Background: an optimization exercise with open tools, aiming at small area, a short achievable clock period and few clock cycles. Do not read the settings as production practice. The RTL was checked by simulation tests, not by an equivalence proof against the original design. The series may have gaps, and a smaller design here may also do less where the tests do not look.

### flow/config.mk
export PLATFORM = sky130hd
export DESIGN_NAME = tiny_riscv_processor
export DESIGN_NICKNAME = tiny_riscv_processor
export VERILOG_FILES = /design/flow/design.v
export SDC_FILE = /design/flow/constraint.sdc
export NUM_CORES = 4
export LEC_CHECK = 0
export CAP_MARGIN = 20
export CORE_MARGIN = 2
export CORE_UTILIZATION = 40
export SLEW_MARGIN = 20
### flow/constraint.sdc
create_clock -name core_clock -period 10.0 [get_ports {i_Clk}]
set_input_delay 2.0000 -clock core_clock [delete_from_list [all_inputs] [get_ports {i_Clk}]]
set_output_delay 2.0000 -clock core_clock [all_outputs]
set_load 0.01 [all_outputs]
### flow/design.v
`default_nettype none
module tiny_riscv_processor(
    input wire i_Clk,
    input wire i_Rst_N,
    output wire [31:0] o_mem_addr,
    input wire [31:0] i_mem_data,
    output wire o_read_strobe,
    output wire [31:0] o_mem_write_data,
    output wire [3:0]  o_mem_write_mask
);
    assign o_mem_addr = (r_state == STATE_WAIT_INSTR || r_state == STATE_FETCH_INSTR) ? r_PC : w_load_or_store_address;
    assign o_read_strobe = (r_state == STATE_FETCH_INSTR || r_state == STATE_LOAD_DATA);
    assign o_mem_write_mask = {4{r_state == STATE_STORE_DATA}} & r_store_write_mask;
    assign o_mem_write_data = r_mem_write_data;
    reg [31:0] r_PC;
    reg [31:0] r_instr;
    wire w_is_fence_instr          =  r_instr[6:0] == 7'b000_1111;
    wire w_is_ecall_instr          =  r_instr[6:0] == 7'b111_0011;
    wire w_is_ebreak_instr         =  r_instr[6:0] == 7'b111_0011;
    wire w_is_system_instr         =  r_instr[6:0] == 7'b111_0011;
    wire w_is_ALU_reg_instr        =  r_instr[6:0] == 7'b011_0011;  
    wire w_is_ALU_imm_instr        =  r_instr[6:0] == 7'b001_0011;  
    wire w_is_store_instr          =  r_instr[6:0] == 7'b010_0011;  
    wire w_is_load_instr           =  r_instr[6:0] == 7'b000_0011;
    wire w_is_branch_instr         =  r_instr[6:0] == 7'b110_0011;
    wire w_is_jump_link_r_instr    =  r_instr[6:0] == 7'b110_0111;
    wire w_is_jump_link_instr      =  r_instr[6:0] == 7'b110_1111;
    wire w_is_add_ui_pc_instr      =  r_instr[6:0] == 7'b001_0111;
    wire w_is_load_ui_instr        =  r_instr[6:0] == 7'b011_0111;
    wire [4:0] w_rs1_param = r_instr[19:15];
    wire [4:0] w_rs2_param = r_instr[24:20];
    wire [4:0] w_rd_param  = r_instr[11:7];
    wire [2:0] w_funct3 = r_instr[14:12];
    wire [6:0] w_funct7 = r_instr[31:25];
    wire [31:0] w_U_type_imm = {r_instr[31:12], {12{1'b0}}};  
    wire [31:0] w_I_type_imm = {{21{r_instr[31]}}, r_instr[30:20]};
    wire [31:0] w_S_type_imm = {{21{r_instr[31]}}, r_instr[30:25], r_instr[11:7]};
    wire [31:0] w_B_type_imm = {{20{r_instr[31]}}, r_instr[7], r_instr[30:25], r_instr[11:8], 1'b0};
    wire [31:0] w_J_type_imm = {{12{r_instr[31]}}, r_instr[19:12], r_instr[20], r_instr[30:21], 1'b0};
    reg [31:0] r_RegisterBank[0:31];
    reg [31:0] rs1;
    reg [31:0] rs2;
    wire [31:0] w_load_or_store_address = rs1 + (w_is_store_instr ? w_S_type_imm : w_I_type_imm);
    wire [15:0] w_load_halfword = w_load_or_store_address[1] ? i_mem_data[31:16] : i_mem_data[15:0];          
    reg [7:0] w_load_byte; 
    always @(*) begin
        case(w_load_or_store_address[1:0])
            2'b00: w_load_byte = i_mem_data[7:0];
            2'b01: w_load_byte = i_mem_data[15:8];
            2'b10: w_load_byte = i_mem_data[23:16];
            2'b11: w_load_byte = i_mem_data[31:24];
        endcase
    end
    reg [31:0] w_load_data;
    always @(*) begin
        case(w_funct3)
            3'b000: w_load_data = {{25{w_load_byte[7]}}, w_load_byte[6:0]};              
            3'b001: w_load_data = {{17{w_load_halfword[15]}}, w_load_halfword[14:0]};    
            3'b010: w_load_data = i_mem_data;                                            
            3'b100: w_load_data = {{24{1'b0}},w_load_byte};                              
            3'b101: w_load_data = {{16{1'b0}},w_load_halfword};                          
            default: w_load_data = 0;
        endcase
    end
    reg [31:0] r_mem_write_data;
    always @(*) begin
        case (w_load_or_store_address[1:0])
            2'b00: r_mem_write_data[31:0] = {rs2[31:0]};
            2'b01: r_mem_write_data[31:0] = {rs2[31:24] ,rs2[23:16] ,rs2[7:0], rs2[7:0]};
            2'b10: r_mem_write_data[31:0] = {rs2[15:8] ,rs2[7:0] ,rs2[15:8] ,rs2[7:0]};
            2'b11: r_mem_write_data[31:0] = {rs2[7:0] ,rs2[7:0] ,rs2[7:0], rs2[7:0]};
        endcase
    end
    reg [3:0] w_byte_write_mask;
    always @(*) begin
        case(w_load_or_store_address[1:0])
            2'b00 : w_byte_write_mask = 4'b0001;
            2'b01 : w_byte_write_mask = 4'b0010;
            2'b10 : w_byte_write_mask = 4'b0100;
            2'b11 : w_byte_write_mask = 4'b1000;
        endcase
    end
    wire [3:0] w_half_word_write_mask = w_load_or_store_address[1] ? 4'b1100 : 4'b0011;
    reg [3:0] r_store_write_mask;
    always @(*) begin
        case(w_funct3)
            3'b000: r_store_write_mask = w_byte_write_mask;       
            3'b001: r_store_write_mask = w_half_word_write_mask;  
            3'b010: r_store_write_mask = 4'b1111;                 
            default: r_store_write_mask = 0;
        endcase
    end
    localparam STATE_FETCH_INSTR = 0;
    localparam STATE_WAIT_INSTR  = 1;
    localparam STATE_FETCH_REGS  = 2;
    localparam STATE_EXECUTE     = 3;
    localparam STATE_LOAD_DATA   = 4;
    localparam STATE_WAIT_DATA   = 5;
    localparam STATE_STORE_DATA  = 6;
    reg [2:0] r_state;
    always @(posedge i_Clk) begin
        if(!i_Rst_N) begin  
            r_PC <= 0;
            r_state <= STATE_FETCH_INSTR;
        end
        else begin
            if(w_return_en && (w_rd_param != 0)) begin
                r_RegisterBank[w_rd_param] <= w_return_data;
            end
            case(r_state)
                STATE_FETCH_INSTR: begin
                    r_state <= STATE_WAIT_INSTR;
                end
                STATE_WAIT_INSTR: begin
                    r_instr <= i_mem_data;
                    r_state <= STATE_FETCH_REGS;
                end
                STATE_FETCH_REGS: begin
                    rs1 <= (w_rs1_param == 5'd0) ? 32'd0 : r_RegisterBank[w_rs1_param];
                    rs2 <= (w_rs2_param == 5'd0) ? 32'd0 : r_RegisterBank[w_rs2_param];
                    r_state <= STATE_EXECUTE; 
                end
                STATE_EXECUTE: begin
                    if(!w_is_system_instr) begin
                        r_PC <= w_next_PC;  
                    end
                    if(w_is_load_instr)
                        r_state <= STATE_LOAD_DATA;
                    else if(w_is_store_instr)
                        r_state <= STATE_STORE_DATA;
                    else
                        r_state <= STATE_FETCH_INSTR;
                end
                STATE_LOAD_DATA: begin
                    r_state <= STATE_WAIT_DATA;
                end
                STATE_WAIT_DATA: begin
                    r_state <= STATE_FETCH_INSTR;
                end
                STATE_STORE_DATA: begin
                    r_state <= STATE_FETCH_INSTR;
                end
            endcase
        end
    end
    wire [31:0] w_ALU_in_1 = rs1;
    wire [31:0] w_ALU_in_2 = (w_is_ALU_reg_instr | w_is_branch_instr) ? rs2 : w_I_type_imm;
    reg [31:0] r_ALU_out; 
    wire [4:0] w_shift_amount = w_is_ALU_reg_instr ? rs2[4:0] : r_instr[24:20];
    wire [32:0] w_alu_minus = {1'b0, w_ALU_in_1} - {1'b0, w_ALU_in_2};
    wire w_equal                = (w_alu_minus[31:0] == 0);  
    wire w_less_than_unsigned   = w_alu_minus[32];           
    wire w_less_than_signed     = (w_ALU_in_1[31] ^ w_ALU_in_2[31]) ? w_ALU_in_1[31] : w_alu_minus[32];  
    wire [31:0] w_alu_plus      = w_ALU_in_1 + w_ALU_in_2;
    function [31:0] flipped(input [31:0] in);
        begin
            flipped = { in[0],  in[1],  in[2],  in[3],  in[4],  in[5],
                        in[6],  in[7],  in[8],  in[9],  in[10], in[11],
                        in[12], in[13], in[14], in[15], in[16], in[17],
                        in[18], in[19], in[20], in[21], in[22], in[23],
                        in[24], in[25], in[26], in[27], in[28], in[29],
                        in[30], in[31]
                       };
        end
    endfunction
    wire [31:0] w_shifter_input = (w_funct3 == 3'b001) ? flipped(w_ALU_in_1) : w_ALU_in_1;  
    wire [32:0] w_bit_shifter_temp = $signed({r_instr[30] & w_ALU_in_1[31], w_shifter_input}) >>> w_shift_amount;  
    wire [31:0] w_bit_shifter = w_bit_shifter_temp[31:0];
    wire [31:0] w_left_shift = flipped(w_bit_shifter);
    always @(*) begin
        case (w_funct3)
            3'b000: r_ALU_out = (w_funct7[5] & r_instr[5]) ? (w_alu_minus[31:0]) : w_alu_plus;  
            3'b001: r_ALU_out = w_left_shift;  
            3'b010: r_ALU_out = {31'b0, w_less_than_signed};
            3'b011: r_ALU_out = {31'b0, w_less_than_unsigned};  
            3'b100: r_ALU_out = (w_ALU_in_1 ^ w_ALU_in_2);  
            3'b101: r_ALU_out = w_bit_shifter;  
            3'b110: r_ALU_out = (w_ALU_in_1 | w_ALU_in_2);  
            3'b111: r_ALU_out = (w_ALU_in_1 & w_ALU_in_2);  
        endcase
    end
    reg r_branch_criterion_fulfilled;
    always @(*) begin
        case(w_funct3)
            3'b000: r_branch_criterion_fulfilled = w_equal;
            3'b001: r_branch_criterion_fulfilled = !w_equal;
            3'b100: r_branch_criterion_fulfilled = w_less_than_signed;
            3'b101: r_branch_criterion_fulfilled = !w_less_than_signed;
            3'b110: r_branch_criterion_fulfilled = w_less_than_unsigned;
            3'b111: r_branch_criterion_fulfilled = !w_less_than_unsigned;
            default: r_branch_criterion_fulfilled = 1'b0;
        endcase
    end
    wire [31:0] w_PC_plus4 = r_PC + 4;
    wire [31:0] w_PC_plus_imm = r_PC + ( r_instr[3] ? w_J_type_imm[31:0] :
                                         r_instr[4] ? w_U_type_imm[31:0] :
                                         w_B_type_imm[31:0] );
    wire w_return_en;
    assign w_return_en =    ((r_state == STATE_EXECUTE) && 
                            (w_is_ALU_reg_instr || w_is_ALU_imm_instr || w_is_jump_link_instr || w_is_jump_link_r_instr || w_is_load_ui_instr || w_is_add_ui_pc_instr))  ||
                            (r_state == STATE_WAIT_DATA);
    wire [31:0] w_return_data;
    assign w_return_data = (w_is_jump_link_instr || w_is_jump_link_r_instr) ? (w_PC_plus4)  :  
                            w_is_load_ui_instr ? w_U_type_imm                               :  
                            w_is_add_ui_pc_instr ? w_PC_plus_imm                            :
                            w_is_load_instr ? w_load_data                                   :  
                            r_ALU_out;
    wire [31:0] w_next_PC;
    assign w_next_PC =  ((w_is_branch_instr && r_branch_criterion_fulfilled) || w_is_jump_link_instr) ? w_PC_plus_imm : 
                        w_is_jump_link_r_instr                              ? {w_alu_plus[31:1],1'b0} :
                        w_PC_plus4;
endmodule
### flow/run.sh
#!/bin/bash
# synth_recipe.tcl (not shown) runs the flow's synth.tcl, then flattens the netlist and writes it again
# the make line also repeats each setting of config.mk as NAME=value (left out here)
make -C /OpenROAD-flow-scripts/flow DESIGN_CONFIG=/design/flow/config.mk WORK_HOME=/design/flow/orfs CLKGATE_MAP_FILE= SYNTH_SCRIPT=/design/flow/synth_recipe.tcl finish
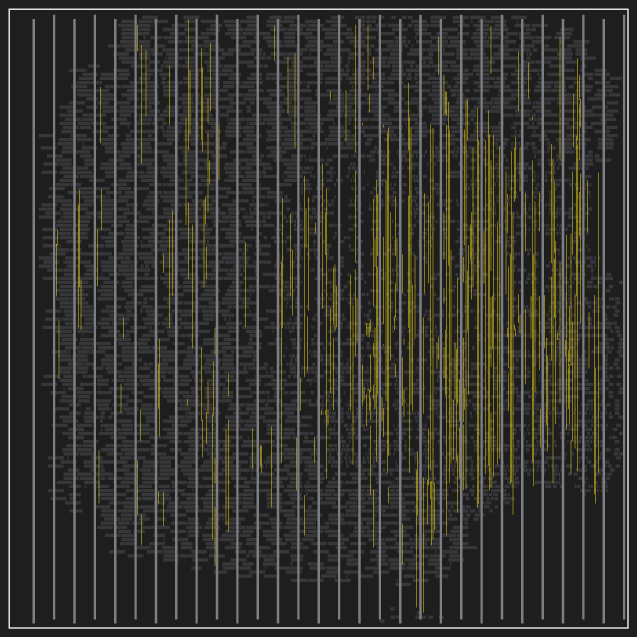
Figure 1: run 1, M4 wires.
(1.5 px per um) Supply wires on this layer in grey. Cells faint in the background.
longest straight run: 274 um
share of all routed wire: 6.1%
main direction: vertical
nets with wire on the layer: 182

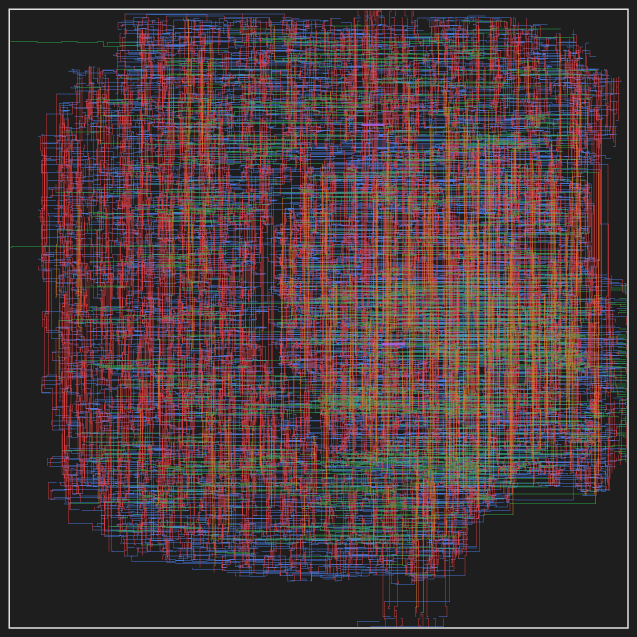
Figure 2: run 1, wiring by layer.
(1.5 px per um)
legend:
  red:
    layer: metal 2
    wire_length: 115 mm
  green:
    layer: metal 3
    wire_length: 32.8 mm
  purple:
    layer: metal 5
    wire_length: 27.6 um
  orange:
    layer: metal 4
    wire_length: 16200 um
  blue:
    layer: metal 1
    wire_length: 102 mm
GRT Util Overall: 0.310
drt total wl: 265000 um
routed vias: 47800

==> run notes, run 1 <==
- Status: timing/DRC/antenna clean
- First-pass GRT wire length: about 360000 um
- FF-to-FF path depth: 22
- Post-CTS repair timing setup buffer count: 0
- Setup TNS: 0 ps
- Final HPWL DP: approximately 180000 um
- Area delta synth->final: 13.0%
- Final setup fails: 0
- Fin. max-slew vios: 0
- Synth Cell Area: ~0.066 mm2
- Hold Crit Start: r_PC[31]$_SDFFE_PN0P_
- I/O Buffers: between 100 and 150
- Num ports: approximately 100
- Vias/cell: around 6.7
- 1st-pass router iterations: 26
- WP data required: about 8000 ps
- TritonCTS clock tree: done
- Register area: 0.0343 mm2
- Vias in the first global route: 45400
- WHS Endpoint: r_PC[31]$_SDFFE_PN0P_
- Worst slew pin tran: approximately 1300 ps
- Fmax achieved: 112 MHz
- Filler instances: between 10000 and 15000
- Worst r2r src: r_instr[5]$_DFFE_PP_
- Max-Cap Viols: 0
- Worst Hold Depth: 2
- Unrepaired setup endpoints after global routing: no
- Hold Path Class: reg2reg
- Maximum net fanout on the critical path: 14
- Worst slack, placed: 1810 ps
- CTS Buf Count: 130
- Clock sink count: between 1000 and 1500
- Hold_buf cts: 0
- Post-DRT Antenna Nets: 0
- Resized Gates After CTS: 0
- Die Ht: between 400 and 500 um
- Worst setup SP type: flop
- Worst-case clock buffer depth: 3
- Initial Utilization: 0.403
- Die ar.: ~0.17 mm2
- Site Rows: 149
- Syn Area/Cell: approximately 14 um2
- Seq cells post-synth: between 1000 and 1500
- Hold Slack: about 540 ps
- Ys flop type: edfxtp_1
- DIE WIDTH: slightly above 400 um
- Worst-Skew Late Latency: approximately 790 ps
- Arrival time at the worst endpoint: a little under 7000 ps
- Layout Nets: 5028
- Critical path class: reg2out
- Reg clk slew, reported paths: roughly 60 ps
- Largest net degree at the start of global routing: 127
- EDFF count, synth: 1120
- Drt initial violations: approximately 7100
- Final Hold Viols: 0
- DR DRC count: 0
- Synthesized instance count: roughly 4700
- Count of cell types in the netlist: 81
- Register area share after synthesis: 0.517
- Initial antenna violation count: 18
- Clock H-tree levels: 4
- CP endpoint kind: primary output
- R2r endpoint: r_PC[15]$_SDFFE_PN0P_
- Post-synthesis async set-or-reset flop share: 0
- Layout Skew: a little under 50 ps
- Area taken by multi-input logic gates: just over 0.03 mm2
- Average wire per standard cell: 37.2 um
- Share of layout cells above drive strength 1: 0.233
- Slew headroom: 0.108
- Synth warn: 1
- Gr ovfl total: 0
- PnR worst setup slack: around 1100 ps
- Worst reg-to-reg setup slack: about 2000 ps
- CTS Root Cell: clkbuf_16
- Min Clock Period, post-route: 8940 ps
- GP Congestion: approximately 1.1
- Final period utilization: 0.894
Testbench counts for the RTL of run 1, summed over its fixed seeds: cycles 101,210.
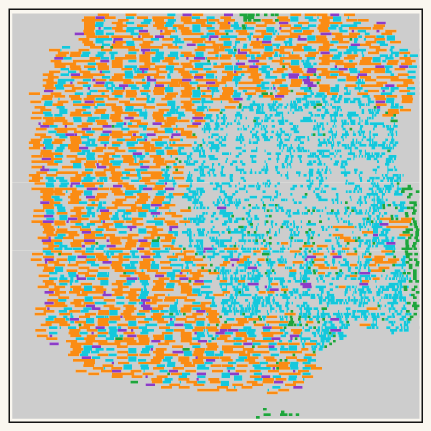
Figure 3: run 1, cell classes on the final placement.
(1 px per um) Fill, decap, tap and diode cells in grey.
legend:
  purple:
    class: clock drivers and dummy loads
    cells: 229
    share_of_their_area: 5.8%
  green:
    class: remaining buffers and delay cells
    cells: 277
    share_of_their_area: 3.4%
  orange:
    class: sequential cells
    cells: 1154
    share_of_their_area: 47%
  cyan:
    class: combinational and other logic
    cells: 3269
    share_of_their_area: 43%
CORE AREA: 0.165 mm2
Design Area, Final: 0.0751 mm2
fraction of area in registers: 0.457

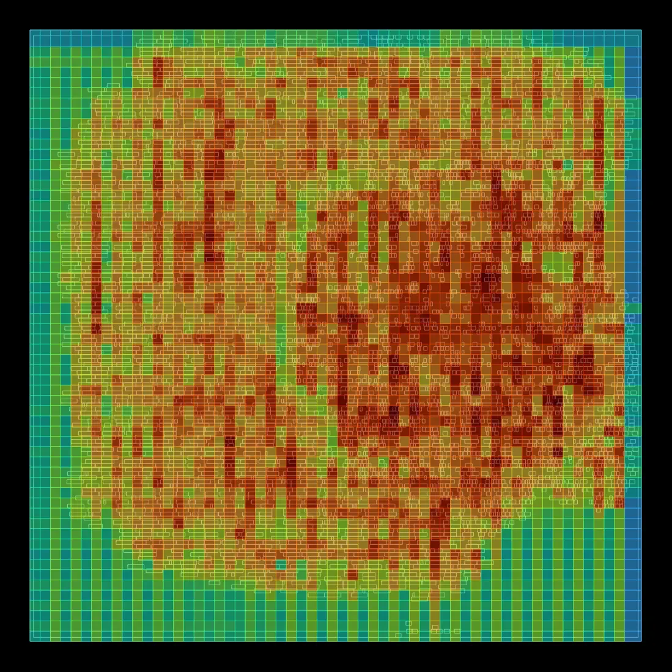
Figure 4: run 1, routing congestion.
gr busiest metal: met2
final core occ: 0.455

## run 1: cells in the final DEF (no fill, tap or decap), types with 29 or more instances in the layout
cell,n
edfxtp_1,1120
mux4_2,583
nor2_1,309
a21oi_1,284
nand2_1,237
o21ai_0,227
mux2i_1,199
buf_4,167
ha_1,158
clkbuf_16,133
inv_1,113
xnor2_1,107
clkdlybuf4s50_1,102
mux2_2,91
a21o_1,86
nand3_1,65
nor3_1,50
o22ai_1,44
o221ai_1,42
nand2b_1,39
o211ai_1,36
a221oi_1,35
xor2_1,34
dfxtp_1,34
a211oi_1,33
conb_1,32
clkbuf_1,30
nor2_4,29
## run 1: worst max-delay path, cell delays in order, from the launching register on
cell,delay (ps)
edfxtp_1,580
nor2_1,270
nand2_1,160
nor2_1,240
nand2_1,240
mux2_2,300
ha_1,170
inv_1,60
fa_1,440
nor2b_1,150
o21a_1,140
o21ai_0,120
and2_1,210
o311a_1,390
o41ai_1,820
a21oi_1,150
nor3_1,320
o221a_2,260
a31o_2,170
o41ai_1,70
xor2_1,150
a21oi_1,200
clkdlybuf4s50_1,560
## run 1: cells in the mapped netlist (18+ instances only)
master | n | share of area
a31oi_1 | 26 | 0.0024
a21o_1 | 86 | 0.0097
o21ai_0 | 233 | 0.018
and3_1 | 19 | 0.0018
nor2_1 | 346 | 0.020
o21bai_1 | 21 | 0.0024
a211o_1 | 18 | 0.0024
o211ai_1 | 36 | 0.0041
a221oi_1 | 39 | 0.0051
mux4_2 | 583 | 0.20
mux2_2 | 91 | 0.015
nor3_1 | 62 | 0.0047
buf_1 | 69 | 0.0039
clkbuf_1 | 273 | 0.015
o221ai_1 | 42 | 0.0055
o21a_1 | 22 | 0.0025
xor2_1 | 34 | 0.0045
xnor2_1 | 107 | 0.014
nand2_1 | 239 | 0.014
mux2i_1 | 203 | 0.031
a211oi_1 | 35 | 0.0040
dfxtp_1 | 34 | 0.010
nand2b_1 | 39 | 0.0037
nand3_1 | 65 | 0.0049
nor2b_1 | 28 | 0.0026
ha_1 | 158 | 0.030
o22ai_1 | 45 | 0.0042
edfxtp_1 | 1120 | 0.51
inv_1 | 113 | 0.0064
a21oi_1 | 291 | 0.022
## run 1: how the worst max path moves through the flow
stage / start / cells past startpoint / endpoint / slack, ps
after detailed placement: r_instr[5]$_DFFE_PP_ / 21 / r_PC[4]$_SDFFE_PN0P_ / 1810
after global routing: r_instr[3]$_DFFE_PP_ / 22 / o_mem_addr[30] / 660
after CTS: r_instr[3]$_DFFE_PP_ / 22 / o_mem_addr[30] / 1070
after global placement: r_instr[3]$_DFFE_PP_ / 22 / o_mem_addr[30] / 2000
after floorplan: i_Rst_N / 2 / rs1[0]$_SDFFCE_PN0P_ / 1030
final: r_instr[3]$_DFFE_PP_ / 22 / o_mem_addr[30] / 1060
## run 1: final cells by class
| class | count | area share |
|---|---|---|
| repair buffers | 277 | 0.0323 |
| clock inverters | 65 | 0.00982 |
| diodes | 16 | 0.000533 |
| flip-flops and latches | 1154 | 0.457 |
| inverters | 118 | 0.00590 |
| well taps | 2189 | 0.0365 |
| multi-input cells | 3151 | 0.412 |
| clock buffers | 164 | 0.0460 |
## run 1: stage by stage
step	area [um2]	cells
5_1_grt	75000	7118
3_5_place_dp	70800	6888
3_3_place_gp	70800	6887
2_1_floorplan	66500	4779
4_1_cts	75000	7117
6_report	75100	7134
## run 1: registers in the layout, indices dropped and copies added (netlist names)
| signal | flops |
|---|---|
| r_instr | 32 |
| r_PC | 31 |
| rs1 | 32 |
| r_RegisterBank | 1024 |
| rs2 | 32 |
| r_state | 3 |
## run 1: cell families (layout without fill, tap and decap cells)
family | count (synthesis) | after routing | synth area share
fa+ha+maj | 162 | 162 | 0.0310
xor+xnor | 141 | 141 | 0.0186
flops | 1154 | 1154 | 0.517
compound gates | 1033 | 1033 | 0.100
mux | 877 | 877 | 0.244
other cells | 1 | 48 | 0.0000565
buf+inv | 474 | 624 | 0.0276
simple gates | 906 | 906 | 0.0620
## run 1: per-layer routing
layer	wire [um]	GRT usage	vias up
li1	-	-	19300
met1	102000	0.421	24700
met2	115000	0.452	3215
met3	32800	0.0897	587
met4	16200	0.158	4
met5	27	0	-
--- run 2 (changed files replaced; the others as in run 1) ---
==> flow/design.v <==
`default_nettype none
module tiny_riscv_processor(
    input wire i_Clk,
    input wire i_Rst_N,
    output wire [31:0] o_mem_addr,
    input wire [31:0] i_mem_data,
    output wire o_read_strobe,
    output wire [31:0] o_mem_write_data,
    output wire [3:0]  o_mem_write_mask
);
    function [31:0] rev(input [31:0] in);
        integer k;
        begin
            for (k = 0; k < 32; k = k + 1) rev[k] = in[31-k];
        end
    endfunction
    reg [29:0] pc_f;         
    reg        a_v;          
    reg [31:0] ir;           
    reg        ir_v;
    reg [29:0] pc_d;         
    reg        e_v;
    reg [31:0] e_a, e_b, e_t;
    reg [4:0]  e_rd;
    reg        e_wen;        
    reg        e_ldw;        
    reg        e_ld, e_st, e_br, e_jalr, e_link, e_pred;
    reg [2:0]  e_f3;
    reg        e_sub, e_sra;
    reg [1:0]  dA, dB;       
    reg        m_ld, m_st;
    reg [29:0] m_addr;
    reg [31:0] m_wdata;
    reg [3:0]  m_mask;
    reg [4:0]  m_rd;
    reg        m_wen;
    reg [2:0]  m_f3;
    reg [1:0]  m_lo;
    reg        w_v;
    reg [4:0]  w_rd;
    reg [2:0]  w_f3;
    reg [1:0]  w_lo;
    reg        l_v;
    reg [4:0]  l_rd;
    reg [31:0] l_val;
    reg [31:0] rf [1:31];
    wire m_busy = m_ld | m_st;
    assign o_mem_addr       = {m_busy ? m_addr : pc_f, 2'b00};
    assign o_read_strobe    = ~m_st;
    assign o_mem_write_data = m_wdata;
    assign o_mem_write_mask = m_mask;
    wire [31:0] w_sh = i_mem_data >> {w_lo, 3'b000};
    reg  [31:0] w_data;
    always @(*) begin
        case (w_f3[1:0])
            2'b00:   w_data = {{24{w_sh[7]  & ~w_f3[2]}}, w_sh[7:0]};
            2'b01:   w_data = {{16{w_sh[15] & ~w_f3[2]}}, w_sh[15:0]};
            default: w_data = w_sh;
        endcase
    end
    wire e_dep    = (dA != 2'd0) | (dB != 2'd0);
    wire e_wr_req = e_v & e_wen & ~e_dep;
    wire e_hold   = e_v & (e_dep | (l_v & w_v & e_wen));
    wire e_exec   = e_v & ~e_hold;
    wire e_wr_now = e_exec & e_wen;
    wire [31:0] e_bx  = e_b ^ {32{e_sub}};
    wire [32:0] e_sum = {1'b0, e_a} + {1'b0, e_bx} + {32'd0, e_sub};
    wire e_ltu = ~e_sum[32];
    wire e_lt  = (e_a[31] ^ e_b[31]) ? e_a[31] : e_sum[31];
    wire e_eq  = (e_a == e_b);
    wire        e_left  = (e_f3 == 3'b001);
    wire [31:0] e_shin  = e_left ? rev(e_a) : e_a;
    wire [32:0] e_sht   = $signed({e_sra & e_a[31], e_shin}) >>> e_b[4:0];
    wire [31:0] e_shr   = e_sht[31:0];
    reg [31:0] e_alu;
    always @(*) begin
        case (e_f3)
            3'b000: e_alu = e_sum[31:0];
            3'b001: e_alu = rev(e_shr);
            3'b010: e_alu = {31'd0, e_lt};
            3'b011: e_alu = {31'd0, e_ltu};
            3'b100: e_alu = e_a ^ e_b;
            3'b101: e_alu = e_shr;
            3'b110: e_alu = e_a | e_b;
            3'b111: e_alu = e_a & e_b;
        endcase
    end
    wire [31:0] e_res = e_link ? e_t : e_alu;
    reg e_taken;
    always @(*) begin
        case (e_f3)
            3'b000:  e_taken = e_eq;
            3'b001:  e_taken = ~e_eq;
            3'b100:  e_taken = e_lt;
            3'b101:  e_taken = ~e_lt;
            3'b110:  e_taken = e_ltu;
            3'b111:  e_taken = ~e_ltu;
            default: e_taken = 1'b0;
        endcase
    end
    wire        e_redir = e_exec & (e_jalr | (e_br & (e_taken ^ e_pred)));
    wire [29:0] e_tgt   = e_jalr ? e_sum[31:2] : e_t[31:2];
    reg [31:0] e_wdata;
    reg [3:0]  e_mask;
    always @(*) begin
        case (e_f3[1:0])
            2'b00: begin
                e_wdata = {4{e_t[7:0]}};
                e_mask  = 4'b0001 << e_sum[1:0];
            end
            2'b01: begin
                e_wdata = {2{e_t[15:0]}};
                e_mask  = e_sum[1] ? 4'b1100 : 4'b0011;
            end
            default: begin
                e_wdata = e_t;
                e_mask  = 4'b1111;
            end
        endcase
    end
    wire l_write_now = l_v & ~e_wr_now;
    wire w_keep = w_v & ~(e_wr_now & (e_rd == w_rd));
    wire l_keep = l_v & ~l_write_now & ~(e_wr_now & (e_rd == l_rd));
    wire [31:0] d_ins = ir_v ? ir : i_mem_data;
    wire        d_val = ir_v | a_v;
    wire [4:0] d_op = d_ins[6:2];
    wire d_lui   = d_op == 5'b01101;
    wire d_auipc = d_op == 5'b00101;
    wire d_jal   = d_op == 5'b11011;
    wire d_jalr  = d_op == 5'b11001;
    wire d_br    = d_op == 5'b11000;
    wire d_ld    = d_op == 5'b00000;
    wire d_st    = d_op == 5'b01000;
    wire d_alui  = d_op == 5'b00100;
    wire d_alur  = d_op == 5'b01100;
    wire d_sys   = d_op == 5'b11100;
    wire [2:0] d_f3 = d_ins[14:12];
    wire [4:0] d_rs1 = d_ins[19:15];
    wire [4:0] d_rs2 = d_ins[24:20];
    wire [4:0] d_rd  = d_ins[11:7];
    wire d_rd_nz = (d_rd != 5'd0);
    wire [31:0] d_immI = {{20{d_ins[31]}}, d_ins[31:20]};
    wire [31:0] d_immS = {{20{d_ins[31]}}, d_ins[31:25], d_ins[11:7]};
    wire [31:0] d_immB = {{19{d_ins[31]}}, d_ins[31], d_ins[7], d_ins[30:25], d_ins[11:8], 1'b0};
    wire [31:0] d_immJ = {{11{d_ins[31]}}, d_ins[31], d_ins[19:12], d_ins[20], d_ins[30:21], 1'b0};
    wire [31:0] d_immU = {d_ins[31:12], 12'd0};
    wire [29:0] d_off    = d_sys ? 30'd0 : d_jal ? d_immJ[31:2] : d_immB[31:2];
    wire [29:0] d_target = pc_d + d_off;
    wire [29:0] d_pc4    = pc_d + 30'd1;
    wire        d_pred   = d_br & d_ins[31];
    wire d_use1 = d_alur | d_alui | d_ld | d_st | d_br | d_jalr;
    wire d_use2 = d_alur | d_st | d_br;
    wire [31:0] rf_a = (d_rs1 == 5'd0) ? 32'd0 : rf[d_rs1];
    wire [31:0] rf_b = (d_rs2 == 5'd0) ? 32'd0 : rf[d_rs2];
    wire eA = e_wr_now & (e_rd == d_rs1);
    wire eB = e_wr_now & (e_rd == d_rs2);
    wire [31:0] d_a = eA ? e_res :
                      (w_v & (w_rd == d_rs1)) ? w_data :
                      (l_v & (l_rd == d_rs1)) ? l_val : rf_a;
    wire [31:0] d_b = eB ? e_res :
                      (w_v & (w_rd == d_rs2)) ? w_data :
                      (l_v & (l_rd == d_rs2)) ? l_val : rf_b;
    wire eLA = e_exec & e_ldw & (e_rd == d_rs1);
    wire eLB = e_exec & e_ldw & (e_rd == d_rs2);
    wire mA  = m_ld & m_wen & (m_rd == d_rs1);
    wire mB  = m_ld & m_wen & (m_rd == d_rs2);
    wire [1:0] d_dA = ~d_use1 ? 2'd0 : eLA ? 2'd2 : (~eA & mA) ? 2'd1 : 2'd0;
    wire [1:0] d_dB = ~d_use2 ? 2'd0 : eLB ? 2'd2 : (~eB & mB) ? 2'd1 : 2'd0;
    wire d_redir = d_val & ~e_hold & ~e_redir & (d_jal | d_sys | d_pred);
    wire drop    = a_v & ir_v & e_hold;
    always @(posedge i_Clk) begin
        if (i_Rst_N) begin
            if (e_wr_now)
                rf[e_rd] <= e_res;
            else if (l_v)
                rf[l_rd] <= l_val;
        end
    end
    always @(posedge i_Clk) begin
        if (!i_Rst_N) begin
            pc_f  <= 30'd0;
            pc_d  <= 30'd0;
            a_v   <= 1'b0;
            ir_v  <= 1'b0;
            e_v   <= 1'b0;
            dA    <= 2'd0;
            dB    <= 2'd0;
            m_ld  <= 1'b0;
            m_st  <= 1'b0;
            m_mask <= 4'd0;
            w_v   <= 1'b0;
            l_v   <= 1'b0;
        end else begin
            if (e_redir) begin
                pc_f <= e_tgt;
                a_v  <= 1'b0;
            end else if (d_redir) begin
                pc_f <= d_target;
                a_v  <= 1'b0;
            end else if (drop) begin
                pc_f <= d_pc4;
                a_v  <= 1'b0;
            end else if (!m_busy) begin
                pc_f <= pc_f + 30'd1;
                a_v  <= 1'b1;
            end else begin
                a_v  <= 1'b0;
            end
            if (e_redir) begin
                ir_v <= 1'b0;
                pc_d <= e_tgt;
            end else if (d_redir) begin
                ir_v <= 1'b0;
                pc_d <= d_target;
            end else if (!e_hold) begin
                if (d_val)
                    pc_d <= d_pc4;
                if (ir_v & a_v)
                    ir <= i_mem_data;
                else
                    ir_v <= 1'b0;
            end else begin
                if (!ir_v & a_v) begin
                    ir   <= i_mem_data;
                    ir_v <= 1'b1;
                end
            end
            if (e_hold) begin
                if (dA == 2'd1) e_a <= w_data;
                if (dB == 2'd1) begin
                    if (e_st) e_t <= w_data;
                    else      e_b <= w_data;
                end
                if (dA != 2'd0) dA <= dA - 2'd1;
                if (dB != 2'd0) dB <= dB - 2'd1;
            end else begin
                e_v    <= d_val & ~e_redir;
                e_a    <= d_lui ? 32'd0 : d_auipc ? {pc_d, 2'b00} : d_a;
                e_b    <= (d_alur | d_br) ? d_b :
                          d_st ? d_immS :
                          (d_lui | d_auipc) ? d_immU : d_immI;
                e_t    <= d_st ? d_b :
                          (d_jal | d_jalr | d_pred) ? {d_pc4, 2'b00} : {d_target, 2'b00};
                e_rd   <= d_rd;
                e_wen  <= d_rd_nz & (d_alur | d_alui | d_lui | d_auipc | d_jal | d_jalr);
                e_ldw  <= d_rd_nz & d_ld;
                e_ld   <= d_ld;
                e_st   <= d_st;
                e_br   <= d_br;
                e_jalr <= d_jalr;
                e_link <= d_jal | d_jalr;
                e_pred <= d_pred;
                e_f3   <= (d_lui | d_auipc) ? 3'b000 : d_f3;
                e_sub  <= d_br | ((d_alur | d_alui) & (d_f3[2:1] == 2'b01)) |
                          (d_alur & (d_f3 == 3'b000) & d_ins[30]);
                e_sra  <= d_ins[30];
                dA     <= (d_val & ~e_redir) ? d_dA : 2'd0;
                dB     <= (d_val & ~e_redir) ? d_dB : 2'd0;
            end
            m_ld <= e_exec & e_ld;
            m_st <= e_exec & e_st;
            m_mask <= (e_exec & e_st) ? e_mask : 4'd0;
            m_addr <= e_sum[31:2];
            m_lo   <= e_sum[1:0];
            m_wdata <= e_wdata;
            m_rd   <= e_rd;
            m_wen  <= e_ldw;
            m_f3   <= e_f3;
            w_v  <= m_ld & m_wen & ~(e_wr_now & (e_rd == m_rd));
            w_rd <= m_rd;
            w_f3 <= m_f3;
            w_lo <= m_lo;
            if (w_keep) begin
                l_v   <= 1'b1;
                l_rd  <= w_rd;
                l_val <= w_data;
            end else begin
                l_v <= l_keep;
            end
        end
    end
endmodule
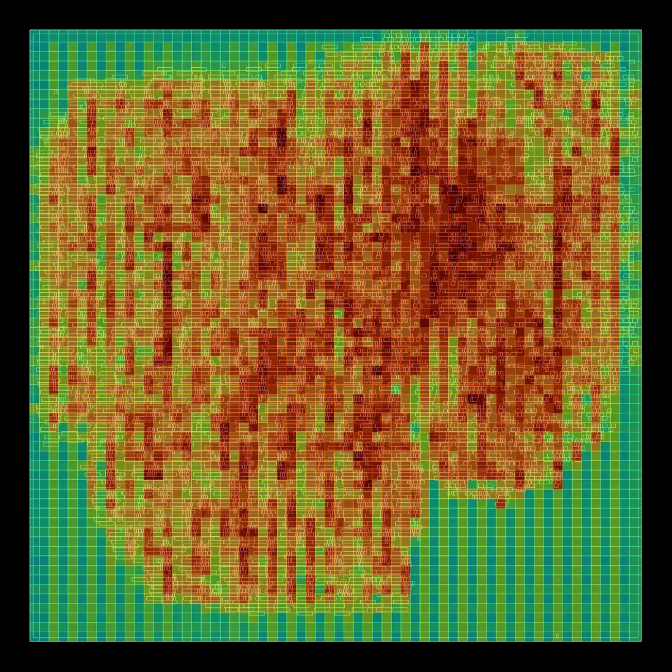
Figure 5: run 2, routing congestion.
global-route track usage on met2: 0.487
GRT Util Overall: 0.319

==> run 2 against run 1 <==
Net effect:
- still clean on timing, DRC and antenna
- synthesized cell count rose by 73%
- clock skew is 23 ps higher
- global-route usage up 0.90 points
- count of clock-buffer cells in the layout rose by 25
- first-iteration DRC count rose by 57%
- register-to-register slack better by 1300 ps
- maximum frequency rose by 32%
- cell count rose by 49%
- die area increased by 16%
- worst setup slack better by 2100 ps
- critical endpoint is now e_t[31]$_DFFE_PP_
==> run notes, run 2 <==
- Final HPWL DP: 203000 um (+16%)
- Worst slew pin tran: 1280 ps (-44.9 ps)
- Unrepaired setup endpoints after global routing: no
- DR DRC count: 0 (unchanged)
- Worst setup SP type: input pin
- Share of layout cells above drive strength 1: 0.0825 (-0.150)
- Final Hold Viols: 0 (unchanged)
- Final core occ: 0.446 (-0.00876)
- Final period utilization: 0.679 (-0.215)
- Site Rows: 161 (+8.1%)
- Largest net degree at the start of global routing: 142 (+12%)
- Post-route insts no fill: 10700 (+49%)
- Num ports: 103 (unchanged)
- Worst-case clock buffer depth: 3 (unchanged)
- Fmax achieved: 147 MHz (+32%)
- Die Ht: 443 um (+7.8%)
- Max-Cap Viols: 0 (unchanged)
- Top reg by flops: rf
- DIE WIDTH: 443 um (+7.8%)
- Synth warn: 1 (unchanged)
- Average wire per standard cell: 30.4 um (-18%)
- Most instantiated library cell after synthesis: nand2_1
- Area delta synth->final: 11.0%
- Initial Utilization: 0.402 (-0.000574)
- Top-area cell type share of the netlist area: 0.488 (-0.0182)
- Post-DRT Antenna Nets: 0 (unchanged)
- Status: timing/DRC/antenna clean
- Register area share after synthesis: 0.508 (-0.00896)
- Vias/cell: 6.47 (-3.4%)
- Leading cell types in the layout, fill and taps excluded: 2308 x nand2_1, 1256 x edfxtp_1, 835 x nand3_1
- # placed instances: 10400 (+51%)
- Design Area, Final: 0.0858 mm2 (+14%)
- GP Congestion: 1.05 (-4.7%)
- Fin. max-slew vios: 0 (unchanged)
- CORE AREA: 0.192 mm2 (+16%)
- TritonCTS clock tree: done
- Hold_buf cts: 0 (unchanged)
- Critical path class: in2reg
- Die ar.: 0.197 mm2 (+16%)
- Syn Area/Cell: 9.40 um2 (-33%)
- Reg clk slew, reported paths: 60 ps (about the same)
- First-pass GRT wire length: 460000 um (+26%)
- Worst-Skew Late Latency: 830 ps (+40 ps)
- Setup TNS: 0 ps (unchanged)
- CP Launch Point: i_mem_data[5]
- Clock H-tree levels: 4 (unchanged)
- Placement Cell Area: 0.0810 mm2 (+14%)
- Slew headroom: 0.123 (+0.0149)
- Most common cell after layout, fill and taps aside: nand2_1
- Count of cell types in the netlist: 85 (+4.9%)
- FF-to-FF path depth: 14 (-36%)
- Synth Cell Area: 0.0773 mm2 (+16%)
- Vias in the first global route: 63700 (+40%)
- Worst reg-to-reg setup slack: 3290 ps (+1280 ps)
- 1st-pass router iterations: 10 (-62%)
- CTS Buf Count: 152 (+17%)
- Layout Skew: 73.1 ps (+23.5 ps)
- Drt total wl: 324000 um (+22%)
- Min Clock Period, post-route: 6790 ps (-2150 ps)
- Drt initial violations: 11200 (+57%)
- Seq cells post-synth: 1331 (+15%)
- CP endpoint kind: flop
- Max reg flops: 992 (-3.1%)
- Worst r2r src: e_sub$_DFFE_PP_
- Largest area contributor in the netlist: edfxtp_1
- Hold Path Class: reg2reg
- Filler instances: 17800 (+22%)
- R2r endpoint: rf[31][28]$_DFFE_PP_
- I/O Buffers: 100 (-2.0%)
- WP data required: 10510 ps (+2510 ps)
- Synthesized instance count: 8219 (+73%)
- Arrival time at the worst endpoint: 7310 ps (+370 ps)
- Synth top cells by count: 2319 x nand2_1, 1256 x edfxtp_1, 838 x nand3_1
- Top post-synthesis cells by area: edfxtp_1 49%, nand2_1 11%, nand3_1 5.4%
- Routed vias: 69000 (+44%)
- EDFF count, synth: 1256 (+12%)
- Critical Path End: e_t[31]$_DFFE_PP_
- Clock sink count: 1331 (+15%)
- Post-CTS repair timing setup buffer count: 0 (unchanged)
- Post-synthesis async set-or-reset flop share: 0 (unchanged)
- Maximum net fanout on the critical path: 11 (-3)
- Final setup fails: 0 (unchanged)
- Initial antenna violation count: 16 (-2)
- Gr ovfl total: 0 (unchanged)
- CTS Root Cell: clkbuf_16
- Ys flop type: edfxtp_1
- Resized Gates After CTS: 0 (unchanged)
- Layout Nets: 8183 (+63%)
Testbench counts for the RTL of run 2, summed over its fixed seeds: cycles 32,341.
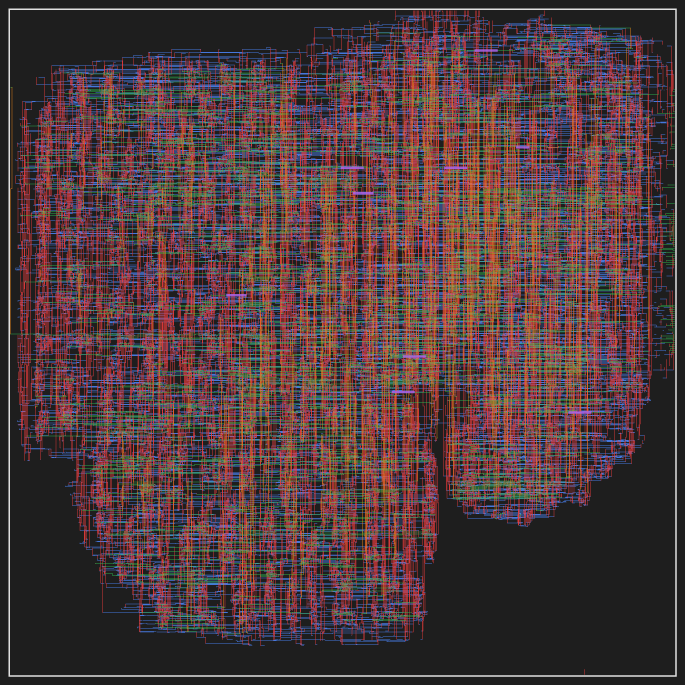
Figure 6: run 2, wiring by layer.
(1.5 px per um)
legend:
  blue:
    layer: metal 1
    wire_length: 120 mm
  purple:
    layer: metal 5
    wire_length: 114 um
  red:
    layer: metal 2
    wire_length: 143 mm
  orange:
    layer: metal 4
    wire_length: 24.2 mm
  green:
    layer: metal 3
    wire_length: 37.5 mm

[run 2: cell count changes in the layout (fill, tap and decap cells not counted), sizes merged, moves of 53 or more]
cell    previous run  this run
a211oi            35       102
a311oi             8       387
a31oi             26       119
and3              19       160
edfxtp          1120      1256
mux4             583        54
nand2            239      2319
nand3             65       838
o21ai            233       304
xor2              34        87
[run 2: layout make-up]
cell class                 count  area, um2  area share
clock buffer                 189       4040      0.0471
timing repair buffer         310       2900      0.0338
multi-input combinational   6107      35400       0.412
antenna                        3       7.51   0.0000875
inverter                     114        428     0.00499
tap                         2526       3160      0.0369
clock inverter                85        634     0.00740
sequential                  1331      39200       0.457
[run 2: through the flow]
stage | setup WS [ps] | hold slack [ps]
finish | 3210 | 418
CTS | 3160 | 417
floorplan | 3830 | 400
detailed placement | 2500 | 405
global placement | 2470 | 405
global route | 2790 | 433
[run 2: worst min-delay path by stage]
stage / cells past startpoint / slack, ps / to / start
2_1_floorplan: 0 / 400 / w_f3[0]$_DFFE_PP_ / m_f3[0]$_DFFE_PP_
3_3_place_gp: 0 / 410 / w_f3[0]$_DFFE_PP_ / m_f3[0]$_DFFE_PP_
3_5_place_dp: 0 / 400 / w_lo[1]$_DFFE_PP_ / m_lo[1]$_DFFE_PP_
4_1_cts: 0 / 420 / w_lo[1]$_DFFE_PP_ / m_lo[1]$_DFFE_PP_
5_1_grt: 0 / 430 / w_f3[1]$_DFFE_PP_ / m_f3[1]$_DFFE_PP_
6_report: 0 / 420 / w_lo[1]$_DFFE_PP_ / m_lo[1]$_DFFE_PP_
[run 2: layer usage]
layer | share of wire | wire [um] | up-vias | global-route usage
met5 | 0.00035 | 114 | - | 0
met4 | 0.075 | 24200 | 18 | 0.203
met3 | 0.12 | 37500 | 1057 | 0.0699
met2 | 0.44 | 143000 | 4879 | 0.487
met1 | 0.37 | 120000 | 33400 | 0.409
li1 | - | - | 29600 | -
[run 2: worst max-delay path, cell delays in order]
cell and delay, ps:
clkdlybuf4s50_1 520, or3b_1 390, and2_1 180, or3_1 450
inv_2 120, and2_1 330, or2_2 230, nor2_1 50
a21oi_1 250, inv_1 80, ha_1 290, a21oi_1 180
a2bb2oi_1 240, a21oi_1 150, a31o_2 320, a41oi_1 500
o21a_1 240, o21ai_0 100, a21oi_1 190, xnor2_1 130
o211ai_1 220, a31oi_1 130
[run 2: cell families after synthesis]
logic type,after synthesis,synth area share
simple gates,3922,0.216
buf+inv,782,0.0429
fa+ha+maj,133,0.0217
flops,1331,0.508
compound gates,1566,0.142
mux,282,0.0466
other cells,1,0.0000485
xor+xnor,202,0.0229
Figure 7. M4 wires (run 2).
(1 px per um) Supply wires on this layer in grey. Cells faint in the background.
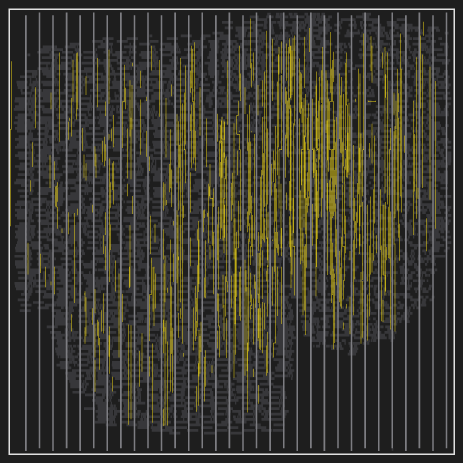

--- run 3 (changed files replaced; the others as in run 2) ---
==> flow/design.v <==
`default_nettype none
module tiny_riscv_processor(
    input wire i_Clk,
    input wire i_Rst_N,
    output wire [31:0] o_mem_addr,
    input wire [31:0] i_mem_data,
    output wire o_read_strobe,
    output wire [31:0] o_mem_write_data,
    output wire [3:0]  o_mem_write_mask
);
    function [31:0] rev(input [31:0] in);
        integer k;
        begin
            for (k = 0; k < 32; k = k + 1) rev[k] = in[31-k];
        end
    endfunction
    reg [29:0] pc_f;         
    reg        a_v;          
    reg [29:0] pc_d;         
    reg        e_v;
    reg [31:0] e_a, e_b, e_t;
    reg [4:0]  e_rd;
    reg        e_wen;        
    reg        e_ldw;        
    reg        e_ld, e_st, e_br, e_jalr, e_pred;
    reg [2:0]  e_f3;
    reg        e_sub, e_sra;
    reg [8:0]  e_sel;        
    reg [1:0]  dA, dB;       
    reg        m_ld, m_st;
    reg [29:0] m_addr;
    reg [31:0] m_wdata;
    reg [3:0]  m_mask;
    reg [4:0]  m_rd;
    reg        m_wen;
    reg [2:0]  m_f3;
    reg [1:0]  m_lo;
    reg        w_v;
    reg [4:0]  w_rd;
    reg [2:0]  w_f3;
    reg [1:0]  w_lo;
    reg        l_v;
    reg [4:0]  l_rd;
    reg [31:0] l_val;
    reg [31:0] rf [1:31];
    wire m_busy = m_ld | m_st;
    assign o_mem_addr       = {m_busy ? m_addr : pc_f, 2'b00};
    assign o_read_strobe    = ~m_st;
    assign o_mem_write_data = m_wdata;
    assign o_mem_write_mask = m_mask;
    wire [31:0] w_sh = i_mem_data >> {w_lo, 3'b000};
    reg  [31:0] w_data;
    always @(*) begin
        case (w_f3[1:0])
            2'b00:   w_data = {{24{w_sh[7]  & ~w_f3[2]}}, w_sh[7:0]};
            2'b01:   w_data = {{16{w_sh[15] & ~w_f3[2]}}, w_sh[15:0]};
            default: w_data = w_sh;
        endcase
    end
    wire e_dep    = (dA != 2'd0) | (dB != 2'd0);
    wire e_wr_req = e_v & e_wen & ~e_dep;
    wire e_hold   = e_v & (e_dep | (l_v & w_v & e_wen));
    wire e_exec   = e_v & ~e_hold;
    wire e_wr_now = e_exec & e_wen;
    wire [31:0] e_bx  = e_b ^ {32{e_sub}};
    wire [33:0] e_sum1 = {1'b0, e_a, 1'b1} + {1'b0, e_bx, e_sub};
    wire [32:0] e_sum  = e_sum1[33:1];
    wire e_ltu = ~e_sum[32];
    wire e_lt  = (e_a[31] ^ e_b[31]) ? e_a[31] : e_sum[31];
    wire e_eq  = (e_a == e_b);
    wire        e_left  = e_sel[1];
    wire [31:0] e_shin  = e_left ? rev(e_a) : e_a;
    wire [32:0] e_sht   = $signed({e_sra & e_a[31], e_shin}) >>> e_b[4:0];
    wire [31:0] e_shr   = e_sht[31:0];
    wire [31:0] e_res = ({32{e_sel[0]}} & e_sum[31:0]) |
                        ({32{e_sel[1]}} & rev(e_shr)) |
                        {31'd0, e_sel[2] & e_lt} |
                        {31'd0, e_sel[3] & e_ltu} |
                        ({32{e_sel[4]}} & (e_a ^ e_b)) |
                        ({32{e_sel[5]}} & e_shr) |
                        ({32{e_sel[6]}} & (e_a | e_b)) |
                        ({32{e_sel[7]}} & (e_a & e_b)) |
                        ({32{e_sel[8]}} & e_t);
    reg e_taken;
    always @(*) begin
        case (e_f3)
            3'b000:  e_taken = e_eq;
            3'b001:  e_taken = ~e_eq;
            3'b100:  e_taken = e_lt;
            3'b101:  e_taken = ~e_lt;
            3'b110:  e_taken = e_ltu;
            3'b111:  e_taken = ~e_ltu;
            default: e_taken = 1'b0;
        endcase
    end
    wire        e_redir = e_exec & (e_jalr | (e_br & (e_taken ^ e_pred)));
    wire [29:0] e_tgt   = e_jalr ? e_sum[31:2] : e_t[31:2];
    reg [31:0] e_wdata;
    reg [3:0]  e_mask;
    always @(*) begin
        case (e_f3[1:0])
            2'b00: begin
                e_wdata = {4{e_t[7:0]}};
                e_mask  = 4'b0001 << e_sum[1:0];
            end
            2'b01: begin
                e_wdata = {2{e_t[15:0]}};
                e_mask  = e_sum[1] ? 4'b1100 : 4'b0011;
            end
            default: begin
                e_wdata = e_t;
                e_mask  = 4'b1111;
            end
        endcase
    end
    wire l_write_now = l_v & ~e_wr_now;
    wire w_keep = w_v & ~(e_wr_now & (e_rd == w_rd));
    wire l_keep = l_v & ~l_write_now & ~(e_wr_now & (e_rd == l_rd));
    wire [31:0] d_ins = i_mem_data;
    wire        d_val = a_v;
    wire [4:0] d_op = d_ins[6:2];
    wire d_lui   = d_op == 5'b01101;
    wire d_auipc = d_op == 5'b00101;
    wire d_jal   = d_op == 5'b11011;
    wire d_jalr  = d_op == 5'b11001;
    wire d_br    = d_op == 5'b11000;
    wire d_ld    = d_op == 5'b00000;
    wire d_st    = d_op == 5'b01000;
    wire d_alui  = d_op == 5'b00100;
    wire d_alur  = d_op == 5'b01100;
    wire d_sys   = d_op == 5'b11100;
    wire [2:0] d_f3 = d_ins[14:12];
    wire [4:0] d_rs1 = d_ins[19:15];
    wire [4:0] d_rs2 = d_ins[24:20];
    wire [4:0] d_rd  = d_ins[11:7];
    wire d_rd_nz = (d_rd != 5'd0);
    wire [31:0] d_immI = {{20{d_ins[31]}}, d_ins[31:20]};
    wire [31:0] d_immS = {{20{d_ins[31]}}, d_ins[31:25], d_ins[11:7]};
    wire [31:0] d_immB = {{19{d_ins[31]}}, d_ins[31], d_ins[7], d_ins[30:25], d_ins[11:8], 1'b0};
    wire [31:0] d_immJ = {{11{d_ins[31]}}, d_ins[31], d_ins[19:12], d_ins[20], d_ins[30:21], 1'b0};
    wire [31:0] d_immU = {d_ins[31:12], 12'd0};
    wire [29:0] d_tgtB   = pc_d + d_immB[31:2];
    wire [29:0] d_tgtJ   = pc_d + d_immJ[31:2];
    wire [29:0] d_target = d_sys ? pc_d : d_jal ? d_tgtJ : d_tgtB;
    wire [29:0] d_pc4    = pc_d + 30'd1;
    wire        d_pred   = d_br & d_ins[31];
    wire d_use1 = d_alur | d_alui | d_ld | d_st | d_br | d_jalr;
    wire d_use2 = d_alur | d_st | d_br;
    reg [31:0] rf_a, rf_b;
    integer r;
    always @(*) begin
        rf_a = 32'd0;
        rf_b = 32'd0;
        for (r = 1; r < 32; r = r + 1) begin
            rf_a = rf_a | (rf[r] & {32{d_rs1 == r[4:0]}});
            rf_b = rf_b | (rf[r] & {32{d_rs2 == r[4:0]}});
        end
    end
    wire eA = e_wr_now & (e_rd == d_rs1);
    wire eB = e_wr_now & (e_rd == d_rs2);
    wire [31:0] d_a = eA ? e_res :
                      (w_v & (w_rd == d_rs1)) ? w_data :
                      (l_v & (l_rd == d_rs1)) ? l_val : rf_a;
    wire [31:0] d_b = eB ? e_res :
                      (w_v & (w_rd == d_rs2)) ? w_data :
                      (l_v & (l_rd == d_rs2)) ? l_val : rf_b;
    wire eLA = e_exec & e_ldw & (e_rd == d_rs1);
    wire eLB = e_exec & e_ldw & (e_rd == d_rs2);
    wire mA  = m_ld & m_wen & (m_rd == d_rs1);
    wire mB  = m_ld & m_wen & (m_rd == d_rs2);
    wire [1:0] d_dA = ~d_use1 ? 2'd0 : eLA ? 2'd2 : (~eA & mA) ? 2'd1 : 2'd0;
    wire [1:0] d_dB = ~d_use2 ? 2'd0 : eLB ? 2'd2 : (~eB & mB) ? 2'd1 : 2'd0;
    wire d_redir = d_val & ~e_hold & ~e_redir & (d_jal | d_sys | d_pred);
    wire drop    = a_v & e_hold;
    always @(posedge i_Clk) begin
        if (i_Rst_N) begin
            if (e_wr_now)
                rf[e_rd] <= e_res;
            else if (l_v)
                rf[l_rd] <= l_val;
        end
    end
    always @(posedge i_Clk) begin
        if (!i_Rst_N) begin
            pc_f  <= 30'd0;
            pc_d  <= 30'd0;
            a_v   <= 1'b0;
            e_v   <= 1'b0;
            dA    <= 2'd0;
            dB    <= 2'd0;
            m_ld  <= 1'b0;
            m_st  <= 1'b0;
            m_mask <= 4'd0;
            w_v   <= 1'b0;
            l_v   <= 1'b0;
        end else begin
            if (e_redir) begin
                pc_f <= e_tgt;
                a_v  <= 1'b0;
            end else if (d_redir) begin
                pc_f <= d_target;
                a_v  <= 1'b0;
            end else if (drop) begin
                pc_f <= pc_d;
                a_v  <= 1'b0;
            end else if (!m_busy) begin
                pc_f <= pc_f + 30'd1;
                a_v  <= 1'b1;
            end else begin
                a_v  <= 1'b0;
            end
            if (e_redir)
                pc_d <= e_tgt;
            else if (d_redir)
                pc_d <= d_target;
            else if (d_val & ~e_hold)
                pc_d <= d_pc4;
            if (e_hold) begin
                if (dA == 2'd1) e_a <= w_data;
                if (dB == 2'd1) begin
                    if (e_st) e_t <= w_data;
                    else      e_b <= w_data;
                end
                if (dA != 2'd0) dA <= dA - 2'd1;
                if (dB != 2'd0) dB <= dB - 2'd1;
            end else begin
                e_v    <= d_val & ~e_redir;
                e_a    <= d_lui ? 32'd0 : d_auipc ? {pc_d, 2'b00} : d_a;
                e_b    <= (d_alur | d_br) ? d_b :
                          d_st ? d_immS :
                          (d_lui | d_auipc) ? d_immU : d_immI;
                e_t    <= d_st ? d_b :
                          (d_jal | d_jalr | d_pred) ? {d_pc4, 2'b00} : {d_target, 2'b00};
                e_rd   <= d_rd;
                e_wen  <= d_rd_nz & (d_alur | d_alui | d_lui | d_auipc | d_jal | d_jalr);
                e_ldw  <= d_rd_nz & d_ld;
                e_ld   <= d_ld;
                e_st   <= d_st;
                e_br   <= d_br;
                e_jalr <= d_jalr;
                e_sel  <= {d_jal | d_jalr,
                           {8{d_alur | d_alui}} & (8'd1 << d_f3)} |
                          {8'd0, d_lui | d_auipc};
                e_pred <= d_pred;
                e_f3   <= (d_lui | d_auipc) ? 3'b000 : d_f3;
                e_sub  <= d_br | ((d_alur | d_alui) & (d_f3[2:1] == 2'b01)) |
                          (d_alur & (d_f3 == 3'b000) & d_ins[30]);
                e_sra  <= d_ins[30];
                dA     <= (d_val & ~e_redir) ? d_dA : 2'd0;
                dB     <= (d_val & ~e_redir) ? d_dB : 2'd0;
            end
            m_ld <= e_exec & e_ld;
            m_st <= e_exec & e_st;
            m_mask <= (e_exec & e_st) ? e_mask : 4'd0;
            m_addr <= e_sum[31:2];
            m_lo   <= e_sum[1:0];
            m_wdata <= e_wdata;
            m_rd   <= e_rd;
            m_wen  <= e_ldw;
            m_f3   <= e_f3;
            w_v  <= m_ld & m_wen & ~(e_wr_now & (e_rd == m_rd));
            w_rd <= m_rd;
            w_f3 <= m_f3;
            w_lo <= m_lo;
            if (w_keep) begin
                l_v   <= 1'b1;
                l_rd  <= w_rd;
                l_val <= w_data;
            end else begin
                l_v <= l_keep;
            end
        end
    end
endmodule
==> flow/config.mk <==
export PLATFORM = sky130hd
export DESIGN_NAME = tiny_riscv_processor
export DESIGN_NICKNAME = tiny_riscv_processor
export VERILOG_FILES = /design/flow/design.v
export SDC_FILE = /design/flow/constraint.sdc
export NUM_CORES = 4
export LEC_CHECK = 0
export ABC_CLOCK_PERIOD_IN_PS = 4000
export CAP_MARGIN = 20
export CORE_MARGIN = 2
export CORE_UTILIZATION = 40
export SETUP_SLACK_MARGIN = 5
export SLEW_MARGIN = 20
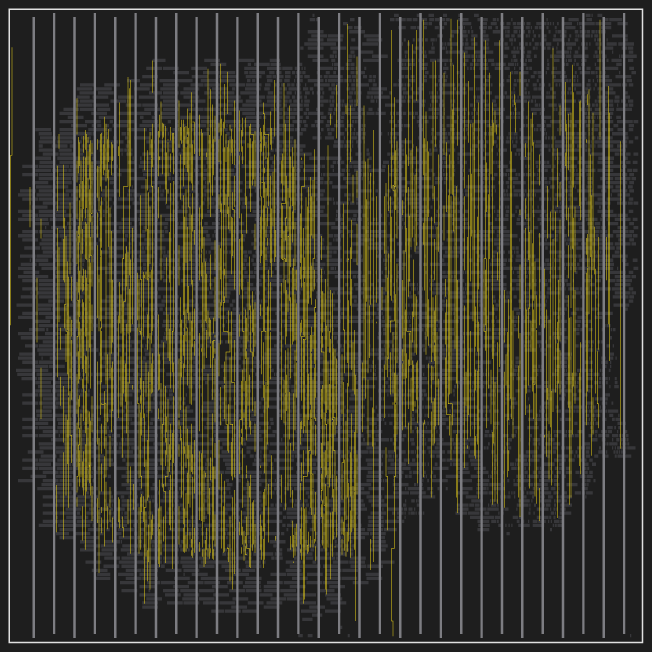
Figure 8: run 3, M4 wires.
(1.5 px per um) Supply wires on this layer in grey. Cells faint in the background.
wire length on this layer: 42.2 mm
nets with wire on the layer: 488
longest straight run: 288 um
share of all routed wire: 11%
routed vias: 65200
drt total wl: 377000 um

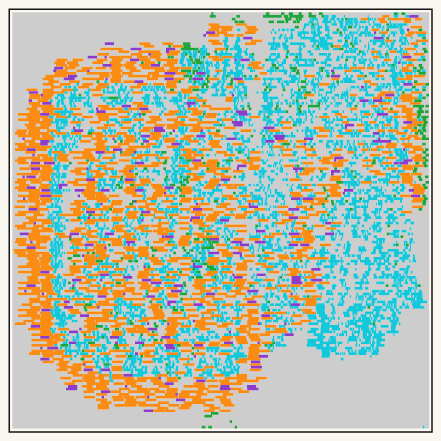
Figure 9: run 3, cell classes on the final placement.
(1 px per um) Fill, decap, tap and diode cells in grey.
legend:
  purple:
    class: clock drivers and dummy loads
    cells: 269
    share_of_their_area: 6.4%
  orange:
    class: sequential cells
    cells: 1308
    share_of_their_area: 49%
  cyan:
    class: combinational and other logic
    cells: 4357
    share_of_their_area: 40%
  green:
    class: remaining buffers and delay cells
    cells: 442
    share_of_their_area: 5.2%

==> run 3 against run 2 <==
Net effect:
- still clean on timing, DRC and antenna
- clock skew grew 11 ps
- first-iteration DRC count grew 39%
- worst setup slack gained 1600 ps
- critical path depth shrank 9
- synthesized cell count shrank 25%
- sequential share of layout area grew 1.3 points
- die area shrank 9.8%
==> run notes, run 3 <==
- Average wire per standard cell: 43.2 um (+42%)
- GP Congestion: 1.04 (-1.5%)
- Site Rows: 153 (-5.0%)
- Worst setup SP type: input pin
- Final HPWL DP: 235000 um (+16%)
- Layout Skew: 83.7 ps (+10.6 ps)
- Synth Cell Area: 0.0696 mm2 (-9.9%)
- Critical path class: in2reg
- Die Ht: 421 um (-5.0%)
- Setup TNS: 0 ps (unchanged)
- Synth top cells by count: 1234 x edfxtp_1, 817 x a22oi_1, 484 x nand2_1
- Arrival time at the worst endpoint: 5710 ps (-1600 ps)
- Ys flop type: edfxtp_1
- CTS Buf Count: 144 (-5.3%)
- Vias/cell: 7.48 (+16%)
- Num ports: 103 (unchanged)
- Post-synthesis async set-or-reset flop share: 0 (unchanged)
- Fmax achieved: 193 MHz (+31%)
- Worst-case clock buffer depth: 3 (unchanged)
- First-pass GRT wire length: 504000 um (+9.6%)
- Seq cells post-synth: 1308 (-1.7%)
- Top-area cell type share of the netlist area: 0.532 (+0.0441)
- Min Clock Period, post-route: 5180 ps (-1610 ps)
- Post-DRT Antenna Nets: 0 (unchanged)
- TritonCTS clock tree: done
- Largest area contributor in the netlist: edfxtp_1
- Largest net degree at the start of global routing: 59 (-58%)
- Synthesized instance count: 6164 (-25%)
- Final Hold Viols: 0 (unchanged)
- Share of layout cells above drive strength 1: 0.162 (+0.0794)
- Leading cell types in the layout, fill and taps excluded: 1234 x edfxtp_1, 817 x a22oi_1, 477 x nand2_1
- DIE WIDTH: 421 um (-5.0%)
- Final period utilization: 0.518 (-0.161)
- CTS Root Cell: clkbuf_16
- Final setup fails: 0 (unchanged)
- Initial antenna violation count: 18 (+2)
- Worst-Skew Late Latency: 840 ps (about the same)
- WP data required: 10530 ps (+20 ps)
- EDFF count, synth: 1234 (-1.8%)
- Reg clk slew, reported paths: 60 ps (about the same)
- Fin. max-slew vios: 0 (unchanged)
- Top post-synthesis cells by area: edfxtp_1 53%, a22oi_1 8.8%, nand2_1 2.6%
- Hold_buf cts: 0 (unchanged)
- Unrepaired setup endpoints after global routing: yes
- Initial Utilization: 0.401 (-0.000656)
- DR DRC count: 0 (unchanged)
- GRT Util Overall: 0.407 (+0.0883)
- Slew headroom: 0.168 (+0.0451)
- Max-Cap Viols: 0 (unchanged)
- CORE AREA: 0.173 mm2 (-9.8%)
- Register area share after synthesis: 0.554 (+0.0460)
- Layout Nets: 6419 (-22%)
- Area delta synth->final: 17.6%
- CP endpoint kind: flop
- Count of cell types in the netlist: 95 (+12%)
- Hold Path Class: reg2reg
- Clock H-tree levels: 4 (unchanged)
- Syn Area/Cell: 11.3 um2 (+20%)
- Most common cell after layout, fill and taps aside: edfxtp_1
- Synth warn: 1 (unchanged)
- Gr ovfl total: 0 (unchanged)
- Maximum net fanout on the critical path: 20 (+9)
- Clock sink count: 1308 (-1.7%)
- Worst slew pin tran: 1240 ps (-39.9 ps)
- Drt initial violations: 15500 (+39%)
- Filler instances: 15800 (-11%)
- 1st-pass router iterations: 13 (+3)
- Die ar.: 0.177 mm2 (-9.8%)
- Status: timing/DRC/antenna clean
- I/O Buffers: 100 (unchanged)
- Top reg by flops: rf
- Most instantiated library cell after synthesis: edfxtp_1
- Vias in the first global route: 59500 (-6.6%)
- Max reg flops: 992 (unchanged)
Testbench counts for the RTL of run 3, summed over its fixed seeds: cycles 32,349.
==> run 3: cell types whose count changed after synthesis, sizes merged, moves of 63 or more <==
cell | previous run | this run
a222oi | 0 | 65
a22oi | 17 | 818
a311oi | 387 | 9
a31oi | 119 | 56
buf | 346 | 88
clkbuf | 322 | 417
mux2i | 161 | 83
nand2 | 2319 | 484
nand3 | 838 | 204
o21ai | 304 | 203
==> run 3: critical path, cell delays in order <==
cell	delay [ps]
clkdlybuf4s50_1	440
buf_8	200
and2_1	270
and2_4	360
buf_4	300
a222oi_1	700
nand3_1	150
nor3_1	230
a31oi_1	140
a211oi_2	410
nor2_1	70
a221oi_1	310
nor2_1	90
==> run 3: through the flow <==
step                      cells   util  area, um2  hold WS [ps]  setup slack (ps)
after floorplan            6165      -      69800           400              4690
after global placement     8326  0.428      74200           403              2270
after detailed placement   8329  0.429      74300           405              2900
after CTS                  8663  0.466      80800           401              5000
after global routing       8705  0.472      81900           415              4870
final                      8712  0.472      81900           404              4820
==> run 3: worst paths after layout <==
check / cells past startpoint / start / endpoint / slack [ps]
worst min-delay path: 0 / m_f3[1]$_DFFE_PP_ / w_f3[1]$_DFFE_PP_ / 400
worst min register to register: 0 / m_f3[1]$_DFFE_PP_ / w_f3[1]$_DFFE_PP_ / 400
worst max register to register: 7 / e_sel[1]$_DFFE_PP_ / rf[3][3]$_DFFE_PP_ / 5060
worst max-delay path: 13 / i_mem_data[23] / e_b[14]$_DFFE_PP_ / 4820
==> run 3: what timing repair did <==
action / CTS / global route
gates cloned: 4 / 2
endpoints found under the hold margin: 0 / 0
gates resized for setup: 238 / 138
pin swaps: 42 / 68
setup endpoints to repair: 659 / 220
setup buffers: 61 / 35
==> run 3: layout make-up <==
class	instances	area, um2	area share
Multi-Input combinational cell	4220	30700	0.375
Clock inverter	100	1280	0.0157
Clock buffer	169	3740	0.0457
Inverter	137	519	0.00634
Sequential cell	1308	38500	0.471
Timing Repair Buffer	442	4140	0.0506
Antenna cell	11	27.5	0.000336
Tap cell	2325	2910	0.0355
==> run 3: metal layers <==
layer / track usage / vias up / routed length, um
li1: - / 24600 / -
met1: 0.486 / 31300 / 123000
met4: 0.330 / 26 / 42200
met2: 0.575 / 7113 / 151000
met3: 0.165 / 2182 / 60300
met5: 0.00672 / - / 386
==> run 3: logic make-up after synthesis <==
family | count (synthesis) | synth area share
AOI/OAI and AO/OA | 2037 | 0.209
and+or+nand+nor | 1648 | 0.112
DFF | 1308 | 0.554
buffers and inverters | 642 | 0.0356
muxes | 208 | 0.0414
xor gates and xnor gates | 188 | 0.0237
adders and majority gates | 132 | 0.0238
other | 1 | 0.0000539
Figure 10. Routing congestion (run 3).
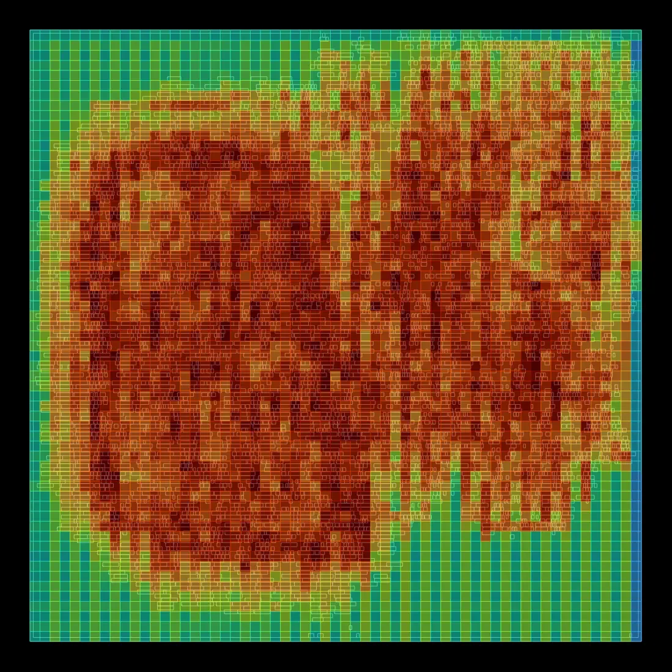

==> run 4: a larger rewrite; changed files in full <==
removed: flow/run.sh
==> flow/design.v <==
`default_nettype none
module tiny_riscv_processor(
    input wire i_Clk,
    input wire i_Rst_N,
    output wire [31:0] o_mem_addr,
    input wire [31:0] i_mem_data,
    output wire o_read_strobe,
    output wire [31:0] o_mem_write_data,
    output wire [3:0]  o_mem_write_mask
);
    function [31:0] rev(input [31:0] in);
        integer k;
        begin
            for (k = 0; k < 32; k = k + 1) rev[k] = in[31-k];
        end
    endfunction
    reg [29:0] pc_f;         
    reg        a_v;          
    wire [29:0] pc_d = pc_f - 30'd1;
    reg        e_v;
    reg [31:0] e_a, e_b, e_t;
    reg [4:0]  e_rd;
    reg        e_wen;        
    reg        e_ldw;        
    reg        e_ld, e_st, e_br, e_jalr, e_pred;
    reg [2:0]  e_f3;
    reg        e_sub, e_sra;
    reg [8:0]  e_sel;        
    reg        m_ld, m_st;
    reg [29:0] m_addr;
    reg [31:0] m_wdata;
    reg [3:0]  m_mask;
    reg [4:0]  m_rd;
    reg        m_wen;
    reg [2:0]  m_f3;
    reg [1:0]  m_lo;
    reg        w_v;
    reg [4:0]  w_rd;
    reg [2:0]  w_f3;
    reg [1:0]  w_lo;
    reg        l_v;
    reg [4:0]  l_rd;
    reg [31:0] l_val;
    reg [31:0] rf [1:31];
    wire m_busy = m_ld | m_st;
    assign o_mem_addr       = {m_busy ? m_addr : pc_f, 2'b00};
    assign o_read_strobe    = ~m_st;
    assign o_mem_write_data = m_wdata;
    assign o_mem_write_mask = m_mask;
    wire [31:0] w_sh = i_mem_data >> {w_lo, 3'b000};
    reg  [31:0] w_data;
    always @(*) begin
        case (w_f3[1:0])
            2'b00:   w_data = {{24{w_sh[7]  & ~w_f3[2]}}, w_sh[7:0]};
            2'b01:   w_data = {{16{w_sh[15] & ~w_f3[2]}}, w_sh[15:0]};
            default: w_data = w_sh;
        endcase
    end
    wire e_exec   = e_v;
    wire e_wr_now = e_v & e_wen;
    wire [33:0] e_sum1;
    tr_add #(.W(34)) u_alu_add (.a({1'b0, e_a, 1'b1}), .b({1'b0, e_b, e_sub}), .s(e_sum1));
    wire [32:0] e_sum  = e_sum1[33:1];
    wire e_eq, e_lt, e_ltu;
    tr_cmp u_cmp (.a(e_a), .b(e_b), .eq(e_eq), .lt(e_lt), .ltu(e_ltu));
    wire        e_left  = e_sel[1];
    wire [31:0] e_shin  = e_left ? rev(e_a) : e_a;
    wire [32:0] e_sht   = $signed({e_sra & e_a[31], e_shin}) >>> e_b[4:0];
    wire [31:0] e_shr   = e_sht[31:0];
    wire [31:0] e_res = ({32{e_sel[0]}} & e_sum[31:0]) |
                        ({32{e_sel[1]}} & rev(e_shr)) |
                        {31'd0, e_sel[2] & e_lt} |
                        {31'd0, e_sel[3] & e_ltu} |
                        ({32{e_sel[4]}} & (e_a ^ e_b)) |
                        ({32{e_sel[5]}} & e_shr) |
                        ({32{e_sel[6]}} & (e_a | e_b)) |
                        ({32{e_sel[7]}} & (e_a & e_b)) |
                        ({32{e_sel[8]}} & e_t);
    reg e_taken;
    always @(*) begin
        case (e_f3)
            3'b000:  e_taken = e_eq;
            3'b001:  e_taken = ~e_eq;
            3'b100:  e_taken = e_lt;
            3'b101:  e_taken = ~e_lt;
            3'b110:  e_taken = e_ltu;
            3'b111:  e_taken = ~e_ltu;
            default: e_taken = 1'b0;
        endcase
    end
    wire        e_redir = e_exec & (e_jalr | (e_br & (e_taken ^ e_pred)));
    wire [29:0] e_tgt   = e_jalr ? e_sum[31:2] : e_t[31:2];
    reg [31:0] e_wdata;
    reg [3:0]  e_mask;
    always @(*) begin
        case (e_f3[1:0])
            2'b00: begin
                e_wdata = {4{e_t[7:0]}};
                e_mask  = 4'b0001 << e_sum[1:0];
            end
            2'b01: begin
                e_wdata = {2{e_t[15:0]}};
                e_mask  = e_sum[1] ? 4'b1100 : 4'b0011;
            end
            default: begin
                e_wdata = e_t;
                e_mask  = 4'b1111;
            end
        endcase
    end
    wire w_keep = w_v & ~(e_wr_now & (e_rd == w_rd));
    wire [31:0] d_ins = i_mem_data;
    wire        d_val = a_v;
    wire [4:0] d_op = d_ins[6:2];
    wire d_lui   = d_op == 5'b01101;
    wire d_auipc = d_op == 5'b00101;
    wire d_jal   = d_op == 5'b11011;
    wire d_jalr  = d_op == 5'b11001;
    wire d_br    = d_op == 5'b11000;
    wire d_ld    = d_op == 5'b00000;
    wire d_st    = d_op == 5'b01000;
    wire d_alui  = d_op == 5'b00100;
    wire d_alur  = d_op == 5'b01100;
    wire d_sys   = d_op == 5'b11100;
    wire [2:0] d_f3 = d_ins[14:12];
    wire [4:0] d_rs1 = d_ins[19:15];
    wire [4:0] d_rs2 = d_ins[24:20];
    wire [4:0] d_rd  = d_ins[11:7];
    wire d_rd_nz = (d_rd != 5'd0);
    wire [31:0] d_immI = {{20{d_ins[31]}}, d_ins[31:20]};
    wire [31:0] d_immS = {{20{d_ins[31]}}, d_ins[31:25], d_ins[11:7]};
    wire [31:0] d_immB = {{19{d_ins[31]}}, d_ins[31], d_ins[7], d_ins[30:25], d_ins[11:8], 1'b0};
    wire [31:0] d_immJ = {{11{d_ins[31]}}, d_ins[31], d_ins[19:12], d_ins[20], d_ins[30:21], 1'b0};
    wire [31:0] d_immU = {d_ins[31:12], 12'd0};
    wire [29:0] d_tgtB, d_tgtJ;
    tr_add #(.W(30)) u_tgt_b (.a(pc_d), .b(d_immB[31:2]), .s(d_tgtB));
    tr_add #(.W(30)) u_tgt_j (.a(pc_d), .b(d_immJ[31:2]), .s(d_tgtJ));
    wire [29:0] d_target = d_sys ? pc_d : d_jal ? d_tgtJ : d_tgtB;
    wire [29:0] d_pc4    = pc_f;
    wire        d_pred   = d_br & d_ins[31];
    wire d_use1 = d_alur | d_alui | d_ld | d_st | d_br | d_jalr;
    wire d_use2 = d_alur | d_st | d_br;
    reg [31:0] rf_a, rf_b;
    integer r;
    always @(*) begin
        rf_a = 32'd0;
        rf_b = 32'd0;
        for (r = 1; r < 32; r = r + 1) begin
            rf_a = rf_a | (rf[r] & {32{d_rs1 == r[4:0]}});
            rf_b = rf_b | (rf[r] & {32{d_rs2 == r[4:0]}});
        end
    end
    wire eA = e_wr_now & (e_rd == d_rs1);
    wire eB = e_wr_now & (e_rd == d_rs2);
    wire wA = w_v & (w_rd == d_rs1);
    wire wB = w_v & (w_rd == d_rs2);
    wire lA = l_v & (l_rd == d_rs1);
    wire lB = l_v & (l_rd == d_rs2);
    wire aE  = ~d_lui & ~d_auipc & eA;
    wire aW  = ~d_lui & ~d_auipc & ~eA & wA;
    wire aL  = ~d_lui & ~d_auipc & ~eA & ~wA & lA;
    wire aR  = ~d_lui & ~d_auipc & ~eA & ~wA & ~lA;
    wire [31:0] d_a = ({32{aR}} & rf_a) | ({32{aE}} & e_res) | ({32{aW}} & w_data) |
                      ({32{aL}} & l_val) | ({32{d_auipc}} & {pc_d, 2'b00});
    wire bE  = eB;
    wire bW  = ~eB & wB;
    wire bL  = ~eB & ~wB & lB;
    wire bR  = ~eB & ~wB & ~lB;
    wire [31:0] d_b = ({32{bR}} & rf_b) | ({32{bE}} & e_res) | ({32{bW}} & w_data) |
                      ({32{bL}} & l_val);
    wire [31:0] d_imm = d_st ? d_immS : (d_lui | d_auipc) ? d_immU : d_immI;
    wire        d_b_rs2 = d_alur | d_br;
    wire        d_sub = d_alur & (d_f3 == 3'b000) & d_ins[30];
    wire [31:0] d_bop = d_b_rs2 ? (d_b ^ {32{d_sub}}) : d_imm;
    wire        d_t_link = d_jal | d_jalr | d_pred;
    wire [31:0] d_top = d_st ? d_b : d_t_link ? {d_pc4, 2'b00} : {d_target, 2'b00};
    wire eLA = e_exec & e_ldw & (e_rd == d_rs1);
    wire eLB = e_exec & e_ldw & (e_rd == d_rs2);
    wire mA  = m_ld & m_wen & (m_rd == d_rs1);
    wire mB  = m_ld & m_wen & (m_rd == d_rs2);
    wire d_stall = d_val & ((d_use1 & (eLA | (~eA & mA))) | (d_use2 & (eLB | (~eB & mB))));
    wire d_redir = d_val & ~d_stall & ~e_redir & (d_jal | d_sys | d_pred);
    wire drop    = d_stall & ~e_redir;
    always @(posedge i_Clk) begin
        if (e_wr_now)
            rf[e_rd] <= e_res;
        else if (l_v)
            rf[l_rd] <= l_val;
    end
    always @(posedge i_Clk) begin
        if (!i_Rst_N) begin
            pc_f   <= 30'd0;
            a_v    <= 1'b0;
            e_v    <= 1'b0;
            m_ld   <= 1'b0;
            m_st   <= 1'b0;
            m_mask <= 4'd0;
            w_v    <= 1'b0;
            l_v    <= 1'b0;
        end else begin
            if (e_redir) begin
                pc_f <= e_tgt;
                a_v  <= 1'b0;
            end else if (d_redir) begin
                pc_f <= d_target;
                a_v  <= 1'b0;
            end else if (drop) begin
                pc_f <= pc_d;
                a_v  <= 1'b0;
            end else if (!m_busy) begin
                pc_f <= pc_f + 30'd1;
                a_v  <= 1'b1;
            end else begin
                a_v  <= 1'b0;
            end
            e_v    <= d_val & ~d_stall & ~e_redir;
            m_ld   <= e_exec & e_ld;
            m_st   <= e_exec & e_st;
            m_mask <= (e_exec & e_st) ? e_mask : 4'd0;
            w_v    <= m_ld & m_wen & ~(e_wr_now & (e_rd == m_rd));
            l_v    <= w_keep;
        end
    end
    always @(posedge i_Clk) begin
        e_a    <= d_a;
        e_b    <= d_bop;
        e_t    <= d_top;
        e_rd   <= d_rd;
        e_wen  <= d_rd_nz & (d_alur | d_alui | d_lui | d_auipc | d_jal | d_jalr);
        e_ldw  <= d_rd_nz & d_ld;
        e_ld   <= d_ld;
        e_st   <= d_st;
        e_br   <= d_br;
        e_jalr <= d_jalr;
        e_sel  <= {d_jal | d_jalr,
                   {8{d_alur | d_alui}} & (8'd1 << d_f3)} |
                  {8'd0, d_lui | d_auipc};
        e_pred <= d_pred;
        e_f3   <= (d_lui | d_auipc) ? 3'b000 : d_f3;
        e_sub  <= d_sub;
        e_sra  <= d_ins[30];
        m_addr  <= e_sum[31:2];
        m_lo    <= e_sum[1:0];
        m_wdata <= e_wdata;
        m_rd    <= e_rd;
        m_wen   <= e_ldw;
        m_f3    <= e_f3;
        w_rd <= m_rd;
        w_f3 <= m_f3;
        w_lo <= m_lo;
        l_rd  <= w_rd;
        l_val <= w_data;
    end
endmodule
module tr_add #(parameter W = 32) (
    input  wire [W-1:0] a,
    input  wire [W-1:0] b,
    output wire [W-1:0] s
);
    assign s = a + b;
endmodule
module tr_cmp (
    input  wire [31:0] a,
    input  wire [31:0] b,
    output wire        eq,
    output wire        lt,
    output wire        ltu
);
    assign eq  = (a == b);
    assign ltu = (a < b);
    assign lt  = ($signed(a) < $signed(b));
endmodule
==> flow/flow/run.sh <==
#!/bin/bash
set -o pipefail
bash standard.sh \
  "BUFFER_PORTS_ARGS=-buffer_cell sky130_fd_sc_hd__buf_4" \
  "CTS_ARGS=-sink_clustering_enable -repair_clock_nets -dont_use_dummy_load" \
  finish > flow_make.log 2>&1
==> flow/standard.sh <==
#!/bin/bash
# synth_recipe.tcl (not shown) runs the flow's synth.tcl, then flattens the netlist and writes it again
# the make line also repeats each setting of config.mk as NAME=value (left out here)
make -C /OpenROAD-flow-scripts/flow DESIGN_CONFIG=/design/flow/config.mk WORK_HOME=/design/flow/orfs CLKGATE_MAP_FILE= SYNTH_SCRIPT=/design/flow/synth_recipe.tcl "${@:-finish}"
==> flow/config.mk <==
export PLATFORM = sky130hd
export DESIGN_NAME = tiny_riscv_processor
export DESIGN_NICKNAME = tiny_riscv_processor
export VERILOG_FILES = /design/flow/design.v
export SDC_FILE = /design/flow/constraint.sdc
export NUM_CORES = 4
export LEC_CHECK = 0
export ABC_CLOCK_PERIOD_IN_PS = 4000
export CAP_MARGIN = 20
export CORE_MARGIN = 2
export CORE_UTILIZATION = 35
export SETUP_SLACK_MARGIN = 5
export SLEW_MARGIN = 20
export SYNTH_HIERARCHICAL = 1
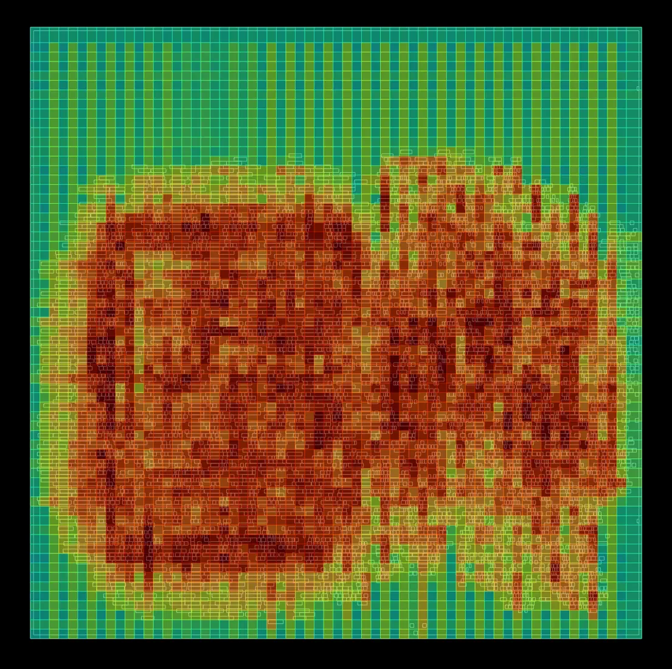
Figure 11: run 4, routing congestion.
GRT Util Overall: 0.341
met1 usage: 0.419
average wire per standard cell: 41.0 um

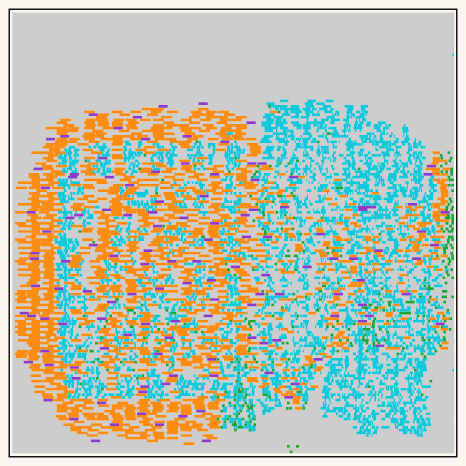
Figure 12: run 4, cell classes on the final placement.
(1 px per um) Fill, decap, tap and diode cells in grey.
legend:
  green:
    class: remaining buffers and delay cells
    cells: 363
    share_of_their_area: 3.9%
  cyan:
    class: combinational and other logic
    cells: 4317
    share_of_their_area: 44%
  orange:
    class: sequential cells
    cells: 1274
    share_of_their_area: 48%
  purple:
    class: clock drivers
    cells: 130
    share_of_their_area: 4.4%

==> run 4 against run 3 <==
Net effect:
- clock skew grew 20 ps
- global-route usage is 6.6 points lower
- non-clock buffer count decreased by 79
- count of clock-buffer cells in the layout down 39
- routed wire length decreased by 6.0%
- highest routed layer unchanged
- critical endpoint is now e_b[13]$_DFF_P_
- flip-flop and latch count shrank 34
- maximum frequency is essentially flat
==> run notes, run 4 <==
- CP peak stage delay: 630 ps (-70 ps)
- Synth Cell Area: 0.0683 mm2 (-1.8%)
- Filler instances: 18500 (+17%)
- Share of layout cells above drive strength 1: 0.164 (+0.00169)
- Post-route insts no fill: 8638 (-0.85%)
- Top reg by flops: rf
- First-pass GRT wire length: 475000 um (-5.7%)
- 1st-pass router iterations: 12 (-1)
- Num ports: 103 (unchanged)
- Vias/cell: 7.39 (-1.2%)
- CP Cell Sequence: buf_6, nor2b_4, and2_2, buf_4, a22oi_1, nand2_1, nor3_1, a21oi_2, a2bb2oi_1, mux2i_1, nand2_1
- Fmax achieved: 193 MHz (about the same)
- Arrival time at the worst endpoint: 5840 ps (+130 ps)
- Status: timing/DRC/antenna clean
- Layout Nets: 6312 (-1.7%)
- I/O Buffers: 100 (unchanged)
- # placed instances: 8464 (+1.6%)
- GP Congestion: 1.03 (-0.64%)
- Fin. max-slew vios: 0 (unchanged)
- Syn Area/Cell: 11.2 um2 (-0.39%)
- Worst-case clock buffer depth: 3 (unchanged)
- Die ar.: 0.199 mm2 (+12%)
- Area delta synth->final: 12.7%
- Critical path class: in2reg
- Final HPWL DP: 215000 um (-8.8%)
- CORE AREA: 0.195 mm2 (+12%)
- WP data required: 10650 ps (+120 ps)
- Layout Skew: 104 ps (+20.0 ps)
- Post-DRT Antenna Nets: 0 (unchanged)
- Clock sink count: 1274 (-2.6%)
- Slew headroom: 0.109 (-0.0584)
- Vias in the first global route: 58100 (-2.3%)
- Global-route track usage on met2: 0.470 (-0.104)
- Worst setup SP type: input pin
- CTS Buf Count: 130 (-9.7%)
- Drt initial violations: 15100 (-2.5%)
- Max-Cap Viols: 0 (unchanged)
- Routed vias: 63800 (-2.1%)
- Min Clock Period, post-route: 5190 ps (+3.02 ps)
- Initial Utilization: 0.351 (-0.0501)
- Maximum net fanout on the critical path: 24 (+20%)
- Unrepaired setup endpoints after global routing: yes
- Reg clk slew, reported paths: 60 ps (about the same)
- CTS Root Cell: clkbuf_16
- Hold Path Class: reg2reg
- Register area: 0.0355 mm2 (-8.0%)
- Largest net degree at the start of global routing: 78 (+32%)
- Drt total wl: 354000 um (-6.0%)
- Die Ht: 446 um (+5.9%)
- Setup TNS: 0 ps (unchanged)
- Routing usage on met3: 0.159 (-0.00662)
- Worst slew pin tran: 1320 ps (+82.6 ps)
- DIE WIDTH: 446 um (+5.9%)
- Max reg flops: 992 (unchanged)
- TritonCTS clock tree: done
- Critical Path Most Common Cell: nand2_1
- DR DRC count: 0 (unchanged)
- Worst Hold Depth: 0 (unchanged)
- Leading cell types in the layout, fill and taps excluded: 992 x edfxtp_1, 549 x a22oi_1, 403 x nand2_1
- Most common cell after layout, fill and taps aside: edfxtp_1
- Final period utilization: 0.519 (about the same)
- Site Rows: 162 (+5.9%)
- CP endpoint kind: flop
- Synthesized instance count: 6076 (-1.4%)
- FF-to-FF path depth: 18 (+11)
- Gr busiest metal: met2
- Final Hold Viols: 0 (unchanged)
- Final setup fails: 0 (unchanged)
- Crit path max-delay cell type: nor2b_4
Testbench counts for the RTL of run 4, summed over its fixed seeds: cycles 32,418.
[run 4: timing repair]
| item | in CTS | in global routing |
|---|---|---|
| gates cloned | 1 | 2 |
| endpoints found under the setup margin | 178 | 205 |
| hold buffers | 0 | 0 |
| resized for setup | 73 | 109 |
| pin swaps | 7 | 15 |
| setup buffers | 12 | 17 |
[run 4: worst max-delay path: cells and delay by family]
family,cells,cell delay (ps)
AOI/OAI and AO/OA,3,1250
buffers and inverters,2,860
muxes,1,250
and+or+nand+nor,5,1370
[run 4: path summary, 6_finish.rpt]
check / start / to / slack (ps)
max: i_mem_data[22] / e_b[13]$_DFF_P_ / 4810
min: m_f3[2]$_DFF_P_ / w_f3[2]$_DFF_P_ / 340
max reg2reg: pc_f[15]$_SDFFE_PN0P_ / pc_f[25]$_SDFFE_PN0P_ / 4990
min reg2reg: m_f3[2]$_DFF_P_ / w_f3[2]$_DFF_P_ / 340
[run 4: layout make-up]
cell class                      instances  area share
Timing Repair Buffer                  363      0.0378
Tap cell                             2542      0.0413
Inverter                              184     0.00905
Antenna cell                           12    0.000390
Sequential cell                      1274       0.460
Clock buffer                          130      0.0422
Multi-Input combinational cell       4133       0.409
[run 4: metal layers]
metal / routed length (um) / share of wire
met1: 122000 / 0.34
met2: 137000 / 0.39
met3: 59900 / 0.17
met4: 34200 / 0.097
met5: 385 / 0.0011
[run 4: per-stage QoR]
step            util  hold WS, ps  instance area, um2  worst slack, ps
4_1_cts        0.393          334               76400             4960
5_1_grt        0.396          342               77000             4870
3_3_place_gp   0.373          313               72700             3700
6_report       0.396          337               77000             4810
2_1_floorplan      -          310               68400             5380
3_5_place_dp   0.374          317               72700             3680
Figure 13. Wiring by layer (run 4).
(1.5 px per um)
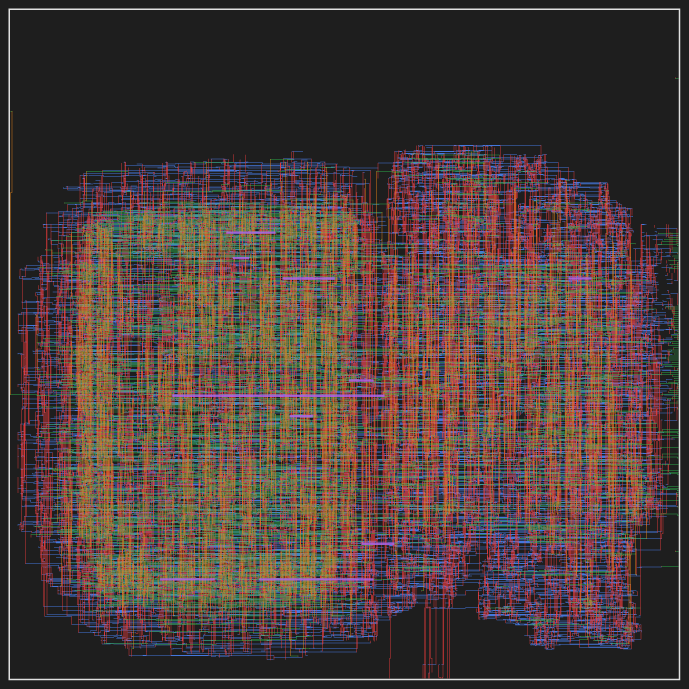

==> run 5, diff against run 4 <==
--- a/flow/config.mk
+++ b/flow/config.mk
@@ -8,7 +8,7 @@
 export ABC_CLOCK_PERIOD_IN_PS = 4000
 export CAP_MARGIN = 20
 export CORE_MARGIN = 2
-export CORE_UTILIZATION = 35
+export CORE_UTILIZATION = 45
 export SETUP_SLACK_MARGIN = 5
 export SLEW_MARGIN = 20
 export SYNTH_HIERARCHICAL = 1
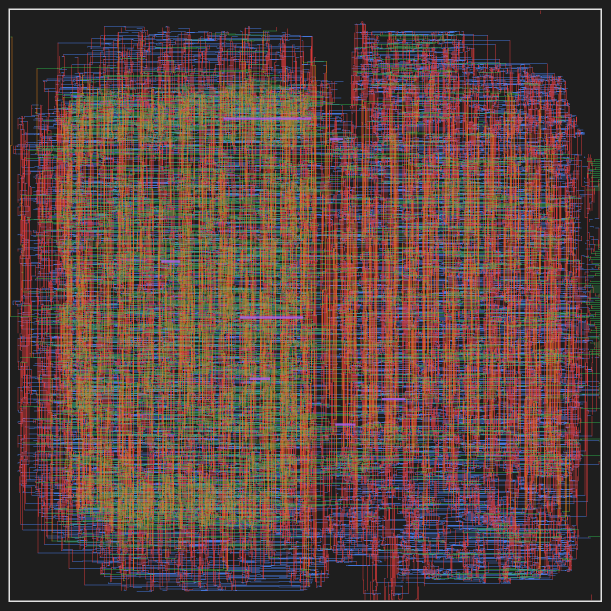
Figure 14: run 5, wiring by layer.
(1.5 px per um)
legend:
  red:
    layer: metal 2
    wire_length: 147 mm
  purple:
    layer: metal 5
    wire_length: 154 um
  blue:
    layer: metal 1
    wire_length: 119 mm
  orange:
    layer: metal 4
    wire_length: 38.3 mm
  green:
    layer: metal 3
    wire_length: 53.0 mm

==> run 5 against run 4 <==
Net effect:
- worst setup slack better by 53 ps
- sequential share of layout area rose by 0.30 points
- synthesized cell count stayed put
- critical path depth is 2 higher
- critical path type unchanged
- largest cell class unchanged
==> run notes, run 5 <==
- Status: timing/DRC/antenna clean
- CP peak stage delay: 660 ps (+30 ps)
- Num ports: 103 (unchanged)
- DIE WIDTH: 394 um (-12%)
- Die ar.: 0.155 mm2 (-22%)
- Slew headroom: 0.124 (+0.0150)
- CTS Root Cell: clkbuf_16
- CP Cell Sequence: buf_6, nor2b_2, buf_4, and2_2, buf_6, a22oi_1, nand3_1, nor4_1, buf_4, o21ai_0, a311o_1, mux2i_1, nand2_1
- CP endpoint kind: flop
- Setup TNS: 0 ps (unchanged)
- Final HPWL DP: 223000 um (+4.0%)
- Synth warn: 7
- Fin. max-slew vios: 0 (unchanged)
- Drt initial violations: 13300 (-12%)
- I/O Buffers: 100 (unchanged)
- Reg clk slew, reported paths: 60 ps (about the same)
- Final period utilization: 0.513 (-0.00530)
- Arrival time at the worst endpoint: 5740 ps (-100 ps)
- Crit path max-delay cell type: and2_2
- Maximum net fanout on the critical path: 21 (-13%)
- Unrepaired setup endpoints after global routing: no
- Min Clock Period, post-route: 5130 ps (-53.0 ps)
- Initial antenna violation count: 26
- Vias/cell: 7.79 (+5.3%)
- Hold_buf cts: 0 (unchanged)
- Global-route track usage on met2: 0.642 (+0.172)
- Share of layout cells above drive strength 1: 0.166 (+0.00244)
- GRT Util Overall: 0.442 (+0.101)
- Largest delay contributor family on the critical path: simple AND/OR/NAND/NOR gates
- DR DRC count: 0 (unchanged)
- Layout Nets: 6319 (+0.11%)
- CTS Buf Count: 138 (+6.2%)
- Clock H-tree levels: 4
- Area delta synth->final: 12.0%
- Final setup fails: 0 (unchanged)
- Hold Path Class: reg2reg
- Max reg flops: 992 (unchanged)
- Synthesized instance count: 6076 (unchanged)
- Critical path class: in2reg
- First-pass GRT wire length: 479000 um (+0.78%)
- Initial Utilization: 0.452 (+0.100)
- WP data required: 10610 ps (-40 ps)
- GP Congestion: 1.05 (+1.9%)
- Average wire per standard cell: 43.9 um (+7.1%)
- Drt total wl: 357000 um (+0.79%)
- Syn Area/Cell: 11.2 um2 (unchanged)
- Worst-case clock buffer depth: 3 (unchanged)
- Layout Skew: 86.0 ps (-17.8 ps)
- Crit path buffers/inverters: 4 (+2)
- # placed instances: 7956 (-6.0%)
- Routing usage on met3: 0.163 (+0.00466)
- Leading cell types in the layout, fill and taps excluded: 992 x edfxtp_1, 549 x a22oi_1, 405 x nand2_1
- Most common cell after layout, fill and taps aside: edfxtp_1
- Vias in the first global route: 58800 (+1.1%)
- Hold Slack: 330 ps (-6.45 ps)
- Largest net degree at the start of global routing: 77 (-1.3%)
- Worst-Skew Late Latency: about 800 ps
- Top reg by flops: rf
- Final Hold Viols: 0 (unchanged)
- TritonCTS clock tree: done
- Clock sink count: 1274 (unchanged)
- Post-route insts no fill: 8132 (-5.9%)
- Gr busiest metal: met2
- Post-DRT Antenna Nets: 0 (unchanged)
- Routed vias: 63300 (-0.83%)
- Worst setup SP type: input pin
- Gr ovfl total: 0
- Met1 usage: 0.525 (+0.106)
- Worst slew pin tran: 1300 ps (-22.3 ps)
- 1st-pass router iterations: 12 (unchanged)
- Max-Cap Viols: 0 (unchanged)
- Synth Cell Area: 0.0683 mm2 (unchanged)
- Die Ht: 394 um (-12%)
- Fmax achieved: 195 MHz (+1.0%)
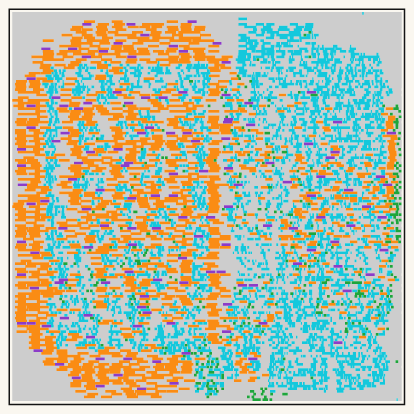
Figure 15: run 5, cell classes on the final placement.
(1 px per um) Fill, decap, tap and diode cells in grey.
legend:
  green:
    class: remaining buffers and delay cells
    cells: 363
    share_of_their_area: 3.9%
  orange:
    class: sequential cells
    cells: 1274
    share_of_their_area: 48%
  cyan:
    class: combinational and other logic
    cells: 4316
    share_of_their_area: 43%
  purple:
    class: clock drivers
    cells: 138
    share_of_their_area: 4.7%
final core occ: 0.506
Site Rows: 143
fraction of area in registers: 0.463
Design Area, Final: 0.0766 mm2
CORE AREA: 0.151 mm2

-- run 5: area by class of cell --
class / count / area (um2)
timing repair buffer: 363 / 2900
fill: 13400 / 74800
multi-input combinational: 4132 / 31500
antenna: 11 / 27.5
sequential: 1274 / 35500
tap: 2030 / 2540
inverter: 184 / 697
clock buffer: 138 / 3450
-- run 5: worst paths after layout --
path,cells past startpoint,to,slack (ps),from
hold / removal,0,w_lo[1]$_DFF_P_,330,m_lo[1]$_DFF_P_
hold reg to reg,0,w_lo[1]$_DFF_P_,330,m_lo[1]$_DFF_P_
setup reg to reg,18,pc_f[24]$_SDFFE_PN0P_,5070,e_a[31]$_DFF_P_
setup / recovery,13,e_b[16]$_DFF_P_,4870,i_mem_data[23]
-- run 5: metal layers --
layer	vias up	part of all wire
li1	24200	-
met1	30400	0.33
met2	6563	0.41
met3	2210	0.15
met4	14	0.11
met5	-	0.00043
-- run 5: timing repair --
action                                 CTS  global route
buffers inserted                        10            15
pin swaps                               10            22
endpoints found under the hold margin    0             0
gates resized for setup                 96            94
gates cloned                             1             1
setup endpoints to repair              126           161
-- run 5: worst register-to-register path, cell delays in order (launching register included) --
cell       delay, ps
dfxtp_2          590
ha_1             290
and4_1           250
nand4_1          240
nor3_2           310
o31a_1           320
nor3_2           140
xnor2_1          170
o22ai_2          210
mux2_2           380
a221o_1          310
buf_12           180
a211oi_4         320
buf_4            190
clkbuf_16        160
nand2b_1          80
o31ai_1          310
o31ai_1          140
a22o_1           180
-- run 5: metrics by stage --
stage | util | worst slack (ps) | instance area [um2]
global placement | 0.476 | 3360 | 72100
CTS | 0.502 | 4960 | 76000
floorplan | - | 5380 | 68400
finish | 0.506 | 4870 | 76600
global route | 0.506 | 4980 | 76500
detailed placement | 0.476 | 3440 | 72100
Figure 16. M4 wires (run 5).
(1.5 px per um) Supply wires on this layer in grey. Cells faint in the background.
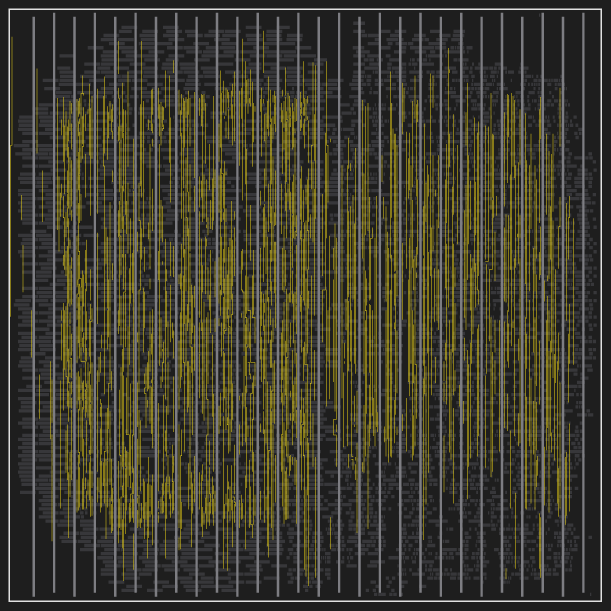

==> run 6, diff against run 5 <==
==> flow/run.sh (new file) <==
#!/bin/bash
# synth_recipe.tcl (not shown) runs the flow's synth.tcl, then flattens the netlist and writes it again
# the make line also repeats each setting of config.mk as NAME=value (left out here)
make -C /OpenROAD-flow-scripts/flow DESIGN_CONFIG=/design/flow/config.mk WORK_HOME=/design/flow/orfs CLKGATE_MAP_FILE= SYNTH_SCRIPT=/design/flow/synth_recipe.tcl finish
--- a/flow/config.mk
+++ b/flow/config.mk
@@ -8,7 +8,7 @@
 export ABC_CLOCK_PERIOD_IN_PS = 4000
 export CAP_MARGIN = 20
 export CORE_MARGIN = 2
-export CORE_UTILIZATION = 45
+export CORE_UTILIZATION = 35
 export SETUP_SLACK_MARGIN = 5
 export SLEW_MARGIN = 20
 export SYNTH_HIERARCHICAL = 1
removed: flow/flow/run.sh
removed: flow/standard.sh
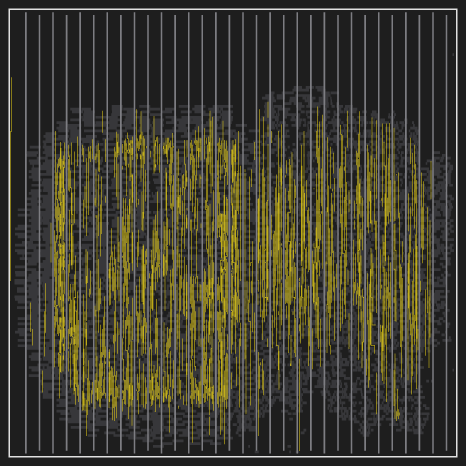
Figure 17: run 6, M4 wires.
(1 px per um) Supply wires on this layer in grey. Cells faint in the background.
share of all routed wire: 9.7%
wire length on this layer: 34.9 mm
longest straight run: 209 um
routed vias: 64500
drt total wl: 361000 um

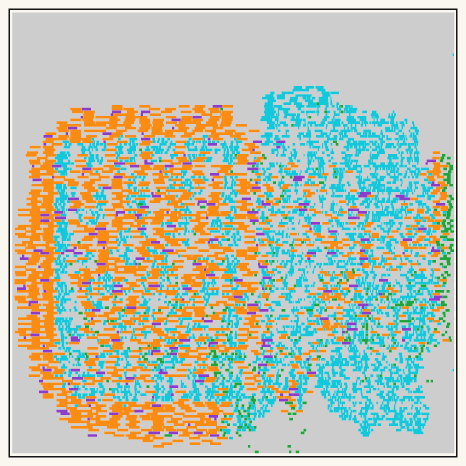
Figure 18: run 6, cell classes on the final placement.
(1 px per um) Fill, decap, tap and diode cells in grey.
legend:
  orange:
    class: sequential cells
    cells: 1274
    share_of_their_area: 47%
  purple:
    class: clock drivers and dummy loads
    cells: 240
    share_of_their_area: 5.9%
  cyan:
    class: combinational and other logic
    cells: 4318
    share_of_their_area: 43%
  green:
    class: remaining buffers and delay cells
    cells: 391
    share_of_their_area: 4.5%
Design Area, Final: 0.0789 mm2
fraction of area in registers: 0.450
final core occ: 0.405
CORE AREA: 0.195 mm2

==> run 6 against run 5 <==
Net effect:
- worst setup slack got worse by 75 ps
- clock skew decreased by 21 ps
- synthesized cell count unchanged
- global-route usage shrank 9.3 points
- die area up 28%
==> run notes, run 6 <==
- Num ports: 103 (unchanged)
- Synth warn: 7 (unchanged)
- Hold Path Class: reg2reg
- Most common cell after layout, fill and taps aside: edfxtp_1
- Initial Utilization: 0.351 (-0.100)
- Status: timing/DRC/antenna clean
- Site Rows: 162 (+13%)
- Final Hold Viols: 0 (unchanged)
- Critical path class: in2reg
- Syn Area/Cell: 11.2 um2 (unchanged)
- CP endpoint kind: flop
- WP data required: 10680 ps (+70 ps)
- Post-DRT Antenna Nets: 0 (unchanged)
- Vias/cell: 7.35 (-5.6%)
- Leading cell types in the layout, fill and taps excluded: 992 x edfxtp_1, 549 x a22oi_1, 406 x nand2_1
- Max-Cap Viols: 0 (unchanged)
- Gr ovfl total: 0 (unchanged)
- Area delta synth->final: 15.4%
- 1st-pass router iterations: 14 (+2)
- Synthesized instance count: 6076 (unchanged)
- Die Ht: 446 um (+13%)
- Worst slack, placed: 3030 ps (-407 ps)
- Average wire per standard cell: 41.2 um (-6.1%)
- Worst slew pin tran: 1250 ps (-49.6 ps)
- Worst setup SP type: input pin
- Max reg flops: 992 (unchanged)
- TritonCTS clock tree: done
- Setup TNS: 0 ps (unchanged)
- Largest net degree at the start of global routing: 73 (-5.2%)
- Final period utilization: 0.521 (+0.00751)
- Reg clk slew, reported paths: 70 ps (about the same)
- Slew headroom: 0.158 (+0.0334)
- CTS Buf Count: 132 (-4.3%)
- GRT Util Overall: 0.349 (-0.0933)
- Share of layout cells above drive strength 1: 0.164 (-0.00175)
- GP Congestion: 1.03 (-2.0%)
- Final HPWL DP: 222000 um (-0.72%)
- PnR worst setup slack: 4790 ps (-75.1 ps)
- Worst-Skew Late Latency: 840 ps (+40 ps)
- Initial antenna violation count: 24 (-7.7%)
- Die ar.: 0.199 mm2 (+28%)
- Layout Skew: 65.0 ps (-21.0 ps)
- Clock H-tree levels: 4 (unchanged)
- DIE WIDTH: 446 um (+13%)
- Filler instances: 18400 (+38%)
- First-pass GRT wire length: 484000 um (+1.1%)
- Fin. max-slew vios: 0 (unchanged)
- CTS Root Cell: clkbuf_16
- Layout Nets: 6343 (+0.38%)
- Vias in the first global route: 59200 (+0.75%)
- Synth Cell Area: 0.0683 mm2 (unchanged)
- DR DRC count: 0 (unchanged)
- Top reg by flops: rf
- Maximum net fanout on the critical path: 23 (+9.5%)
- Arrival time at the worst endpoint: 5890 ps (+150 ps)
- I/O Buffers: 100 (unchanged)
- Worst-case clock buffer depth: 3 (unchanged)
- Clock sink count: 1274 (unchanged)
- Fmax achieved: 192 MHz (-1.4%)
- Final setup fails: 0 (unchanged)
- Unrepaired setup endpoints after global routing: yes
- Min Clock Period, post-route: 5210 ps (+75.1 ps)
- Drt initial violations: 14200 (+6.6%)
-- run 6: layer usage --
layer  global-route usage  routed length, um  vias to the layer above  share of wire
met1                0.427             123000                    31100           0.34
met4                0.247              34900                       24          0.097
li1                     -                  -                    24300              -
met3                0.154              61400                     2138           0.17
met2                0.486             142000                     6951           0.39
met5              0.00855                305                        -        0.00084
-- run 6: worst paths after layout --
| kind | start | to | slack (ps) | cells after the start |
|---|---|---|---|---|
| worst min-delay path | m_f3[2]$_DFF_P_ | w_f3[2]$_DFF_P_ | 340 | 0 |
| worst min register to register | m_f3[2]$_DFF_P_ | w_f3[2]$_DFF_P_ | 340 | 0 |
| worst max-delay path | i_mem_data[22] | e_t[16]$_DFF_P_ | 4790 | 14 |
| worst max register to register | pc_f[4]$_SDFFE_PN0P_ | e_t[15]$_DFF_P_ | 5050 | 16 |
-- run 6: layout make-up --
class | count | area (um2) | area share
flip-flops and latches | 1274 | 35500 | 0.450
multi-input cells | 4133 | 31600 | 0.401
clock buffers | 160 | 3440 | 0.0436
repair buffers | 391 | 3410 | 0.0432
well taps | 2542 | 3180 | 0.0403
clock inverters | 80 | 998 | 0.0127
inverters | 184 | 701 | 0.00888
diodes | 12 | 30.0 | 0.000381
repair inverters | 1 | 5.00 | 0.0000635
-- run 6: critical path, stage by stage --
cell and delay, ps:
clkbuf_4 270, buf_8 230, nor2b_2 180, buf_4 380, and2_4 520, buf_4 490, a222oi_1 170, nand3_1 140
nor4_2 60, buf_4 170, o21ai_0 450, a311o_1 310, nand2_1 160, o21ai_0 240
-- run 6: through the flow --
stage | cells | instance area (um2) | hold slack, ps
2_1_floorplan | 6077 | 68400 | 310
3_3_place_gp | 8471 | 73000 | 324
3_5_place_dp | 8475 | 73100 | 316
4_1_cts | 8736 | 78100 | 335
5_1_grt | 8767 | 78900 | 347
6_report | 8777 | 78900 | 339
-- run 6: repair_timing --
action / 4_1_cts / 5_1_grt
setup buffers: 19 / 25
setup endpoints to repair: 190 / 274
resized for setup: 140 / 147
endpoints found under the hold margin: 0 / 0
hold buffers: 0 / 0
pin swaps: 9 / 22
gates cloned: 2 / 2

separate check: timing with driven ports:
No port has a modelled driver above. Below, the same layouts with a new extraction and two added sets of constraints. Step 1 sets driving cells, clkbuf_16 on the clock port and buf_2 on the other inputs (assumed; they add their load-dependent delay and slew). Step 2, shift: input delay + t, output delay - t, t = (earliest + latest rising clock arrival at the registers) / 2. This alone moves slack from input paths to output paths. Three values: no drivers, after step 1, after step 2; two values: the first two.
| run | t (ns) | slack for setup (ns) | hold slack, ns | latest minus earliest clock arrival (ns) |
|---|---|---|---|---|
| run 1 | 0.849 | 1.057 / 0.968 / 1.817 | 0.543 / 0.543 / 0.543 | 0.049 / 0.050 |
| run 2 | 0.877 | 3.205 / 3.264 / 2.386 | 0.418 / 0.418 / 0.418 | 0.073 / 0.073 |
| run 3 | 0.889 | 4.815 / 4.885 / 3.996 | 0.404 / 0.404 / 0.404 | 0.084 / 0.084 |
| run 4 | 0.845 | 4.812 / 4.776 / 3.931 | 0.337 / 0.337 / 0.337 | 0.104 / 0.104 |
| run 5 | 0.838 | 4.865 / 4.812 / 3.974 | 0.330 / 0.330 / 0.330 | 0.087 / 0.086 |
| run 6 | 0.891 | 4.790 / 4.844 / 3.953 | 0.339 / 0.339 / 0.339 | 0.077 / 0.077 |
After both steps setup and hold are still met in every run listed. For run 5, which loses most, drivers alone change the setup slack by -0.053 ns; drivers and shift together by -0.891 ns.
